This is an optimization exercise on Yosys and OpenROAD, whose aim is small area, not a production implementation.
At most, simulation tests tie the RTL to the original design; equivalence was not proved.
Not every run is shown, and edits may drop behaviour that the tests do not exercise.
Only the layout flow was run in run 2; the RTL was not checked for function there.
No activity file was given, so power comes from the tool's default toggle rates.

### Signal wires by layer, run 1

Bar = 200 µm. Two of the layers only.
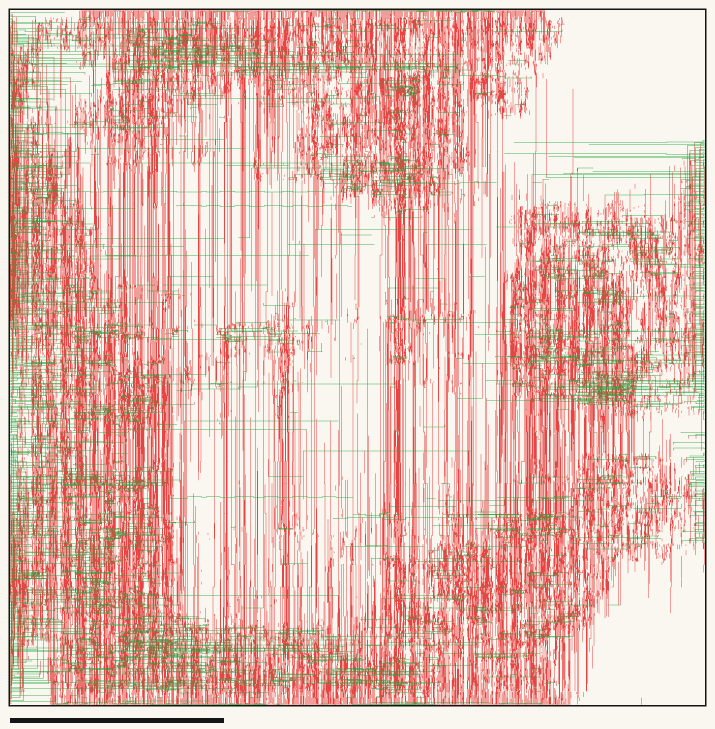
### Placed cells, one colour a class, run 1

Bar = 200 µm.
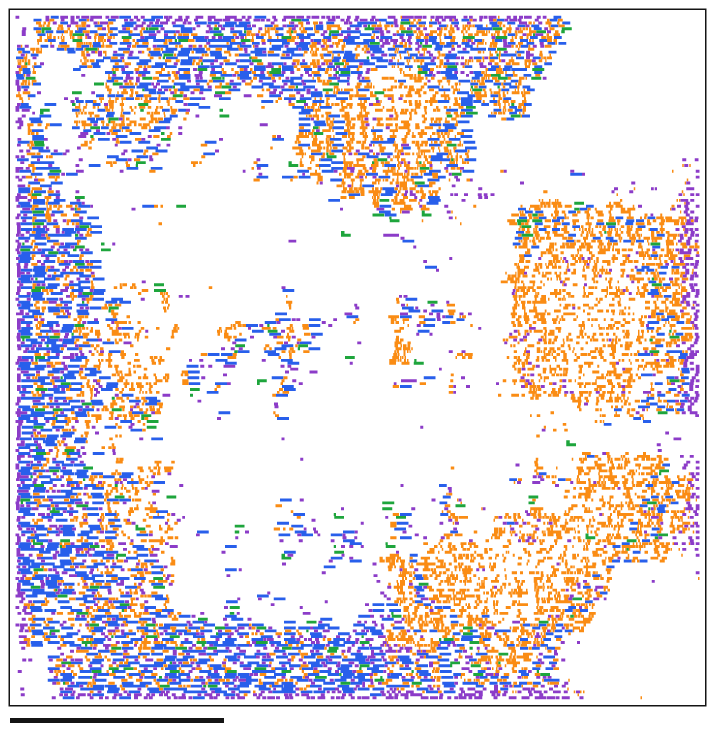
### CTS result over the die, run 1

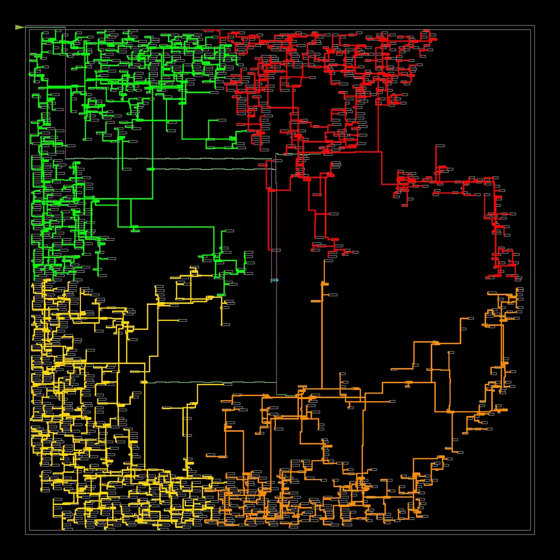
[flow/run.sh]
#!/bin/bash
# synth_recipe.tcl (not shown) runs the flow's synth.tcl, then flattens the netlist and writes it again
# the make line also repeats each setting of config.mk as NAME=value (left out here)
make -C /OpenROAD-flow-scripts/flow DESIGN_CONFIG=/design/flow/config.mk WORK_HOME=/design/flow/orfs CLKGATE_MAP_FILE= SYNTH_SCRIPT=/design/flow/synth_recipe.tcl finish
[flow/config.mk]
export PLATFORM = sky130hd
export DESIGN_NAME = data_checker
export DESIGN_NICKNAME = data_checker
export VERILOG_FILES = /design/flow/design.v
export SDC_FILE = /design/flow/constraint.sdc
export NUM_CORES = 4
export LEC_CHECK = 0
export CAP_MARGIN = 20
export CORE_AREA = 5 5 645 645
export DIE_AREA = 0 0 650 650
export SLEW_MARGIN = 20
[flow/constraint.sdc]
create_clock -name core_clock -period 10.0 [get_ports {clk}]
set_input_delay 2.0000 -clock core_clock [delete_from_list [all_inputs] [get_ports {clk}]]
set_output_delay 2.0000 -clock core_clock [all_outputs]
set_load 0.01 [all_outputs]
[flow/design.v]
module byte_swap #
(
    parameter DW = 32    
)
(
    input  [DW-1:0] I,
    output [DW-1:0] O
);  
localparam BC = DW / 8;
genvar i;
for (i=0; i<BC; i=i+1) begin
    assign O[i*8 +:8] = I[(BC-1-i)*8 +:8];
end 
endmodule
module data_checker # (FREQ_HZ = 1000)
(
    input   clk, resetn,
    input   channel,
    input[31:0]     axis_pattern_tdata,
    input           axis_pattern_tvalid,
    output          axis_pattern_tready,
    input[511:0]    axis_eth_tdata,
    input           axis_eth_tvalid,
    input           axis_eth_tlast,
    input           axis_eth_tuser,
    output          axis_eth_tready,
    input[15:0]     PACKET_SIZE,
    input[31:0]     FRAME_SIZE,
    input[63:0]     RFD_ADDR, RFD_SIZE,
    input[63:0]     RMD_ADDR, RMD_SIZE,
    input[63:0]     RFC_ADDR,
    input[31:0]     PACKETS_PER_GROUP,
    output eth_active,
    output reg[63:0] total_packets_rcvd,
    output reg[63:0] malformed_packets,
    output reg[31:0] expected_fc,
    output reg[31:0] expected_frame_pattern,
    output reg[63:0] expected_rdmx_addr, 
    output reg[15:0] expected_rdmx_seq,
    output reg[17:0] error,
    output reg[511:0] error_data,
    output all_good
);
localparam DATA_TIMEOUT = FREQ_HZ * 2;
localparam PACKET_OVERHEAD   = 50;
wire[31:0] FD_IP_PACKET_SIZE = PACKET_SIZE + PACKET_OVERHEAD;
localparam MD_IP_PACKET_SIZE = 128         + PACKET_OVERHEAD;
localparam FC_IP_PACKET_SIZE = 4           + PACKET_OVERHEAD;
localparam RDMX_MAGIC = 16'h0122;
wire[511:0] be_tdata;
byte_swap#(.DW(512)) i_byte_swap (.I(axis_eth_tdata), .O(be_tdata));
wire[47:0]  w_eth_dst_mac    = be_tdata[511:464];
wire[47:0]  w_eth_src_mac    = be_tdata[463:416];
wire[15:0]  w_eth_frame_type = be_tdata[415:400];
wire[15:0]  w_ip4_ver_dsf    = be_tdata[399:384];
wire[15:0]  w_ip4_length     = be_tdata[383:368];
wire[15:0]  w_ip4_id         = be_tdata[367:352];
wire[15:0]  w_ip4_flags      = be_tdata[351:336];
wire[15:0]  w_ip4_ttl_prot   = be_tdata[335:320];
wire[15:0]  w_ip4_checksum   = be_tdata[319:304];
wire[31:0]  w_ip4_src_ip     = be_tdata[303:272];
wire[31:0]  w_ip4_dst_ip     = be_tdata[271:240];
wire[15:0]  w_udp_src_port   = be_tdata[239:224];
wire[15:0]  w_udp_dst_port   = be_tdata[223:208];
wire[15:0]  w_udp_length     = be_tdata[207:192];
wire[15:0]  w_udp_checksum   = be_tdata[191:176];
wire[15:0]  w_rdmx_magic     = be_tdata[175:160];
wire[63:0]  w_rdmx_address   = be_tdata[159:096];
wire[15:0]  w_rdmx_seq_num   = be_tdata[095:080];
assign all_good = (error == 0);
reg[2:0]   fsm_state;
localparam FSM_GET_PATTERN      = 0;
localparam FSM_GET_FDATA_HEADER = 1;
localparam FSM_GET_FDATA_PACKET = 2;
localparam FSM_GET_MDATA_HEADER = 3;
localparam FSM_GET_MDATA_PACKET = 4;
localparam FSM_GET_FC_HEADER    = 5;
localparam FSM_GET_FC_PACKET    = 6;
localparam[511:0] FRAME_HEADER_MASK = {8{64'hFFFF_FFFF_FFFF_FF00}};
localparam[255:0] FFMASK_1 = {4{64'h00FF_FFFF_FFFF_FFFF}};
localparam[255:0] FFMASK_0 = {32{8'hFF}};
localparam[511:0] FRAME_FOOTER_MASK = {FFMASK_1, FFMASK_0};
assign axis_pattern_tready = (resetn == 1) & (error || (fsm_state == FSM_GET_PATTERN));
assign axis_eth_tready     = (resetn == 1) & (error || (fsm_state != FSM_GET_PATTERN));
wire axis_pattern_handshake = axis_pattern_tvalid & axis_pattern_tready;
wire axis_eth_handshake     = axis_eth_tvalid     & axis_eth_tready;
reg [511:0] expected_frame_data, expected_frame_header, expected_frame_footer;
reg        inc_fd_offs;
reg [63:0] expected_fd_offs;
wire[63:0] next_fd_offs = expected_fd_offs + PACKET_SIZE;
wire[63:0] expected_fd_addr = RFD_ADDR + expected_fd_offs;
always @(posedge clk) begin
    if (resetn == 0)
        expected_fd_offs <= 0;
    else if (inc_fd_offs) begin
        if (next_fd_offs < RFD_SIZE)
            expected_fd_offs <= next_fd_offs;
        else
            expected_fd_offs <= 0;
    end
end
reg        inc_md_offs;
reg [63:0] expected_md_offs;
wire[63:0] next_md_offs = expected_md_offs + 128;
wire[63:0] expected_md_addr = RMD_ADDR + expected_md_offs;
always @(posedge clk) begin
    if (resetn == 0)
        expected_md_offs <= 0;
    else if (inc_md_offs) begin
        if (next_md_offs < RMD_SIZE)
            expected_md_offs <= next_md_offs;
        else
            expected_md_offs <= 0;
    end
end
reg[31:0] eth_active_timer;
assign eth_active = (eth_active_timer != 0);
always @(posedge clk) begin
    if (eth_active_timer)
        eth_active_timer <= eth_active_timer - 1;
    if (resetn == 0) 
        eth_active_timer <= 0;
    else if (axis_eth_tvalid)
        eth_active_timer <= FREQ_HZ * 2;
end
reg [31:0] packets_per_frame;
wire[31:0] packets_per_hframe = packets_per_frame / 2;
always @* begin
    case (PACKET_SIZE)
          64:   packets_per_frame = FRAME_SIZE /   64;
         128:   packets_per_frame = FRAME_SIZE /  128;
         256:   packets_per_frame = FRAME_SIZE /  256;
         512:   packets_per_frame = FRAME_SIZE /  512;
        1024:   packets_per_frame = FRAME_SIZE / 1024;
        2048:   packets_per_frame = FRAME_SIZE / 2048;
        4096:   packets_per_frame = FRAME_SIZE / 4096;
        8192:   packets_per_frame = FRAME_SIZE / 8192;
     default:   packets_per_frame = 1;
    endcase
end
wire[7:0] cycles_per_fdata_packet = PACKET_SIZE / 64;
reg[7:0] cycles_in_packet;
reg[31:0] hframe_cycle;
wire[31:0] cycles_per_hframe = (FRAME_SIZE / 64) / 2;
wire[31:0] first_footer_hframe_cycle = cycles_per_hframe - 256;
reg[31:0] fd_packet_count;
reg        reg_valid;
reg        reg_tlast;
reg[511:0] reg_tdata, reg_be_tdata, reg_frame_header, reg_frame_footer;
reg[ 15:0] reg_rdmx_magic;
reg[ 63:0] reg_rdmx_address;
reg[ 15:0] reg_rdmx_seq_num;
reg[ 15:0] reg_ip4_length;
reg[ 31:0] reg_frame_counter;
reg        reg_well_formed;
always @(posedge clk) begin
    reg_valid <= 0;
    reg_tlast <= 0;
    if (axis_eth_handshake) begin
        reg_well_formed   <= (axis_eth_tuser == 0);
        reg_tdata         <= axis_eth_tdata;
        reg_frame_header  <= axis_eth_tdata & FRAME_HEADER_MASK;
        reg_frame_footer  <= axis_eth_tdata & FRAME_FOOTER_MASK;
        reg_be_tdata      <= be_tdata;
        reg_tlast         <= axis_eth_tlast;
        reg_frame_counter <= axis_eth_tdata[31:0];
        reg_rdmx_magic    <= w_rdmx_magic;
        reg_rdmx_address  <= w_rdmx_address;
        reg_rdmx_seq_num  <= w_rdmx_seq_num;
        reg_ip4_length    <= w_ip4_length;
        reg_valid         <= 1;
    end
end
localparam BAD_FD_MAGIC =  0;
localparam BAD_FD_SEQ   =  1;
localparam BAD_FD_PSIZE =  2;
localparam BAD_FD_TADDR =  3;
localparam BAD_FD       =  4;
localparam BAD_FD_PLEN  =  5;
localparam BAD_MD_MAGIC =  6;
localparam BAD_MD_SEQ   =  7;
localparam BAD_MD_PSIZE =  8;
localparam BAD_MD_TADDR =  9;
localparam BAD_MD       = 10;
localparam BAD_MD_PLEN  = 11;
localparam BAD_FC_MAGIC = 12;
localparam BAD_FC_SEQ   = 13;
localparam BAD_FC_PSIZE = 14;
localparam BAD_FC_TADDR = 15;
localparam BAD_FC       = 16;
localparam BAD_FC_PLEN  = 17;
always @(posedge clk) begin
    inc_fd_offs <= 0;
    inc_md_offs <= 0;
    if (reg_valid & reg_tlast & !reg_well_formed)
        malformed_packets <= malformed_packets + 1;
    if (resetn == 0) begin
        fsm_state          <= FSM_GET_PATTERN;
        expected_fc        <= 0;
        error              <= 0;
        total_packets_rcvd <= 0;
        malformed_packets  <= 0;
        expected_rdmx_addr <= 0;
        expected_rdmx_seq  <= 1;
    end
    else if (error == 0) begin
        if (reg_valid)
            cycles_in_packet <= cycles_in_packet + 1;
        if (reg_valid & reg_tlast) begin
            total_packets_rcvd <= total_packets_rcvd + 1;
            expected_rdmx_seq  <= expected_rdmx_seq  + 1;
        end
        case(fsm_state)
        FSM_GET_PATTERN:
            if (axis_pattern_handshake) begin
                expected_frame_pattern <= axis_pattern_tdata;
                expected_frame_data    <= {16{axis_pattern_tdata}};
                expected_frame_header  <= {16{axis_pattern_tdata}} & FRAME_HEADER_MASK;
                expected_frame_footer  <= {16{axis_pattern_tdata}} & FRAME_FOOTER_MASK;                
                expected_fc            <= expected_fc + 1;
                fd_packet_count        <= 0;
                hframe_cycle           <= 0;
                fsm_state              <= FSM_GET_FDATA_HEADER;
            end
        FSM_GET_FDATA_HEADER:
            if (reg_valid) begin
                if (reg_well_formed) begin
                    if (reg_rdmx_magic != RDMX_MAGIC) begin
                        error[BAD_FD_MAGIC] <= 1; 
                        error_data          <= reg_be_tdata;                   
                    end
                    if (reg_rdmx_seq_num != expected_rdmx_seq) begin
                        error[BAD_FD_SEQ] <= 1;
                        error_data        <= reg_be_tdata;                   
                    end
                    if (reg_ip4_length != FD_IP_PACKET_SIZE) begin
                        error[BAD_FD_PSIZE] <= 1;
                        error_data          <= reg_be_tdata;
                    end
                    if (reg_rdmx_address != expected_fd_addr) begin
                        error[BAD_FD_TADDR] <= 1;
                        error_data          <= reg_be_tdata;
                        expected_rdmx_addr  <= expected_fd_addr;
                    end
                end
                inc_fd_offs      <= 1;
                fd_packet_count  <= fd_packet_count + 1;
                cycles_in_packet <= 1;
                fsm_state        <= FSM_GET_FDATA_PACKET;
            end
        FSM_GET_FDATA_PACKET:
            if (reg_valid) begin
                if (reg_well_formed) begin
                    if (channel == 0 && hframe_cycle < 256 && hframe_cycle[1:0] == 0) begin
                        if (reg_frame_header != expected_frame_header) begin
                            error_data    <= reg_tdata;
                            error[BAD_FD] <= 1;
                        end
                    end
                    else if (channel == 0 && hframe_cycle < 256 && hframe_cycle[1:0] == 1) begin
                        if (reg_frame_header != expected_frame_header) begin
                            error_data    <= reg_tdata;
                            error[BAD_FD] <= 1;
                        end
                    end
                    else if (channel == 1 && hframe_cycle >= first_footer_hframe_cycle && hframe_cycle[1:0] == 3) begin
                        if (reg_frame_footer != expected_frame_footer) begin
                            error_data    <= reg_tdata;
                            error[BAD_FD] <= 1;
                        end
                    end
                    else begin
                        if (reg_tdata != expected_frame_data) begin
                            error_data    <= reg_tdata;
                            error[BAD_FD] <= 1;
                        end
                    end
                    if (reg_tlast & (cycles_in_packet != cycles_per_fdata_packet)) begin
                        error_data         <= cycles_in_packet;                        
                        error[BAD_FD_PLEN] <= 1;
                    end
                end
                hframe_cycle <= hframe_cycle + 1;
                if (reg_tlast) begin
                    if (fd_packet_count == packets_per_hframe)
                        fsm_state <= FSM_GET_MDATA_HEADER;
                    else
                        fsm_state <= FSM_GET_FDATA_HEADER;
                end
            end
        FSM_GET_MDATA_HEADER:
            if (reg_valid) begin
                if (reg_well_formed) begin
                    if (reg_rdmx_magic != RDMX_MAGIC) begin
                        error[BAD_MD_MAGIC] <= 1;                    
                        error_data          <= reg_be_tdata;
                    end
                    if (reg_rdmx_seq_num != expected_rdmx_seq) begin
                        error[BAD_MD_SEQ]   <= 1;
                        error_data          <= reg_be_tdata;                   
                    end
                    if (reg_ip4_length != MD_IP_PACKET_SIZE) begin
                        error[BAD_MD_PSIZE] <= 1;
                        error_data          <= reg_be_tdata;                    
                    end
                    if (reg_rdmx_address != expected_md_addr) begin
                        error[BAD_MD_TADDR] <= 1;
                        expected_rdmx_addr  <= expected_md_addr;                    
                        error_data          <= reg_be_tdata;
                    end
                end
                inc_md_offs      <= 1;
                cycles_in_packet <= 1;
                fsm_state        <= FSM_GET_MDATA_PACKET;
            end
        FSM_GET_MDATA_PACKET:
            if (reg_valid) begin
                if (reg_well_formed) begin
                    if (reg_tlast & (cycles_in_packet != 2)) begin
                        error[BAD_MD_PLEN] <= 1;
                        error_data         <= cycles_in_packet;
                    end
                end
                if (reg_tlast) fsm_state <= FSM_GET_FC_HEADER;
            end
        FSM_GET_FC_HEADER:
            if (reg_valid) begin
                if (reg_well_formed) begin
                    if (reg_rdmx_magic != RDMX_MAGIC) begin
                        error[BAD_FC_MAGIC] <= 1; 
                        error_data          <= reg_be_tdata;
                    end
                    if (reg_rdmx_seq_num != expected_rdmx_seq) begin
                        error[BAD_FC_SEQ]   <= 1;
                        error_data          <= reg_be_tdata;                   
                    end
                    if (reg_ip4_length != FC_IP_PACKET_SIZE) begin
                        error[BAD_FC_PSIZE] <= 1;
                        error_data          <= reg_be_tdata;                    
                    end
                    if (reg_rdmx_address != RFC_ADDR) begin
                        error[BAD_FC_TADDR] <= 1;
                        expected_rdmx_addr  <= RFC_ADDR;
                        error_data          <= reg_be_tdata;
                    end
                end
                cycles_in_packet <= 1;
                fsm_state        <= FSM_GET_FC_PACKET;
            end
        FSM_GET_FC_PACKET:
            if (reg_valid) begin
                if (reg_well_formed) begin
                    if (reg_frame_counter != expected_fc) begin
                        error[BAD_FC] <= 1;
                        error_data    <= reg_be_tdata;
                    end
                    if (reg_tlast & (cycles_in_packet != 1)) begin
                        error[BAD_FC_PLEN] <= 1;
                        error_data         <= cycles_in_packet;                          
                    end
                end
                if (reg_tlast) fsm_state <= FSM_GET_PATTERN;
            end
        endcase
    end
end
endmodule
==> summary.txt, run 1 <==
Outcome
  • Status: complete, no violations

Synthesis
  • Adder-cell share of the synthesized area: 4.26%
  • Compound-Gate Fraction of Synth Area: 16.2%
  • Yosys top cell area share: 37.7%
  • Largest family of logic cells by synthesized area: simple AND/OR/NAND/NOR gates
  • Top-count cell post-synth: edfxtp_1
  • Seq/Total Area, Yosys: 47.0%
  • EDFF count, synth: 1129
  • Simple logic cell fraction of the synthesized area: 17.9%
  • Post-synth ARST share: 0%
  • Top cells by area, synth: edfxtp_1, dfxtp_1, a221o_1
  • Mapped Area: 90000 µm²
  • Netlist cell types: 114
  • Area leader, netlist: edfxtp_1
  • Commonest register cell after synthesis: edfxtp_1
  • Synth top cells by count: edfxtp_1, nor2_1, and2_1

Global route
  • Global-route met2 utilization: 47.8%
  • Vias in the first global route: 77922
  • Routing usage on met1: 30.7%
  • M3 GR Usage: 7.88%
  • Overflow after GRT: 0
  • GR peak layer: met2
  • Gr usage total: 29.0%
  • First-pass GRT wire length: 813 mm

Worst setup path
  • CP Depth: 35
  • Critical Path Sink: expected_fd_offs[60]
  • Startpoint Class: input pin
  • Critical path class: input pin to flop
  • Worst EP arrival: 9.40 ns
  • Max incr delay on CP: 0.66 ns
  • Buf+Inv Stages, Crit Path: 7
  • Most used cell, CP: a21o_1
  • R2R depth: 18
  • Critical path peak fanout: 48

Finish
  • Number of non-clock inverters: 238
  • Largest regs: error_data (512), reg_be_tdata (433)
  • Layout cell share with drive strength beyond 1: 7.28%
  • Area occupied by multi-input gates: 44500 µm²
  • Final #Nets: 11608
  • ANT cells: 122
  • Signal buffers share of area: 16.6%
  • Count of plain and timing-repair buffers: 2053
  • Clock-cell share: 5.14%
  • Commonest non-fill, non-tap cell in the layout: clkdlybuf4s50_1
  • FF+latch area: 42300 µm²
  • Synthesis-to-layout area growth: 34.7%
  • CLK BUF: 237

Power
  • Clk network pwr share: 41.5%
  • Seq group: 0.00752 W
  • Combinational power share: 15.0%
  • Register share of total power: 43.5%
  • Cell internal pwr: 0.0122 W
  • Peak supply drop: 0.142 mV

STA
  • Headroom to the max-slew limit: 13.1%
  • Tmin final: 8.60 ns
  • Setup violations, final: 0
  • Max-slew violations: 0
  • Final hold violation count: 0
  • Fmax: 116 MHz
  • Slew @ Worst Pin: 1.30 ns

Clock network
  • Post_cts resized: 0
  • Clock latency (worst-skew pair): 0.92 ns
  • CTS tree: yes
  • Hold buffers post-CTS: 0

Floorplanning
  • Die area: 423000 µm²
  • Initial Util: 22.0%
  • Die W: 650 µm
  • Tapcells: 5451
  • Die Y-Extent: 650 µm

Place
  • Dpl cells: 15610
  • Final HPWL from detailed placement: 527 mm
  • Post-placement cell area: 115000 µm²
  • Port bufs: 1716

Route
  • Top Metal Used: met5
  • DRC: 0

Hold path
  • Hold endpoint: eth_active_timer[23]
  • Hold Crit Class: flop to flop
## Picture notes: 'Signal wires by layer'
- red: M2 (wire length 301 mm)
- green: M3 (wire length 56.1 mm)
drt wl/cell: 40.2 µm
via count: 85153
Routed WL: 646 mm

## Picture notes: 'Placed cells, one colour a class'
- purple: remaining buffers and delay cells (cells 2053; share of their area 18%)
- blue: registers (cells 1546; share of their area 37%)
- orange: remaining logic cells (cells 6560; share of their area 40%)
- green: clock drivers and dummy loads (cells 347; share of their area 5.5%)
final core utilization: 29.6%
Seq/total area: 34.9%
final instance area: 121000 µm²
core area: 409000 µm²

## Picture notes: 'CTS result over the die'
Inserted Clock Buffers: 191
clk sinks: 1546
H-Tree Depth: 4
CTS root buf: clkbuf_16
seq_cells: 1546

==> run 2: a larger rewrite; changed files in full <==
removed: flow/run.sh
==> flow/design.v <==
module byte_swap #
(
    parameter DW = 32    
)
(
    input  [DW-1:0] I,
    output [DW-1:0] O
);  
localparam BC = DW / 8;
genvar i;
for (i=0; i<BC; i=i+1) begin
    assign O[i*8 +:8] = I[(BC-1-i)*8 +:8];
end 
endmodule
module data_checker # (FREQ_HZ = 1000)
(
    input   clk, resetn,
    input   channel,
    input[31:0]     axis_pattern_tdata,
    input           axis_pattern_tvalid,
    output          axis_pattern_tready,
    input[511:0]    axis_eth_tdata,
    input           axis_eth_tvalid,
    input           axis_eth_tlast,
    input           axis_eth_tuser,
    output          axis_eth_tready,
    input[15:0]     PACKET_SIZE,
    input[31:0]     FRAME_SIZE,
    input[63:0]     RFD_ADDR, RFD_SIZE,
    input[63:0]     RMD_ADDR, RMD_SIZE,
    input[63:0]     RFC_ADDR,
    input[31:0]     PACKETS_PER_GROUP,
    output eth_active,
    output reg[63:0] total_packets_rcvd,
    output reg[63:0] malformed_packets,
    output reg[31:0] expected_fc,
    output reg[31:0] expected_frame_pattern,
    output    [63:0] expected_rdmx_addr,
    output    [15:0] expected_rdmx_seq,
    output reg[17:0] error,
    output    [511:0] error_data,
    output all_good
);
localparam DATA_TIMEOUT = FREQ_HZ * 2;
localparam TW = $clog2(DATA_TIMEOUT + 1);
localparam RDMX_MAGIC = 16'h0122;
function [63:0] inc64;
    input [63:0] a;
    input        ci;
    integer j, k;
    reg cb, cs;
    begin
        cs = ci;
        for (j = 0; j < 8; j = j + 1) begin
            cb = cs;
            for (k = 0; k < 8; k = k + 1) begin
                inc64[8*j+k] = a[8*j+k] ^ cb;
                cb = cb & a[8*j+k];
            end
            cs = cs & (&a[8*j +: 8]);
        end
    end
endfunction
function [63:0] dec64;
    input [63:0] a;
    input        bi;
    integer j, k;
    reg cb, cs;
    begin
        cs = bi;
        for (j = 0; j < 8; j = j + 1) begin
            cb = cs;
            for (k = 0; k < 8; k = k + 1) begin
                dec64[8*j+k] = a[8*j+k] ^ cb;
                cb = cb & ~a[8*j+k];
            end
            cs = cs & ~(|a[8*j +: 8]);
        end
    end
endfunction
function [16:0] add16;
    input [15:0] a, b;
    integer k;
    reg c;
    begin
        c = 1'b0;
        for (k = 0; k < 16; k = k + 1) begin
            add16[k] = a[k] ^ b[k] ^ c;
            c = (a[k] & b[k]) | (c & (a[k] ^ b[k]));
        end
        add16[16] = c;
    end
endfunction
function le16;
    input [15:0] a, b;
    integer k, w;
    reg [15:0] lt, eq;
    begin
        lt = ~a & b;
        eq = ~(a ^ b);
        for (w = 1; w < 16; w = w * 2)
            for (k = 0; k < 16; k = k + 2 * w) begin
                lt[k] = lt[k + w] | (eq[k + w] & lt[k]);
                eq[k] = eq[k + w] & eq[k];
            end
        le16 = lt[0] | eq[0];
    end
endfunction
function [16:0] sub16;
    input [15:0] a, b;
    integer k;
    reg c;
    begin
        c = 1'b1;
        for (k = 0; k < 16; k = k + 1) begin
            sub16[k] = a[k] ^ ~b[k] ^ c;
            c = (a[k] & ~b[k]) | (c & (a[k] ^ ~b[k]));
        end
        sub16[16] = ~c;
    end
endfunction
localparam FSM_GET_PATTERN      = 0;
localparam FSM_GET_FDATA_HEADER = 1;
localparam FSM_GET_FDATA_PACKET = 2;
localparam FSM_GET_MDATA_HEADER = 3;
localparam FSM_GET_MDATA_PACKET = 4;
localparam FSM_GET_FC_HEADER    = 5;
localparam FSM_GET_FC_PACKET    = 6;
reg [2:0] fsm_state;
wire checking = (error == 0);
assign all_good = checking;
assign axis_pattern_tready = resetn & (~checking | (fsm_state == FSM_GET_PATTERN));
assign axis_eth_tready     = resetn & (~checking | (fsm_state != FSM_GET_PATTERN));
wire axis_pattern_handshake = axis_pattern_tvalid & axis_pattern_tready;
wire axis_eth_handshake     = axis_eth_tvalid     & axis_eth_tready;
wire take_pattern = checking & (fsm_state == FSM_GET_PATTERN) & axis_pattern_tvalid & resetn;
reg reg_valid, reg_tlast, reg_well_formed;
always @(posedge clk) begin
    reg_valid <= axis_eth_handshake;
    if (axis_eth_handshake) begin
        reg_tlast       <= axis_eth_tlast;
        reg_well_formed <= ~axis_eth_tuser;
    end
end
wire[511:0] e = error_data;
wire[15:0]  h_ip4_length    = e[383:368];      
wire[15:0]  h_rdmx_magic    = e[175:160];
wire[63:0]  h_rdmx_address  = e[159:096];
wire[15:0]  h_rdmx_seq_num  = e[095:080];
wire[31:0]  h_frame_counter = {e[487:480], e[495:488], e[503:496], e[511:504]};
wire in_fdh = (fsm_state == FSM_GET_FDATA_HEADER);
wire in_fdp = (fsm_state == FSM_GET_FDATA_PACKET);
wire in_mdh = (fsm_state == FSM_GET_MDATA_HEADER);
wire in_mdp = (fsm_state == FSM_GET_MDATA_PACKET);
wire in_fch = (fsm_state == FSM_GET_FC_HEADER);
wire in_fcp = (fsm_state == FSM_GET_FC_PACKET);
wire proc  = checking & reg_valid;           
wire check = proc & reg_well_formed;         
reg [TW-1:0] eth_active_timer;
assign eth_active = (eth_active_timer != 0);
wire[63:0] tmr_dec = dec64({{(64-TW){1'b0}}, eth_active_timer}, 1'b1);
always @(posedge clk) begin
    if (resetn == 0)
        eth_active_timer <= 0;
    else if (axis_eth_tvalid)
        eth_active_timer <= DATA_TIMEOUT;
    else if (eth_active)
        eth_active_timer <= tmr_dec[TW-1:0];
end
wire pkt_end = reg_valid & reg_tlast;
wire[63:0] seq_inc = inc64({48'd0, total_packets_rcvd[15:0]}, 1'b1);
assign expected_rdmx_seq = seq_inc[15:0];
always @(posedge clk) begin
    if (resetn == 0) begin
        total_packets_rcvd <= 0;
        malformed_packets  <= 0;
    end else begin
        total_packets_rcvd <= inc64(total_packets_rcvd, checking & pkt_end);
        malformed_packets  <= inc64(malformed_packets,  pkt_end & ~reg_well_formed);
    end
end
reg [31:0] pph;
always @* begin
    case (PACKET_SIZE)
          64:   pph = FRAME_SIZE >>  7;
         128:   pph = FRAME_SIZE >>  8;
         256:   pph = FRAME_SIZE >>  9;
         512:   pph = FRAME_SIZE >> 10;
        1024:   pph = FRAME_SIZE >> 11;
        2048:   pph = FRAME_SIZE >> 12;
        4096:   pph = FRAME_SIZE >> 13;
        8192:   pph = FRAME_SIZE >> 14;
     default:   pph = 0;
    endcase
end
reg [31:0] fd_packets_left;
wire[63:0] fdpl_dec = dec64({32'd0, fd_packets_left}, 1'b1);
wire       last_fd_packet = (fd_packets_left == 0);
reg [31:0] hframe_cycle;
reg        in_footer;
wire[63:0] hfc_inc = inc64({32'd0, hframe_cycle}, 1'b1);
wire[63:0] ffc_hi  = dec64({47'd0, FRAME_SIZE[31:15]}, 1'b1);
wire[31:0] first_footer_hframe_cycle = {ffc_hi[23:0], FRAME_SIZE[14:7]};
wire       footer_at_0 = (FRAME_SIZE[31:7] == 25'd256);
reg [7:0]  cycles_in_packet;
wire[63:0] cip_inc = inc64({56'd0, cycles_in_packet}, 1'b1);
wire[63:0] fc_inc = inc64({32'd0, expected_fc}, 1'b1);
reg [63:0] fd_addr, fd_left;
reg        fd_addr_cy, fd_left_bw;
reg [63:7] md_addr, md_left;
wire[16:0] fd_addr_lo = add16(fd_addr[15:0], PACKET_SIZE);
wire[16:0] fd_left_lo = sub16(fd_left[15:0], PACKET_SIZE);
wire[63:0] fd_addr_hi = inc64({16'd0, fd_addr[63:16]}, 1'b1);
wire[63:0] fd_left_hi = dec64({16'd0, fd_left[63:16]}, 1'b1);
wire       fd_wrap    = (fd_left[63:16] == 0) & le16(fd_left[15:0], PACKET_SIZE);
wire[63:0] md_addr_inc = inc64({7'd0, md_addr}, 1'b1);
wire[63:0] md_left_dec = dec64({7'd0, md_left}, 1'b1);
wire       md_wrap     = (md_left[63:8] == 0) & (~md_left[7] | (RMD_SIZE[6:0] == 0));
wire[63:0] exp_addr = ({64{in_fdh}} & fd_addr)
                    | ({64{in_mdh}} & {md_addr, RMD_ADDR[6:0]})
                    | ({64{in_fch}} & RFC_ADDR);
wire addr_error = error[3] | error[9] | error[15];
assign expected_rdmx_addr = {64{addr_error}} & fd_addr;
wire        bad_magic = (h_rdmx_magic != RDMX_MAGIC);
wire        bad_seq   = (h_rdmx_seq_num != expected_rdmx_seq);
wire [16:0] fd_ip_len = add16(PACKET_SIZE, 16'd50);
wire [15:0] exp_len   = in_fdh ? fd_ip_len[15:0] : in_mdh ? 16'd178 : 16'd54;
wire        bad_len   = (h_ip4_length != exp_len) | (in_fdh & fd_ip_len[16]);
wire        bad_addr  = (h_rdmx_address != exp_addr);
reg  hdr_bytes_diff, ftr_bytes_diff, other_diff;
reg  g_and_h, g_or_h, g_and_f, g_or_f, g_and_o, g_or_o;
integer k, m;
always @* begin
    hdr_bytes_diff = 0;
    ftr_bytes_diff = 0;
    other_diff     = 0;
    for (k = 0; k < 32; k = k + 1) begin
        g_and_h = 1; g_or_h = 0;
        g_and_f = 1; g_or_f = 0;
        g_and_o = 1; g_or_o = 0;
        for (m = 0; m < 16; m = m + 1) begin
            if (k < 8 && m % 2 == 0) begin
                g_and_h = g_and_h & e[32*m+k];
                g_or_h  = g_or_h  | e[32*m+k];
            end else if (k >= 24 && m % 2 == 1 && m >= 9) begin
                g_and_f = g_and_f & e[32*m+k];
                g_or_f  = g_or_f  | e[32*m+k];
            end else begin
                g_and_o = g_and_o & e[32*m+k];
                g_or_o  = g_or_o  | e[32*m+k];
            end
        end
        if (k < 8)
            hdr_bytes_diff = hdr_bytes_diff | (expected_frame_pattern[k] ? ~g_and_h : g_or_h);
        if (k >= 24)
            ftr_bytes_diff = ftr_bytes_diff | (expected_frame_pattern[k] ? ~g_and_f : g_or_f);
        other_diff = other_diff | (expected_frame_pattern[k] ? ~g_and_o : g_or_o);
    end
end
wire hdr_cycle  = (channel == 0) & (hframe_cycle[31:8] == 0) & (hframe_cycle[1] == 0);
wire ftr_cycle  = (channel == 1) & in_footer & (hframe_cycle[1:0] == 3);
wire bad_fdata  = other_diff | (hdr_bytes_diff & ~hdr_cycle) | (ftr_bytes_diff & ~ftr_cycle);
wire [7:0] exp_cycles = in_fdp ? PACKET_SIZE[13:6] : in_mdp ? 8'd2 : 8'd1;
wire bad_plen  = reg_tlast & (cycles_in_packet != exp_cycles);
wire bad_fc    = (h_frame_counter != expected_fc);
wire [5:0]  hdr_bits = {2'b00, bad_addr, bad_len, bad_seq, bad_magic};
wire [17:0] fail_bits =
      ({18{check & in_fdh}} & {12'b0, hdr_bits})
    | ({18{check & in_fdp}} & {12'b0, bad_plen, bad_fdata, 4'b0})
    | ({18{check & in_mdh}} & {6'b0, hdr_bits, 6'b0})
    | ({18{check & in_mdp}} & {6'b0, bad_plen, 11'b0})
    | ({18{check & in_fch}} & {hdr_bits, 12'b0})
    | ({18{check & in_fcp}} & {bad_plen, bad_fc, 16'b0});
wire fail      = (fail_bits != 0);
wire plen_fail = check & (in_fdp | in_mdp | in_fcp) & bad_plen;
wire addr_ok   = ~(reg_well_formed & bad_addr);
wire addr_fail = check & (in_fdh | in_mdh | in_fch) & bad_addr;
reg [2:0] fsm_next;
always @* begin
    fsm_next = fsm_state;
    case (fsm_state)
        FSM_GET_PATTERN:
            if (axis_pattern_tvalid) fsm_next = FSM_GET_FDATA_HEADER;
        FSM_GET_FDATA_HEADER:
            if (reg_valid) fsm_next = FSM_GET_FDATA_PACKET;
        FSM_GET_FDATA_PACKET:
            if (reg_valid & reg_tlast)
                fsm_next = last_fd_packet ? FSM_GET_MDATA_HEADER : FSM_GET_FDATA_HEADER;
        FSM_GET_MDATA_HEADER:
            if (reg_valid) fsm_next = FSM_GET_MDATA_PACKET;
        FSM_GET_MDATA_PACKET:
            if (reg_valid & reg_tlast) fsm_next = FSM_GET_FC_HEADER;
        FSM_GET_FC_HEADER:
            if (reg_valid) fsm_next = FSM_GET_FC_PACKET;
        FSM_GET_FC_PACKET:
            if (reg_valid & reg_tlast) fsm_next = FSM_GET_PATTERN;
        default: ;
    endcase
end
wire[511:0] in_data_be;
genvar gb;
generate
    for (gb = 0; gb < 64; gb = gb + 1) begin : g_swap
        assign in_data_be[gb*8 +: 8] = axis_eth_tdata[(63-gb)*8 +: 8];
    end
endgenerate
wire store_raw = (fsm_next == FSM_GET_FDATA_PACKET);
wire ed_load   = checking & ~fail;
wire ed_hold   = ~checking | (fail & ~plen_fail);
error_data_reg i_error_data (
    .clk    (clk),
    .ld_raw (ed_load & store_raw),
    .ld_swap(ed_load & ~store_raw),
    .hold   (ed_hold),
    .ld_len (checking & plen_fail),
    .raw    (axis_eth_tdata),
    .swapped(in_data_be),
    .len    (cycles_in_packet),
    .q      (error_data)
);
always @(posedge clk) begin
    if (resetn == 0) begin
        fsm_state   <= FSM_GET_PATTERN;
        expected_fc <= 0;
        error       <= 0;
    end else if (checking) begin
        fsm_state <= fsm_next;
        error     <= fail_bits;
        if (take_pattern) begin
            expected_frame_pattern <= axis_pattern_tdata;
            expected_fc            <= fc_inc[31:0];
        end
    end
end
always @(posedge clk) begin
    if (checking) begin
        if (take_pattern) begin
            fd_packets_left <= pph;
            hframe_cycle    <= 0;
            in_footer       <= footer_at_0;
        end
        if (reg_valid)
            cycles_in_packet <= cip_inc[7:0];
        if (reg_valid & (in_fdh | in_mdh | in_fch))
            cycles_in_packet <= 1;
        if (reg_valid & in_fdh)
            fd_packets_left <= fdpl_dec[31:0];
        if (reg_valid & in_fdp) begin
            hframe_cycle <= hfc_inc[31:0];
            if (hfc_inc[32])
                in_footer <= footer_at_0;
            else if (hfc_inc[31:0] == first_footer_hframe_cycle)
                in_footer <= 1'b1;
        end
    end
end
always @(posedge clk) begin
    if (resetn == 0) begin
        fd_addr    <= RFD_ADDR;
        fd_left    <= RFD_SIZE;
        fd_addr_cy <= 1'b0;
        fd_left_bw <= 1'b0;
        md_addr    <= RMD_ADDR[63:7];
        md_left    <= RMD_SIZE[63:7];
    end else begin
        fd_addr_cy <= 1'b0;
        fd_left_bw <= 1'b0;
        if (fd_addr_cy) fd_addr[63:16] <= fd_addr_hi[47:0];
        if (fd_left_bw) fd_left[63:16] <= fd_left_hi[47:0];
        if (proc & in_fdh & addr_ok) begin
            if (fd_wrap) begin
                fd_addr <= RFD_ADDR;
                fd_left <= RFD_SIZE;
            end else begin
                fd_addr[15:0] <= fd_addr_lo[15:0];
                fd_left[15:0] <= fd_left_lo[15:0];
                fd_addr_cy    <= fd_addr_lo[16];
                fd_left_bw    <= fd_left_lo[16];
            end
        end
        if (addr_fail)
            fd_addr <= exp_addr;
        if (proc & in_mdh & addr_ok) begin
            if (md_wrap) begin
                md_addr <= RMD_ADDR[63:7];
                md_left <= RMD_SIZE[63:7];
            end else begin
                md_addr <= md_addr_inc[56:0];
                md_left <= md_left_dec[56:0];
            end
        end
    end
end
endmodule
module error_data_reg
(
    input            clk,
    input            ld_raw, ld_swap, hold, ld_len,
    input  [511:0]   raw, swapped,
    input  [7:0]     len,
    output reg[511:0] q
);
always @(posedge clk)
    q <= ({512{ld_raw}}  & raw)
       | ({512{ld_swap}} & swapped)
       | ({512{hold}}    & q)
       | ({512{ld_len}}  & {504'd0, len});
endmodule
==> flow/flow/run.sh <==
#!/bin/bash
# Standard ORFS layout, with minimum-size port buffers and no CTS dummy loads.
set -euo pipefail
export BUFFER_PORTS_ARGS="-buffer_cell sky130_fd_sc_hd__buf_1"
export CTS_ARGS="-sink_clustering_enable -repair_clock_nets -dont_use_dummy_load"
bash standard.sh > standard_flow.log 2>&1
==> flow/standard.sh <==
#!/bin/bash
# synth_recipe.tcl (not shown) runs the flow's synth.tcl, then flattens the netlist and writes it again
# the make line also repeats each setting of config.mk as NAME=value (left out here)
make -C /OpenROAD-flow-scripts/flow DESIGN_CONFIG=/design/flow/config.mk WORK_HOME=/design/flow/orfs CLKGATE_MAP_FILE= SYNTH_SCRIPT=/design/flow/synth_recipe.tcl "${@:-finish}"
==> flow/config.mk <==
export PLATFORM = sky130hd
export DESIGN_NAME = data_checker
export DESIGN_NICKNAME = data_checker
export VERILOG_FILES = /design/flow/design.v
export SDC_FILE = /design/flow/constraint.sdc
export NUM_CORES = 4
export LEC_CHECK = 0
export CAP_MARGIN = 20
export CORE_AREA = 5 5 445 445
export DIE_AREA = 0 0 450 450
export SLEW_MARGIN = 20
export SYNTH_HIERARCHICAL = 1
==> run 2 against run 1 <==
  * The run now fails in I/O pin placement
  * Synthesized cell count fell by 32%
  * Area after synthesis fell by 36%
==> summary.txt, run 2 <==
Outcome
  • Err: [ERROR PPL-0024] Number of IO pins (1757) exceeds maximum number of available positions (1628). Increase the die perimeter from 1800.00um to 2389.52um.
  • Status: did not finish
  • Last stage: I/O pin placement

Floorplanning
  • Initial Util: 29.8%
  • Row count: 161
  • Die W: 450 µm
  • Die Y-Extent: 450 µm

Synthesis
  • Simple logic cell fraction of the synthesized area: 13.9%
  • Mean Syn Cell Area: 9.79 µm²
  • Syn_nets: 7297
  • Mapped Area: 57300 µm²
  • EDFF count, synth: 253
  • Post-synthesis cell count: 5856
  • Largest family of logic cells by synthesized area: compound AO/OA/AOI/OAI gates
  • Syn. warnings: 8
  • Xor/xnor share of the synthesized area: 2.32%
  • #FFs+latches synth: 1055
  • Post-synth ARST share: 0%
  • Compound-Gate Fraction of Synth Area: 18.0%
  • Seq/Total Area, Yosys: 41.3%
  • Netlist cell types: 88
  • Commonest register cell after synthesis: dfxtp_1
  • Adder-cell share of the synthesized area: 11.1%
  • Yosys top cell area share: 28.0%
  • Area leader, netlist: dfxtp_1
  • Synth top cells by count: dfxtp_1, inv_1, a222oi_1
  • Post-synthesis mux area share: 4.05%
  • Top cells by area, synth: dfxtp_1, edfxtp_1, ha_1
  • Top-count cell post-synth: dfxtp_1
## Run 3: what changed since run 2
--- a/flow/design.v
+++ b/flow/design.v
@@ -43,4 +43,13 @@
 );
+function integer bits_for;
+    input integer v;
+    integer n;
+    begin
+        n = 1;
+        while ((v >> n) != 0) n = n + 1;
+        bits_for = n;
+    end
+endfunction
 localparam DATA_TIMEOUT = FREQ_HZ * 2;
-localparam TW = $clog2(DATA_TIMEOUT + 1);
+localparam TW = bits_for(DATA_TIMEOUT);
 localparam RDMX_MAGIC = 16'h0122;
@@ -181,16 +190,6 @@
 end
-reg [31:0] pph;
-always @* begin
-    case (PACKET_SIZE)
-          64:   pph = FRAME_SIZE >>  7;
-         128:   pph = FRAME_SIZE >>  8;
-         256:   pph = FRAME_SIZE >>  9;
-         512:   pph = FRAME_SIZE >> 10;
-        1024:   pph = FRAME_SIZE >> 11;
-        2048:   pph = FRAME_SIZE >> 12;
-        4096:   pph = FRAME_SIZE >> 13;
-        8192:   pph = FRAME_SIZE >> 14;
-     default:   pph = 0;
-    endcase
-end
+wire [2:0] ps_log = {|PACKET_SIZE[13:10], |{PACKET_SIZE[13:12], PACKET_SIZE[9:8]}, |{PACKET_SIZE[13], PACKET_SIZE[11], PACKET_SIZE[9], PACKET_SIZE[7]}};
+wire ps_ok = (PACKET_SIZE[15:14] == 0) & (PACKET_SIZE[5:0] == 0) & (PACKET_SIZE[13:6] != 0) & ((PACKET_SIZE[13:6] & (PACKET_SIZE[13:6] - 8'd1)) == 0);
+wire [24:0] pph_s = FRAME_SIZE[31:7] >> ps_log;
+wire [31:0] pph = ps_ok ? {7'd0, pph_s} : 32'd0;
 reg [31:0] fd_packets_left;
@@ -215,4 +214,7 @@
 wire       fd_wrap    = (fd_left[63:16] == 0) & le16(fd_left[15:0], PACKET_SIZE);
-wire[63:0] md_addr_inc = inc64({7'd0, md_addr}, 1'b1);
-wire[63:0] md_left_dec = dec64({7'd0, md_left}, 1'b1);
+reg [1:0]  md_phase;              
+reg        md_addr_cy, md_left_bw;
+wire       md_step     = md_phase != 0;
+wire[63:0] md_addr_inc = inc64({45'd0, md_addr[25:7]}, md_step ? md_addr_cy : 1'b1);
+wire[63:0] md_left_dec = dec64({45'd0, md_left[25:7]}, md_step ? md_left_bw : 1'b1);
 wire       md_wrap     = (md_left[63:8] == 0) & (~md_left[7] | (RMD_SIZE[6:0] == 0));
@@ -364,2 +366,3 @@
         md_left    <= RMD_SIZE[63:7];
+        md_phase   <= 2'd0;
     end else begin
@@ -382,2 +385,9 @@
             fd_addr <= exp_addr;
+        if (md_step) begin
+            md_addr    <= {md_addr_inc[18:0], md_addr[63:26]};
+            md_left    <= {md_left_dec[18:0], md_left[63:26]};
+            md_addr_cy <= md_addr_inc[19];
+            md_left_bw <= md_left_dec[19];
+            md_phase   <= md_phase - 2'd1;
+        end
         if (proc & in_mdh & addr_ok) begin
@@ -387,4 +397,7 @@
             end else begin
-                md_addr <= md_addr_inc[56:0];
-                md_left <= md_left_dec[56:0];
+                md_addr    <= {md_addr_inc[18:0], md_addr[63:26]};
+                md_left    <= {md_left_dec[18:0], md_left[63:26]};
+                md_addr_cy <= md_addr_inc[19];
+                md_left_bw <= md_left_dec[19];
+                md_phase   <= 2'd2;
             end
==> flow/flow/run.sh (replaced) <==
#!/bin/bash
# Standard ORFS layout, with minimum-size port buffers and no CTS dummy loads.
set -euo pipefail
export BUFFER_PORTS_ARGS="-buffer_cell sky130_fd_sc_hd__buf_1"
export CTS_ARGS="-sink_clustering_enable -repair_clock_nets -dont_use_dummy_load -buf_list sky130_fd_sc_hd__clkbuf_4 -root_buf sky130_fd_sc_hd__clkbuf_16 -sink_clustering_size 8 -sink_clustering_max_diameter 40"
bash standard.sh > standard_flow.log 2>&1
--- a/flow/config.mk
+++ b/flow/config.mk
@@ -8,4 +8,4 @@
 export CAP_MARGIN = 20
-export CORE_AREA = 5 5 445 445
-export DIE_AREA = 0 0 450 450
+export CORE_AREA = 5 5 645 645
+export DIE_AREA = 0 0 650 650
 export SLEW_MARGIN = 20
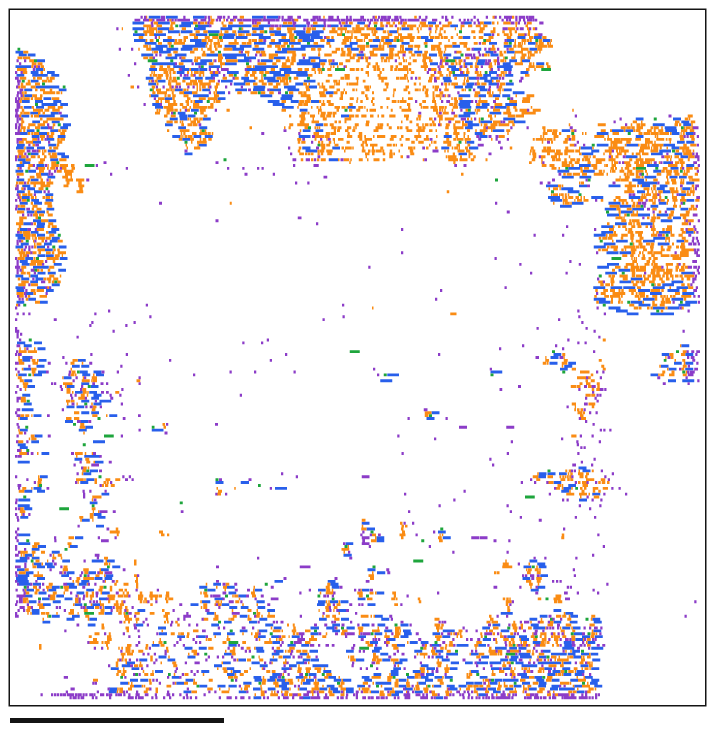
*Placed cells, one colour a class, run 3*
Bar = 200 µm.
- green: clock-net drivers (cells 222; share of their area 3.1%)
- purple: remaining buffers and delay cells (cells 1951; share of their area 13%)
- blue: registers (cells 1059; share of their area 37%)
- orange: remaining logic cells (cells 4120; share of their area 47%)
Seq/total area: 33.4%
final instance area: 71200 µm²
row count: 235

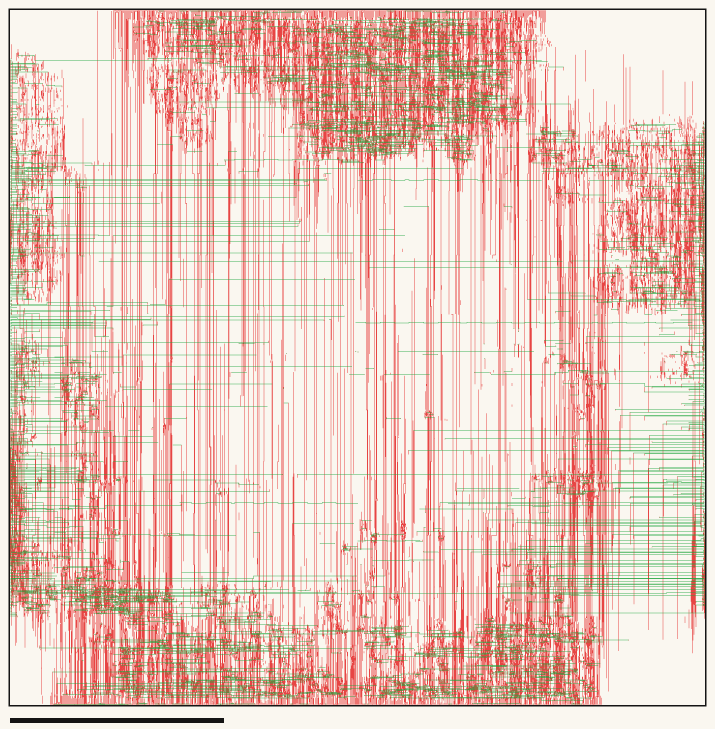
*Signal wires by layer, run 3*
Bar = 200 µm. Two of the layers only.
- green: M3 (wire length 59.6 mm)
- red: M2 (wire length 229 mm)
Routed WL: 510 mm
via count: 59622
gr usage total: 22.9%
drt wl/cell: 39.5 µm

==> run 3 against run 2 <==
  * The run now finishes clean
  * Synthesized cell count decreased by 5.9%
  * Area after synthesis fell by 2.8%
==> summary.txt, run 3 <==
Worst setup path
  • R2R depth: 14
  • Reg2reg end: i_error_data.q[190]
  • Worst EP arrival: 9.01 ns
  • Critical path peak fanout: 75
  • Buf+Inv Stages, Crit Path: 7
  • Max incr delay on CP: 0.69 ns
  • Setup crit end kind: flop
  • Critical Path Sink: i_error_data.q[190]
  • Critical path class: input pin to flop
  • Startpoint Class: input pin
  • Crit-path slowest cell: nor2b_4
  • CP Depth: 31
  • Most used cell, CP: ha_1

Synthesis
  • Top-count cell post-synth: dfxtp_1
  • Adder-cell share of the synthesized area: 10.0%
  • Xor/xnor share of the synthesized area: 2.17%
  • Commonest register cell after synthesis: dfxtp_1
  • Post-synthesis mux area share: 6.47%
  • Mapped Area: 55700 µm²
  • Seq/Total Area, Yosys: 42.6%
  • Synth top cells by count: dfxtp_1, inv_1, a222oi_1
  • Compound-Gate Fraction of Synth Area: 15.7%
  • Yosys top cell area share: 28.9%
  • Netlist cell types: 85
  • Post-synth ARST share: 0%
  • Top cells by area, synth: dfxtp_1, edfxtp_1, a222oi_1
  • Largest family of logic cells by synthesized area: compound AO/OA/AOI/OAI gates
  • Syn. warnings: 8
  • Area leader, netlist: dfxtp_1
  • Syn_nets: 6891
  • EDFF count, synth: 255
  • #FFs+latches synth: 1059
  • Simple logic cell fraction of the synthesized area: 13.7%
  • Mean Syn Cell Area: 10.1 µm²
  • Post-synthesis cell count: 5512

Place
  • Final HPWL from detailed placement: 441 mm
  • Routability congestion estimate from global placement: 1.00
  • Port bufs: 1716
  • Dpl cells: 12581
  • Post-placement cell area: 68900 µm²

Floorplanning
  • Die W: 650 µm
  • Core area: 409000 µm²
  • Tapcells: 5451
  • Die area: 423000 µm²
  • Die Y-Extent: 650 µm

Route
  • DRT antenna net count: 0
  • DRC: 0
  • TritonRoute pass-1 iters: 17
  • Vias/cell: 4.62
  • Met1 Wirelength: 191 mm
  • Top Metal Used: met5

Finish
  • Clock-cell share: 2.76%
  • Area occupied by multi-input gates: 27000 µm²
  • Layout cell share with drive strength beyond 1: 9.47%
  • Number of non-clock inverters: 756
  • Commonest non-fill, non-tap cell in the layout: buf_1
  • Synthesis-to-layout area growth: 27.8%
  • Signal buffers share of area: 12.0%
  • ANT cells: 113
  • FF+latch area: 23800 µm²
  • CLK BUF: 222
  • Count of plain and timing-repair buffers: 1951
  • Final #Nets: 8733

STA
  • Final hold violation count: 0
  • Setup TNS: 0 ns
  • Fmax: 123 MHz
  • Tmin final: 8.12 ns
  • RSZ-0062 raised after global routing: no
  • Slew @ Worst Pin: 1.14 ns
  • Max-slew violations: 0
  • Setup violations, final: 0
  • Headroom to the max-slew limit: 23.9%

Hold path
  • Hold Crit Class: flop to flop
  • Hold endpoint: i_error_data.q[100]

Global route
  • First-pass GRT wire length: 624 mm
  • Global-route met2 utilization: 36.8%
  • Overflow after GRT: 0
  • Initial antenna violation count: 185
  • GR peak layer: met2
  • Vias in the first global route: 54401
  • Pin count of the biggest net entering global routing: 192
  • Routing usage on met1: 26.5%
  • M3 GR Usage: 9.02%

Clock network
  • H-Tree Depth: 4
  • CTS tree: yes
  • Clock latency (worst-skew pair): 1.03 ns
  • CTS root buf: clkbuf_16
  • Post_cts resized: 0
  • Hold buffers post-CTS: 0

Outcome
  • Status: complete, no violations

Power
  • Static leakage: 27.9 nW
  • Combinational power share: 32.4%
  • Register share of total power: 46.6%
  • Peak supply drop: 0.122 mV
  • Total power: 0.0145 W
  • Cell internal pwr: 0.00759 W
  • Clk network pwr share: 21.0%
  • Seq group: 0.00673 W
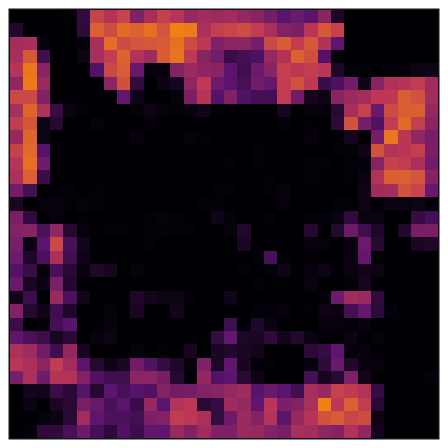
*Local utilization, run 3*
The die is cut into 32 by 32 equal tiles; black is low, pale yellow is high, 0 to 100% covered.
- mean over tiles: 15%
- densest ninth of the die: north
- emptiest ninth of the die: centre
- nearly empty tiles: 50%
final core utilization: 17.4%
Initial Util: 13.6%

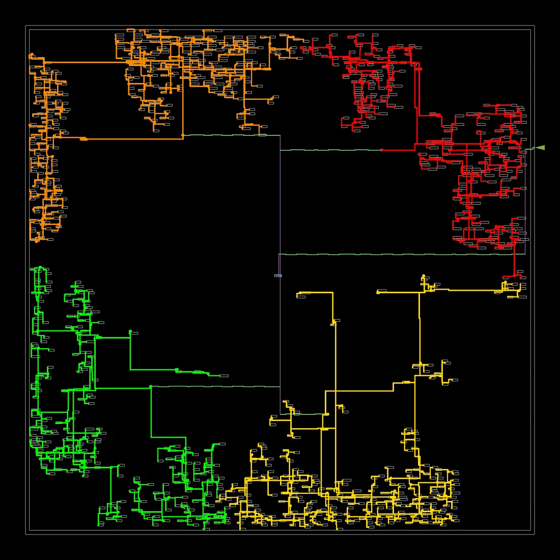
*CTS result over the die, run 3*
seq_cells: 1059
clk sinks: 1059
Inserted Clock Buffers: 222

## Run 4: what changed since run 3
--- a/flow/design.v
+++ b/flow/design.v
@@ -39,3 +39,3 @@
     output    [15:0] expected_rdmx_seq,
-    output reg[17:0] error,
+    output    [17:0] error,
     output    [511:0] error_data,
@@ -138,3 +138,4 @@
 reg [2:0] fsm_state;
-wire checking = (error == 0);
+reg  [5:0] err_bits;
+wire checking = (err_bits == 0);
 assign all_good = checking;
@@ -167,13 +168,45 @@
 wire check = proc & reg_well_formed;         
-reg [TW-1:0] eth_active_timer;
-assign eth_active = (eth_active_timer != 0);
-wire[63:0] tmr_dec = dec64({{(64-TW){1'b0}}, eth_active_timer}, 1'b1);
-always @(posedge clk) begin
-    if (resetn == 0)
-        eth_active_timer <= 0;
-    else if (axis_eth_tvalid)
-        eth_active_timer <= DATA_TIMEOUT;
-    else if (eth_active)
-        eth_active_timer <= tmr_dec[TW-1:0];
+localparam [10:0] LFSR_IDLE = 11'h7FF;
+function [10:0] lfsr_step;
+    input [10:0] t;
+    lfsr_step = {t[9:0], t[10] ^ t[8]};
+endfunction
+function [10:0] lfsr_start;
+    input integer steps;
+    integer n;
+    reg [10:0] t;
+    begin
+        t = LFSR_IDLE;
+        for (n = 0; n < 2047 - steps; n = n + 1)
+            t = lfsr_step(t);
+        lfsr_start = t;
+    end
+endfunction
+generate
+if (DATA_TIMEOUT < 2047) begin : g_lfsr_timer
+    localparam [10:0] LFSR_START = lfsr_start(DATA_TIMEOUT);
+    reg [10:0] eth_active_timer;
+    assign eth_active = (eth_active_timer != LFSR_IDLE);
+    always @(posedge clk) begin
+        if (resetn == 0)
+            eth_active_timer <= LFSR_IDLE;
+        else if (axis_eth_tvalid)
+            eth_active_timer <= LFSR_START;
+        else if (eth_active)
+            eth_active_timer <= lfsr_step(eth_active_timer);
+    end
+end else begin : g_count_timer
+    reg [TW-1:0] eth_active_timer;
+    assign eth_active = (eth_active_timer != 0);
+    wire[63:0] tmr_dec = dec64({{(64-TW){1'b0}}, eth_active_timer}, 1'b1);
+    always @(posedge clk) begin
+        if (resetn == 0)
+            eth_active_timer <= 0;
+        else if (axis_eth_tvalid)
+            eth_active_timer <= DATA_TIMEOUT;
+        else if (eth_active)
+            eth_active_timer <= tmr_dec[TW-1:0];
+    end
 end
+endgenerate
 wire pkt_end = reg_valid & reg_tlast;
@@ -223,40 +256,12 @@
                     | ({64{in_fch}} & RFC_ADDR);
-wire addr_error = error[3] | error[9] | error[15];
+wire addr_error = err_bits[3];
 assign expected_rdmx_addr = {64{addr_error}} & fd_addr;
-wire        bad_magic = (h_rdmx_magic != RDMX_MAGIC);
-wire        bad_seq   = (h_rdmx_seq_num != expected_rdmx_seq);
-wire [16:0] fd_ip_len = add16(PACKET_SIZE, 16'd50);
-wire [15:0] exp_len   = in_fdh ? fd_ip_len[15:0] : in_mdh ? 16'd178 : 16'd54;
-wire        bad_len   = (h_ip4_length != exp_len) | (in_fdh & fd_ip_len[16]);
-wire        bad_addr  = (h_rdmx_address != exp_addr);
-reg  hdr_bytes_diff, ftr_bytes_diff, other_diff;
-reg  g_and_h, g_or_h, g_and_f, g_or_f, g_and_o, g_or_o;
-integer k, m;
-always @* begin
-    hdr_bytes_diff = 0;
-    ftr_bytes_diff = 0;
-    other_diff     = 0;
-    for (k = 0; k < 32; k = k + 1) begin
-        g_and_h = 1; g_or_h = 0;
-        g_and_f = 1; g_or_f = 0;
-        g_and_o = 1; g_or_o = 0;
-        for (m = 0; m < 16; m = m + 1) begin
-            if (k < 8 && m % 2 == 0) begin
-                g_and_h = g_and_h & e[32*m+k];
-                g_or_h  = g_or_h  | e[32*m+k];
-            end else if (k >= 24 && m % 2 == 1 && m >= 9) begin
-                g_and_f = g_and_f & e[32*m+k];
-                g_or_f  = g_or_f  | e[32*m+k];
-            end else begin
-                g_and_o = g_and_o & e[32*m+k];
-                g_or_o  = g_or_o  | e[32*m+k];
-            end
-        end
-        if (k < 8)
-            hdr_bytes_diff = hdr_bytes_diff | (expected_frame_pattern[k] ? ~g_and_h : g_or_h);
-        if (k >= 24)
-            ftr_bytes_diff = ftr_bytes_diff | (expected_frame_pattern[k] ? ~g_and_f : g_or_f);
-        other_diff = other_diff | (expected_frame_pattern[k] ? ~g_and_o : g_or_o);
-    end
-end
+wire bad_magic, bad_seq, bad_len, bad_addr;
+header_compare i_header_compare (
+    .magic(h_rdmx_magic), .seq(h_rdmx_seq_num), .len(h_ip4_length), .addr(h_rdmx_address),
+    .exp_seq(expected_rdmx_seq), .packet_size(PACKET_SIZE), .exp_addr(exp_addr),
+    .in_fdh(in_fdh), .in_mdh(in_mdh),
+    .bad_magic(bad_magic), .bad_seq(bad_seq), .bad_len(bad_len), .bad_addr(bad_addr));
+wire hdr_bytes_diff, ftr_bytes_diff, other_diff;
+pattern_compare i_pattern_compare (.e(e), .p(expected_frame_pattern), .hdr_diff(hdr_bytes_diff), .ftr_diff(ftr_bytes_diff), .other_diff(other_diff));
 wire hdr_cycle  = (channel == 0) & (hframe_cycle[31:8] == 0) & (hframe_cycle[1] == 0);
@@ -268,10 +273,12 @@
 wire [5:0]  hdr_bits = {2'b00, bad_addr, bad_len, bad_seq, bad_magic};
-wire [17:0] fail_bits =
-      ({18{check & in_fdh}} & {12'b0, hdr_bits})
-    | ({18{check & in_fdp}} & {12'b0, bad_plen, bad_fdata, 4'b0})
-    | ({18{check & in_mdh}} & {6'b0, hdr_bits, 6'b0})
-    | ({18{check & in_mdp}} & {6'b0, bad_plen, 11'b0})
-    | ({18{check & in_fch}} & {hdr_bits, 12'b0})
-    | ({18{check & in_fcp}} & {bad_plen, bad_fc, 16'b0});
+wire [5:0] fail_bits =
+      ({6{check & (in_fdh | in_mdh | in_fch)}} & hdr_bits)
+    | ({6{check & in_fdp}} & {bad_plen, bad_fdata, 4'b0})
+    | ({6{check & in_mdp}} & {bad_plen, 5'b0})
+    | ({6{check & in_fcp}} & {bad_plen, bad_fc, 4'b0});
 wire fail      = (fail_bits != 0);
+wire kind_fd = (fsm_state == FSM_GET_FDATA_HEADER) | (fsm_state == FSM_GET_FDATA_PACKET);
+wire kind_md = (fsm_state == FSM_GET_MDATA_HEADER) | (fsm_state == FSM_GET_MDATA_PACKET);
+wire kind_fc = (fsm_state == FSM_GET_FC_HEADER)    | (fsm_state == FSM_GET_FC_PACKET);
+assign error = {err_bits & {6{kind_fc}}, err_bits & {6{kind_md}}, err_bits & {6{kind_fd}}};
 wire plen_fail = check & (in_fdp | in_mdp | in_fcp) & bad_plen;
@@ -326,6 +333,7 @@
         expected_fc <= 0;
-        error       <= 0;
+        err_bits    <= 0;
     end else if (checking) begin
-        fsm_state <= fsm_next;
-        error     <= fail_bits;
+        if (~fail)
+            fsm_state <= fsm_next;
+        err_bits <= fail_bits;
         if (take_pattern) begin
@@ -421 +429,53 @@
 endmodule
+module pattern_compare
+(
+    input  [511:0] e,
+    input  [31:0]  p,
+    output reg     hdr_diff, ftr_diff, other_diff
+);
+reg  g_and_h, g_or_h, g_and_f, g_or_f, g_and_o, g_or_o;
+integer k, m;
+always @* begin
+    hdr_diff = 0;
+    ftr_diff = 0;
+    other_diff     = 0;
+    for (k = 0; k < 32; k = k + 1) begin
+        g_and_h = 1; g_or_h = 0;
+        g_and_f = 1; g_or_f = 0;
+        g_and_o = 1; g_or_o = 0;
+        for (m = 0; m < 16; m = m + 1) begin
+            if (k < 8 && m % 2 == 0) begin
+                g_and_h = g_and_h & e[32*m+k];
+                g_or_h  = g_or_h  | e[32*m+k];
+            end else if (k >= 24 && m % 2 == 1 && m >= 9) begin
+                g_and_f = g_and_f & e[32*m+k];
+                g_or_f  = g_or_f  | e[32*m+k];
+            end else begin
+                g_and_o = g_and_o & e[32*m+k];
+                g_or_o  = g_or_o  | e[32*m+k];
+            end
+        end
+        if (k < 8)
+            hdr_diff = hdr_diff | (p[k] ? ~g_and_h : g_or_h);
+        if (k >= 24)
+            ftr_diff = ftr_diff | (p[k] ? ~g_and_f : g_or_f);
+        other_diff = other_diff | (p[k] ? ~g_and_o : g_or_o);
+    end
+end
+endmodule
+module header_compare
+(
+    input  [15:0] magic, seq, len,
+    input  [63:0] addr,
+    input  [15:0] exp_seq, packet_size,
+    input  [63:0] exp_addr,
+    input         in_fdh, in_mdh,
+    output        bad_magic, bad_seq, bad_len, bad_addr
+);
+wire [16:0] fd_ip_len = packet_size + 16'd50;
+wire [15:0] exp_len   = in_fdh ? fd_ip_len[15:0] : in_mdh ? 16'd178 : 16'd54;
+assign bad_magic = (magic != 16'h0122);
+assign bad_seq   = (seq != exp_seq);
+assign bad_len   = (len != exp_len) | (in_fdh & fd_ip_len[16]);
+assign bad_addr  = (addr != exp_addr);
+endmodule
--- a/flow/config.mk
+++ b/flow/config.mk
@@ -8,4 +8,7 @@
 export CAP_MARGIN = 20
+export CELL_PAD_IN_SITES_DETAIL_PLACEMENT = 1
+export CELL_PAD_IN_SITES_GLOBAL_PLACEMENT = 2
 export CORE_AREA = 5 5 645 645
 export DIE_AREA = 0 0 650 650
+export PLACE_DENSITY = 0.4
 export SLEW_MARGIN = 20
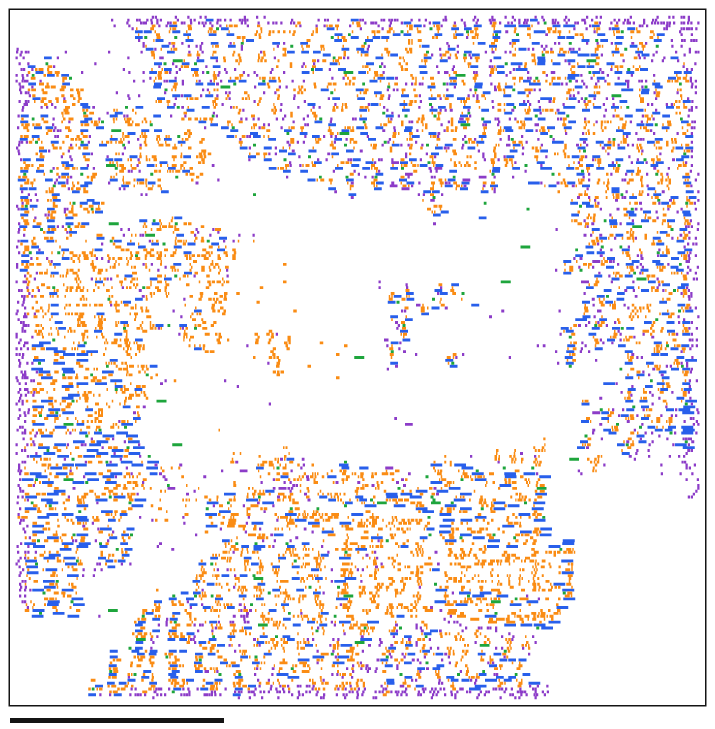
*Placed cells, one colour a class, run 4*
Bar = 200 µm.
- orange: remaining logic cells (cells 4084; share of their area 45%)
- blue: registers (cells 1048; share of their area 37%)
- purple: remaining buffers and delay cells (cells 1884; share of their area 13%)
- green: clock-net drivers (cells 320; share of their area 4.7%)
final core utilization: 17.2%
final instance area: 70200 µm²
Seq/total area: 33.5%

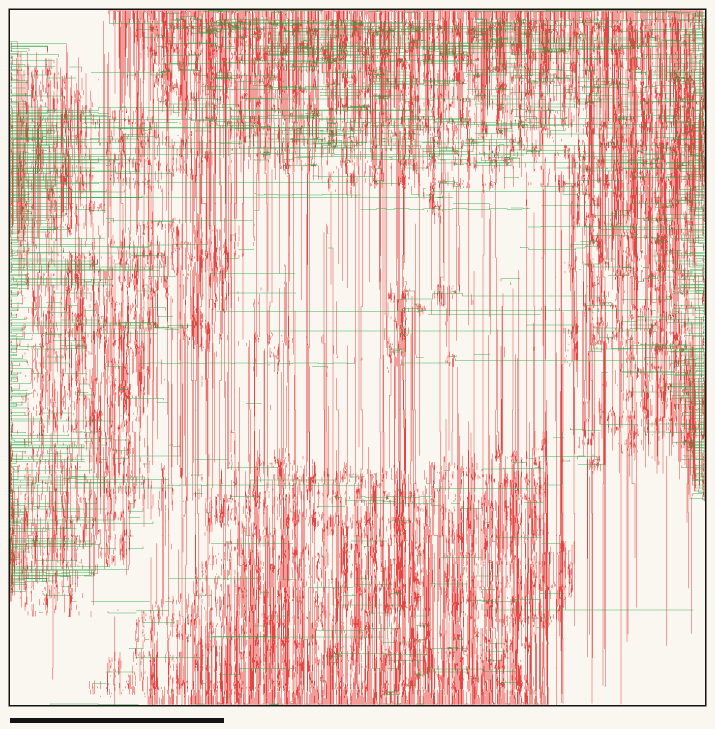
*Signal wires by layer, run 4*
Bar = 200 µm. Two of the layers only.
- red: M2 (wire length 234 mm)
- green: M3 (wire length 43.4 mm)

==> run 4 against run 3 <==
  * Still clean
  * Synthesized cell count decreased by 0.62%
  * Sequential power decreased by 7.4%
  * Final area decreased by 1.4%
  * Sequential cell count decreased by 11
  * Combinational power decreased by 28%
  * Global-route usage decreased by 0.60 points
==> summary.txt, run 4 <==
Floorplanning
  • Die W: 650 µm
  • Row count: 235
  • Die Y-Extent: 650 µm
  • Initial Util: 13.3%
  • Tapcells: 5451
  • Die area: 423000 µm²

Clock network
  • Clk sinks: 1048
  • Post_cts resized: 0
  • CTS tree: yes
  • Clock latency (worst-skew pair): 1.15 ns
  • CTS root buf: clkbuf_16
  • Hold buffers post-CTS: 0

Global route
  • Overflow after GRT: 0
  • Global-route met2 utilization: 37.6%
  • GR peak layer: met2
  • Initial antenna violation count: 256
  • M3 GR Usage: 7.05%
  • Gr usage total: 22.3%
  • Routing usage on met1: 26.1%

Worst setup path
  • Crit-path slowest cell: fa_1
  • R2R depth: 18
  • Critical Path Sink: fd_addr[15]
  • Critical path peak fanout: 2
  • Critical path class: input pin to flop
  • Reg2reg end: i_error_data.q[7]
  • Most used cell, CP: fa_1
  • Startpoint Class: input pin
  • Worst EP arrival: 8.78 ns
  • Setup crit end kind: flop
  • Max incr delay on CP: 0.51 ns

Synthesis
  • Commonest register cell after synthesis: dfxtp_1
  • Syn_nets: 6834
  • Syn. warnings: 9
  • Seq/Total Area, Yosys: 43.3%
  • EDFF count, synth: 255
  • Simple logic cell fraction of the synthesized area: 14.7%
  • Yosys top cell area share: 29.2%
  • Largest family of logic cells by synthesized area: compound AO/OA/AOI/OAI gates
  • Post-synthesis mux area share: 5.27%
  • #FFs+latches synth: 1048
  • Post-synth ARST share: 0%
  • Synth top cells by count: dfxtp_1, inv_1, a222oi_1
  • Mapped Area: 54300 µm²
  • Area leader, netlist: dfxtp_1
  • Compound-Gate Fraction of Synth Area: 14.7%
  • Mean Syn Cell Area: 9.92 µm²
  • Netlist cell types: 84

Power
  • Static leakage: 26.8 nW
  • Seq group: 0.00623 W
  • Total power: 0.0136 W
  • Register share of total power: 45.8%
  • Cell internal pwr: 0.00778 W

Hold path
  • Hold endpoint: g_lfsr_timer.eth_active_timer[10]

Route
  • Drt wl/cell: 38.4 µm
  • Top Metal Used: met5
  • Routed WL: 495 mm
  • TritonRoute pass-1 iters: 11
  • DRT antenna net count: 0
  • Via count: 56883
  • Met1 Wirelength: 194 mm

Finish
  • Synthesis-to-layout area growth: 29.2%
  • Clock-cell share: 4.24%
  • Signal buffers share of area: 11.2%
  • Layout cell share with drive strength beyond 1: 9.11%
  • ANT cells: 97
  • Commonest non-fill, non-tap cell in the layout: buf_1
  • Seq_cells: 1048

STA
  • Setup violations, final: 0
  • Headroom to the max-slew limit: 17.3%
  • Slew @ Worst Pin: 1.23 ns
  • Tmin final: 7.89 ns
  • RSZ-0062 raised after global routing: no

Place
  • Port bufs: 1717
  • Routability congestion estimate from global placement: 0.946
  • Post-placement cell area: 67000 µm²
  • Final HPWL from detailed placement: 422 mm

Outcome
  • Status: complete, no violations
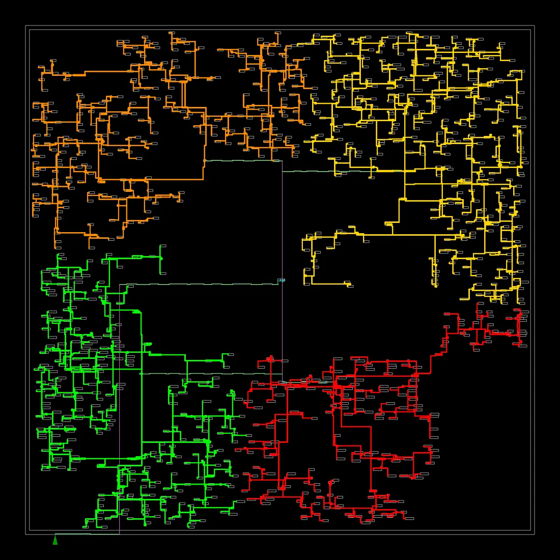
*CTS result over the die, run 4*
H-Tree Depth: 5
Inserted Clock Buffers: 320

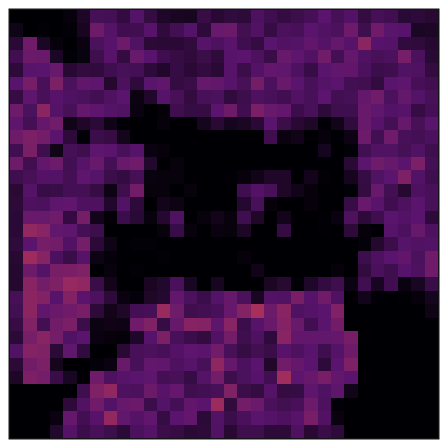
*Local utilization, run 4*
The die is cut into 32 by 32 equal tiles; black is low, pale yellow is high, 0 to 100% covered.
- emptiest ninth of the die: centre
- fullest tile: 44%
- mean over tiles: 15%
- densest ninth of the die: south

## Run 5: what changed since run 4
==> flow/flow/run.sh (replaced) <==
#!/bin/bash
# Standard ORFS layout, with minimum-size port buffers and no CTS dummy loads.
set -euo pipefail
export BUFFER_PORTS_ARGS="-buffer_cell sky130_fd_sc_hd__buf_1"
export CTS_ARGS="-sink_clustering_enable -repair_clock_nets -dont_use_dummy_load -buf_list sky130_fd_sc_hd__clkbuf_4 -root_buf sky130_fd_sc_hd__clkbuf_8 -sink_clustering_size 8 -sink_clustering_max_diameter 40"
bash standard.sh > standard_flow.log 2>&1
--- a/flow/config.mk
+++ b/flow/config.mk
@@ -7,3 +7,3 @@
 export LEC_CHECK = 0
-export CAP_MARGIN = 20
+export CAP_MARGIN = 10
 export CELL_PAD_IN_SITES_DETAIL_PLACEMENT = 1
@@ -13,3 +13,3 @@
 export PLACE_DENSITY = 0.4
-export SLEW_MARGIN = 20
+export SLEW_MARGIN = 10
 export SYNTH_HIERARCHICAL = 1
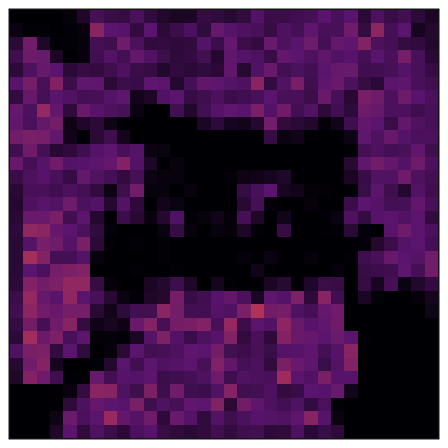
*Local utilization, run 5*
The die is cut into 32 by 32 equal tiles; black is low, pale yellow is high, 0 to 100% covered.
- emptiest ninth of the die: centre
- nearly empty tiles: 27%
- mean over tiles: 15%

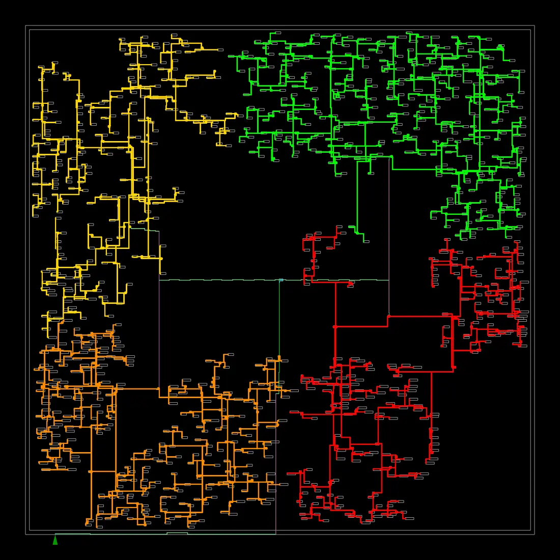
*CTS result over the die, run 5*
CTS root buf: clkbuf_8
seq_cells: 1048
clk sinks: 1048
Inserted Clock Buffers: 317

==> run 5 against run 4 <==
  * Still clean on timing, DRC and antenna
  * Global-route usage barely moved
  * Combinational power hardly changed
  * Final cell count is essentially flat
  * Clock power decreased by 9.0%
  * Sequential share of layout area increased by 0.20 points
  * Clock skew increased by 0.051 ns
  * Wire length hardly changed
  * Setup slack gained 0.0088 ns
  * First-iteration DRC count fell by 6.8%
  * Count of clock-buffer cells in the layout shrank 3
  * Sequential power about the same
  * Critical path type unchanged
  * Largest cell class unchanged
  * Largest power group unchanged
==> summary.txt, run 5 <==
Outcome
  • Status: complete, no violations

Power
  • Clk network pwr share: 27.3%
  • Static leakage: 26.6 nW
  • Cell internal pwr: 0.00748 W
  • Register share of total power: 47.0%

Worst setup path
  • Critical path peak fanout: 2
  • Most used cell, CP: fa_1
  • Setup crit end kind: flop
  • Buf+Inv Stages, Crit Path: 5
  • Critical Path Sink: fd_addr[15]
  • R2R depth: 15

Synthesis
  • Area leader, netlist: dfxtp_1
  • Largest family of logic cells by synthesized area: compound AO/OA/AOI/OAI gates
  • Post-synth ARST share: 0%
  • Netlist cell types: 84
  • Commonest register cell after synthesis: dfxtp_1
  • Adder-cell share of the synthesized area: 9.74%
  • Syn_nets: 6834
  • Top-count cell post-synth: dfxtp_1
  • Yosys top cell area share: 29.2%

Finish
  • Signal buffers share of area: 11.3%
  • Area occupied by multi-input gates: 26200 µm²
  • Layout cell share with drive strength beyond 1: 8.99%
  • ANT cells: 97
  • Count of plain and timing-repair buffers: 1883
  • Final instance area: 69800 µm²

Floorplanning
  • Tapcells: 5451
  • Die area: 423000 µm²
  • Core area: 409000 µm²

STA
  • Setup violations, final: 0
  • Headroom to the max-slew limit: 11.5%
  • Setup TNS: 0 ns

Route
  • Via count: 56750
  • Routed WL: 494 mm
  • DRC: 0

Place
  • Final HPWL from detailed placement: 422 mm

Global route
  • GR peak layer: met2
  • Gr usage total: 22.3%
  • Routing usage on met1: 25.7%

Hold path
  • Hold Crit Class: flop to flop
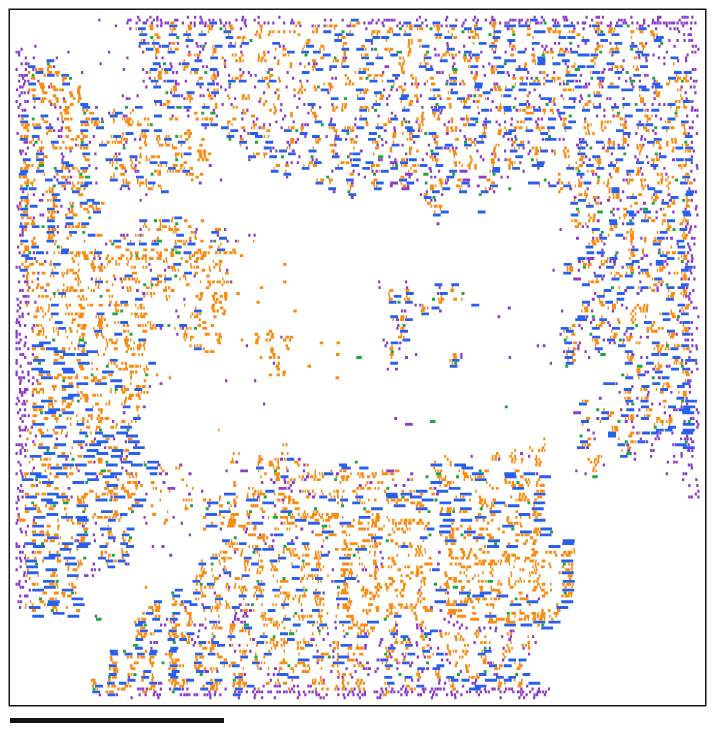
*Placed cells, one colour a class, run 5*
Bar = 200 µm.
- orange: remaining logic cells (cells 4084; share of their area 46%)
- purple: remaining buffers and delay cells (cells 1883; share of their area 13%)
- green: clock-net drivers (cells 317; share of their area 4.1%)
- blue: registers (cells 1048; share of their area 38%)

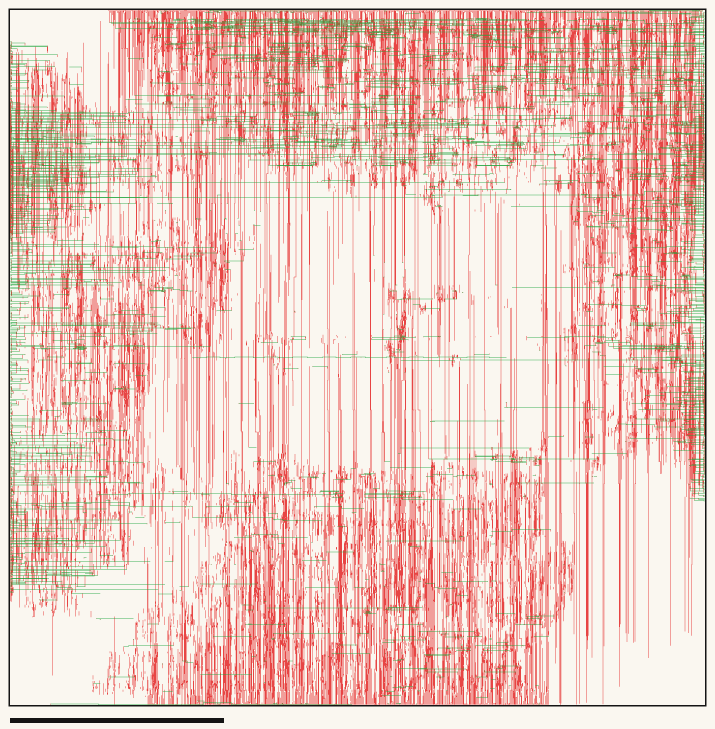
*Signal wires by layer, run 5*
Bar = 200 µm. Two of the layers only.
- green: M3 (wire length 44.7 mm)
- red: M2 (wire length 234 mm)

## Run 6: what changed since run 5
==> flow/flow/run.sh (replaced) <==
#!/bin/bash
# Standard ORFS layout, with minimum-size port buffers and no CTS dummy loads.
set -euo pipefail
export BUFFER_PORTS_ARGS="-buffer_cell sky130_fd_sc_hd__buf_1"
export CTS_ARGS="-sink_clustering_enable -repair_clock_nets -dont_use_dummy_load -buf_list sky130_fd_sc_hd__clkbuf_8 -root_buf sky130_fd_sc_hd__clkbuf_8 -sink_clustering_size 12 -sink_clustering_max_diameter 80"
bash standard.sh > standard_flow.log 2>&1
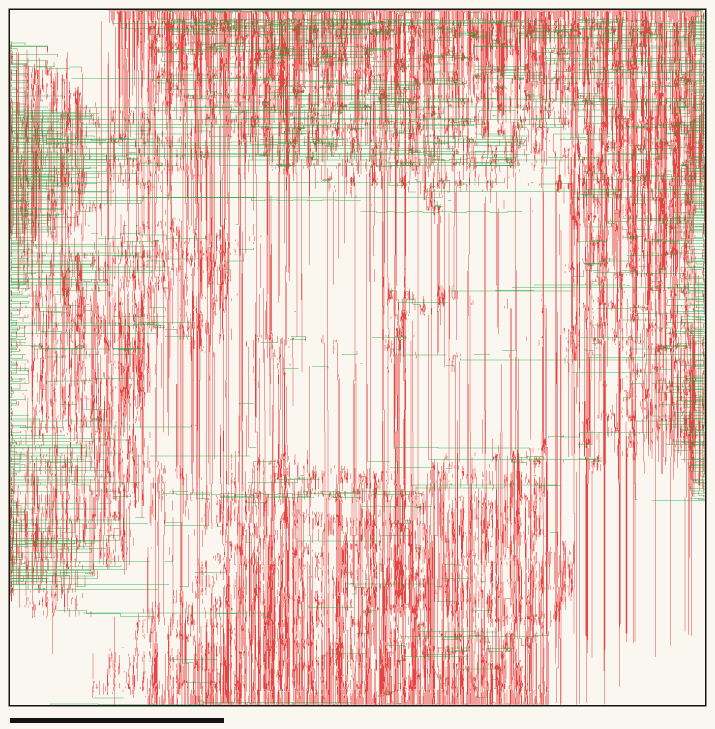
*Signal wires by layer, run 6*
Bar = 200 µm. Two of the layers only.
- green: M3 (wire length 43.9 mm)
- red: M2 (wire length 233 mm)
gr usage total: 22.2%
Routed WL: 494 mm
via count: 55741

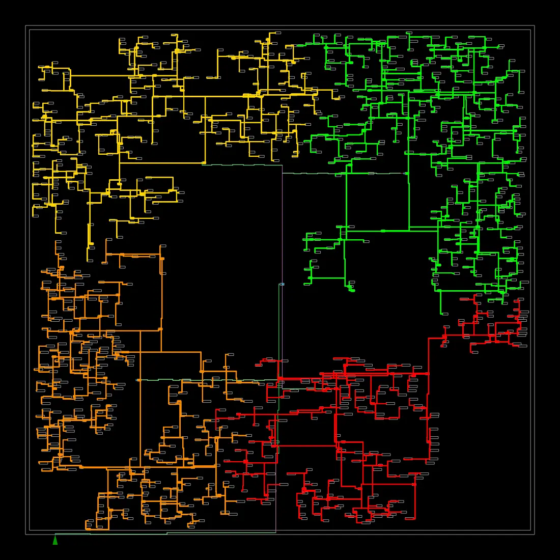
*CTS result over the die, run 6*
H-Tree Depth: 4
Inserted Clock Buffers: 140

==> run 6 against run 5 <==
  * Setup slack got worse by 0.096 ns
  * Sequential power barely moved
  * Non-clock buffer count did not move
  * Area after synthesis did not move
  * Final cell count fell by 1.3%
  * Die area did not move
  * Register-to-register slack got worse by 0.07 ns
  * Synthesized cell count did not move
  * Critical path depth did not move
  * First-iteration DRC count rose by 5.6%
==> summary.txt, run 6 <==
Finish
  • FF+latch area: 23600 µm²
  • Clock-cell share: 2.79%
  • Number of non-clock inverters: 672
  • Seq/total area: 34.1%
  • Seq_cells: 1048
  • CLK BUF: 140
  • Count of plain and timing-repair buffers: 1883
  • ANT cells: 103
  • Layout cell share with drive strength beyond 1: 6.74%
  • Final core utilization: 16.9%
  • Area occupied by multi-input gates: 26200 µm²

Power
  • Static leakage: 26.1 nW
  • Cell internal pwr: 0.00713 W
  • Seq group: 0.00623 W
  • Clk network pwr share: 24.9%
  • Peak supply drop: 0.0744 mV
  • Combinational power share: 26.5%

Synthesis
  • Xor/xnor share of the synthesized area: 3.48%
  • Top-count cell post-synth: dfxtp_1
  • Compound-Gate Fraction of Synth Area: 14.7%
  • #FFs+latches synth: 1048
  • Syn. warnings: 9
  • Post-synthesis mux area share: 5.27%
  • Simple logic cell fraction of the synthesized area: 14.7%
  • Netlist cell types: 84
  • Area leader, netlist: dfxtp_1
  • Top cells by area, synth: dfxtp_1, edfxtp_1, a222oi_1
  • EDFF count, synth: 255
  • Mean Syn Cell Area: 9.92 µm²
  • Syn_nets: 6834
  • Adder-cell share of the synthesized area: 9.74%
  • Commonest register cell after synthesis: dfxtp_1
  • Seq/Total Area, Yosys: 43.3%
  • Mapped Area: 54300 µm²

Floorplanning
  • Die Y-Extent: 650 µm
  • Row count: 235
  • Tapcells: 5451
  • Core area: 409000 µm²
  • Die W: 650 µm
  • Initial Util: 13.3%

Global route
  • First-pass GRT wire length: 616 mm
  • Overflow after GRT: 0
  • Initial antenna violation count: 270
  • Vias in the first global route: 55304
  • GR peak layer: met2

Worst setup path
  • Crit-path slowest cell: fa_1
  • Reg2reg end: i_error_data.q[7]
  • Startpoint Class: input pin
  • CP Depth: 23
  • Most used cell, CP: fa_1
  • Worst EP arrival: 8.77 ns
  • R2R depth: 18
  • Critical Path Sink: fd_addr[15]
  • Critical path peak fanout: 2
  • Critical path class: input pin to flop
  • Max incr delay on CP: 0.50 ns

STA
  • Max-slew violations: 0
  • Tmin final: 7.98 ns
  • Setup violations, final: 0
  • Final hold violation count: 0
  • Slew @ Worst Pin: 1.34 ns
  • Setup TNS: 0 ns
  • Headroom to the max-slew limit: 9.77%
  • Fmax: 125 MHz
  • RSZ-0062 raised after global routing: no

Route
  • DRT antenna net count: 0
  • DRC: 0
  • Drt wl/cell: 38.9 µm
  • Vias/cell: 4.39
  • TritonRoute pass-1 iters: 13
  • Met1 Wirelength: 194 mm

Clock network
  • Hold buffers post-CTS: 0
  • CTS tree: yes
  • Post_cts resized: 0
  • Clock latency (worst-skew pair): 1.05 ns

Place
  • Dpl cells: 12466
  • Port bufs: 1717
  • Post-placement cell area: 67000 µm²

Hold path
  • Hold Crit Class: flop to flop

Outcome
  • Status: complete, no violations
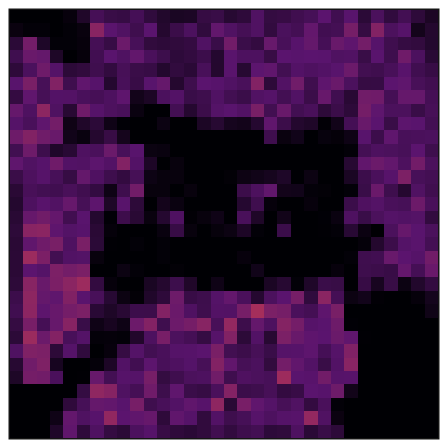
*Local utilization, run 6*
The die is cut into 32 by 32 equal tiles; black is low, pale yellow is high, 0 to 100% covered.
- nearly empty tiles: 26%
- mean over tiles: 15%
- emptiest ninth of the die: centre

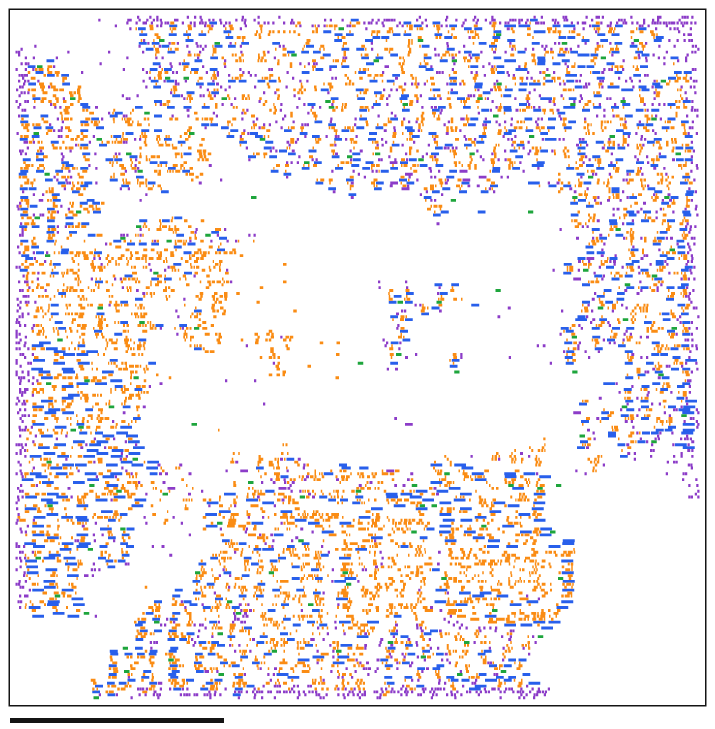
*Placed cells, one colour a class, run 6*
Bar = 200 µm.
- blue: registers (cells 1048; share of their area 38%)
- green: clock-net drivers (cells 140; share of their area 3.1%)
- orange: remaining logic cells (cells 4084; share of their area 46%)
- purple: remaining buffers and delay cells (cells 1883; share of their area 13%)

## Run 7: what changed since run 6
--- a/flow/config.mk
+++ b/flow/config.mk
@@ -7,3 +7,3 @@
 export LEC_CHECK = 0
-export CAP_MARGIN = 10
+export CAP_MARGIN = 20
 export CELL_PAD_IN_SITES_DETAIL_PLACEMENT = 1
@@ -13,3 +13,3 @@
 export PLACE_DENSITY = 0.4
-export SLEW_MARGIN = 10
+export SLEW_MARGIN = 20
 export SYNTH_HIERARCHICAL = 1
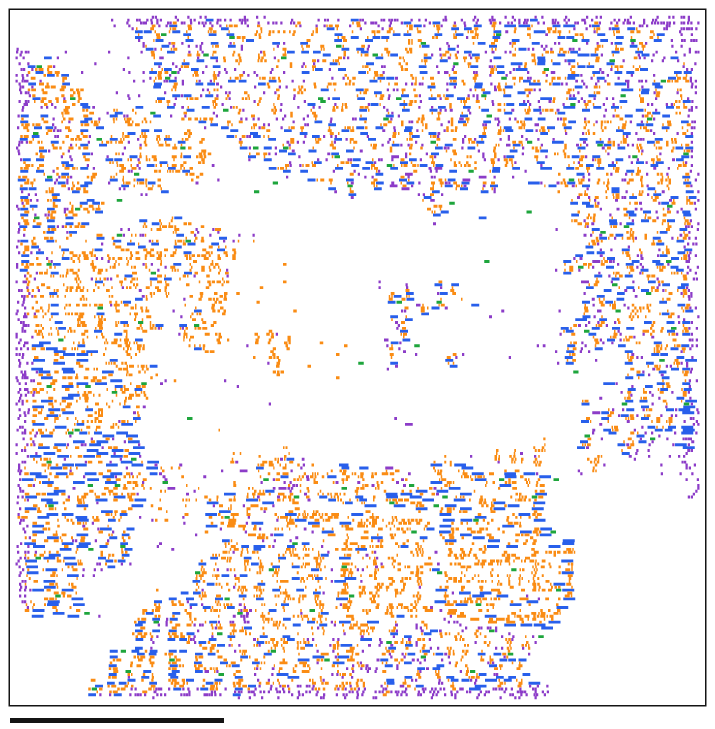
*Placed cells, one colour a class, run 7*
Bar = 200 µm.
- blue: registers (cells 1048; share of their area 38%)
- green: clock-net drivers (cells 142; share of their area 3.1%)
- orange: remaining logic cells (cells 4084; share of their area 46%)
- purple: remaining buffers and delay cells (cells 1884; share of their area 13%)
Seq/total area: 34.0%
final core utilization: 16.9%
final instance area: 69200 µm²

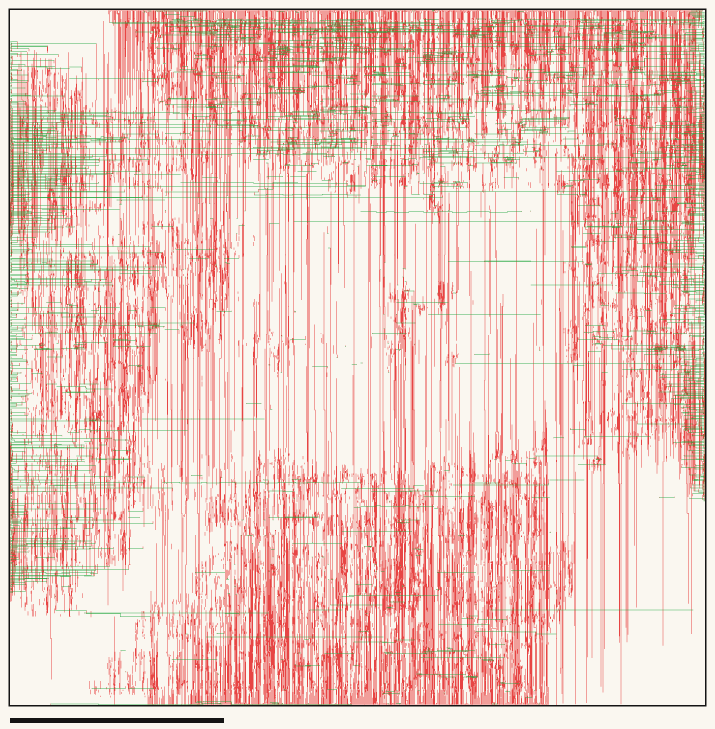
*Signal wires by layer, run 7*
Bar = 200 µm. Two of the layers only.
- green: M3 (wire length 40.3 mm)
- red: M2 (wire length 236 mm)

==> run 7 against run 6 <==
  * Sequential power is essentially flat
  * Clock power about the same
  * Largest cell class unchanged
  * Count of clock-buffer cells in the layout up 2
  * Fmax is 0.24% lower
  * Highest routed layer unchanged
  * Setup slack lost 0.019 ns
  * Wire length about the same
  * Die area stayed put
  * Critical endpoint unchanged
  * Via count is 0.54% higher
  * Critical path depth did not move
  * Still clean
==> summary.txt, run 7 <==
Power
  • Combinational power share: 26.4%
  • Seq group: 0.00623 W
  • Peak supply drop: 0.0741 mV
  • Register share of total power: 48.6%
  • Static leakage: 26.1 nW
  • Total power: 0.0128 W
  • Clk network pwr share: 25.0%
  • Cell internal pwr: 0.00715 W

Worst setup path
  • Critical path class: input pin to flop
  • Setup crit end kind: flop
  • Buf+Inv Stages, Crit Path: 5
  • CP Depth: 23
  • Startpoint Class: input pin
  • Max incr delay on CP: 0.51 ns
  • R2R depth: 18
  • Reg2reg end: i_error_data.q[7]
  • Critical Path Sink: fd_addr[15]
  • Crit-path slowest cell: fa_1
  • Critical path peak fanout: 2
  • Worst EP arrival: 8.77 ns

STA
  • Fmax: 125 MHz
  • Final hold violation count: 0
  • Tmin final: 8.00 ns
  • Slew @ Worst Pin: 1.25 ns
  • Setup violations, final: 0
  • Headroom to the max-slew limit: 15.9%
  • Setup TNS: 0 ns
  • Max-slew violations: 0
  • Final clock skew: 0.142 ns

Finish
  • Commonest non-fill, non-tap cell in the layout: buf_1
  • Final non-filler cell total: 12702
  • Signal buffers share of area: 11.4%
  • Final #Nets: 8516
  • Clock-cell share: 2.83%
  • ANT cells: 93
  • FF+latch area: 23600 µm²
  • Seq_cells: 1048
  • Count of plain and timing-repair buffers: 1884
  • Synthesis-to-layout area growth: 27.3%
  • Number of non-clock inverters: 672
  • Area occupied by multi-input gates: 26200 µm²

Floorplanning
  • Die W: 650 µm
  • Core area: 409000 µm²
  • Die area: 423000 µm²
  • Initial Util: 13.3%
  • Die Y-Extent: 650 µm
  • Tapcells: 5451
  • Row count: 235

Global route
  • Overflow after GRT: 0
  • Initial antenna violation count: 261
  • Pin count of the biggest net entering global routing: 191
  • M3 GR Usage: 6.58%
  • Global-route met2 utilization: 37.9%
  • Routing usage on met1: 26.4%
  • First-pass GRT wire length: 617 mm
  • Vias in the first global route: 55474

Synthesis
  • Syn. warnings: 9
  • Adder-cell share of the synthesized area: 9.74%
  • Xor/xnor share of the synthesized area: 3.48%
  • Syn_nets: 6834
  • Seq/Total Area, Yosys: 43.3%
  • Compound-Gate Fraction of Synth Area: 14.7%
  • Largest family of logic cells by synthesized area: compound AO/OA/AOI/OAI gates
  • Mapped Area: 54300 µm²
  • #FFs+latches synth: 1048
  • Top cells by area, synth: dfxtp_1, edfxtp_1, a222oi_1
  • Simple logic cell fraction of the synthesized area: 14.7%
  • Area leader, netlist: dfxtp_1
  • Synth top cells by count: dfxtp_1, inv_1, a222oi_1
  • Top-count cell post-synth: dfxtp_1
  • Post-synthesis cell count: 5478
  • Netlist cell types: 84
  • EDFF count, synth: 255
  • Yosys top cell area share: 29.2%
  • Post-synthesis mux area share: 5.27%
  • Mean Syn Cell Area: 9.92 µm²
  • Post-synth ARST share: 0%

Place
  • Port bufs: 1717
  • Final HPWL from detailed placement: 422 mm
  • Dpl cells: 12466
  • Post-placement cell area: 67000 µm²
  • Routability congestion estimate from global placement: 0.946

Hold path
  • Hold endpoint: g_lfsr_timer.eth_active_timer[4]
  • Hold Crit Class: flop to flop

Route
  • Top Metal Used: met5
  • TritonRoute pass-1 iters: 12
  • DRC: 0
  • DRT antenna net count: 0
  • Met1 Wirelength: 197 mm
  • Vias/cell: 4.41
  • Drt wl/cell: 38.9 µm
  • Initial drt markers: 7373

Clock network
  • Hold buffers post-CTS: 0
  • CTS tree: yes
  • Post_cts resized: 0
  • CTS root buf: clkbuf_8
  • Clk sinks: 1048
  • Clock latency (worst-skew pair): 1.03 ns

Outcome
  • Status: complete, no violations
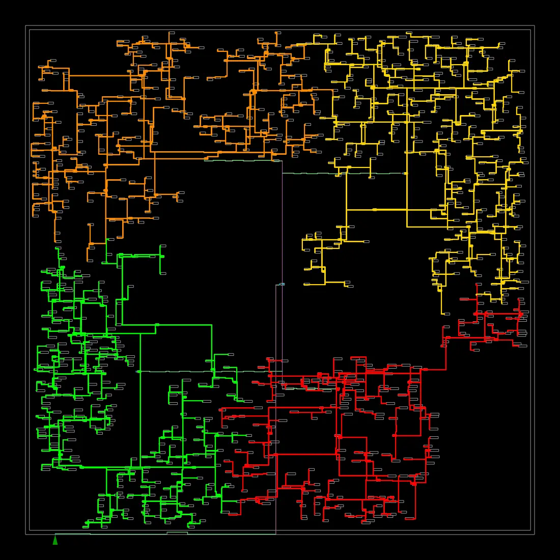
*CTS result over the die, run 7*
Inserted Clock Buffers: 142

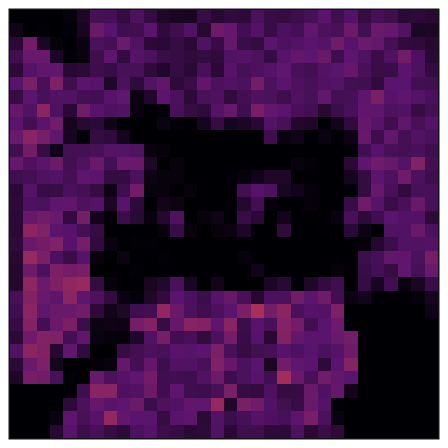
*Local utilization, run 7*
The die is cut into 32 by 32 equal tiles; black is low, pale yellow is high, 0 to 100% covered.
- emptiest ninth of the die: centre
- fullest tile: 44%
- densest ninth of the die: south
- nearly empty tiles: 26%
- mean over tiles: 15%

## port drivers added, routing unchanged
In the flow no input, the clock included, has a driving cell. The finished layouts below were timed again as built, in two steps. Step 1: set_driving_cell puts a clkbuf_16 on clk and a buf_2 on each other input, an assumption about the parent block. Step 2 times the ports against the registers' clock, not the clock port: input delays grow and output delays shrink by t, the midpoint of the rising clock arrivals with the driver on. a / b / c = ideal ports / drivers / drivers and shift; a / b = the first two.
| run | shift t [ns] | setup WS [ns] | clock arrival spread, ns | worst register clock-pin slew, ns |
|---|---|---|---|---|
| run 1 | 0.996 | 1.396 / 1.368 / 0.371 | 0.071 / 0.071 | 0.07 / 0.07 |
| run 3 | 1.071 | 1.875 / 1.932 / 0.861 | 0.114 / 0.114 | 0.10 / 0.10 |
| run 4 | 1.184 | 2.110 / 2.161 / 0.977 | 0.137 / 0.137 | 0.10 / 0.10 |
| run 5 | 1.196 | 2.118 / 2.168 / 0.973 | 0.188 / 0.187 | 0.10 / 0.10 |
| run 6 | 1.075 | 2.023 / 2.073 / 0.997 | 0.150 / 0.149 | 0.10 / 0.10 |
| run 7 | 1.059 | 2.003 / 2.054 / 0.995 | 0.145 / 0.144 | 0.10 / 0.10 |
After both steps setup and hold are still met in every run listed. The setup slack of run 5, which loses most, moves by +0.050 ns with the drivers and by -1.145 ns with both steps.
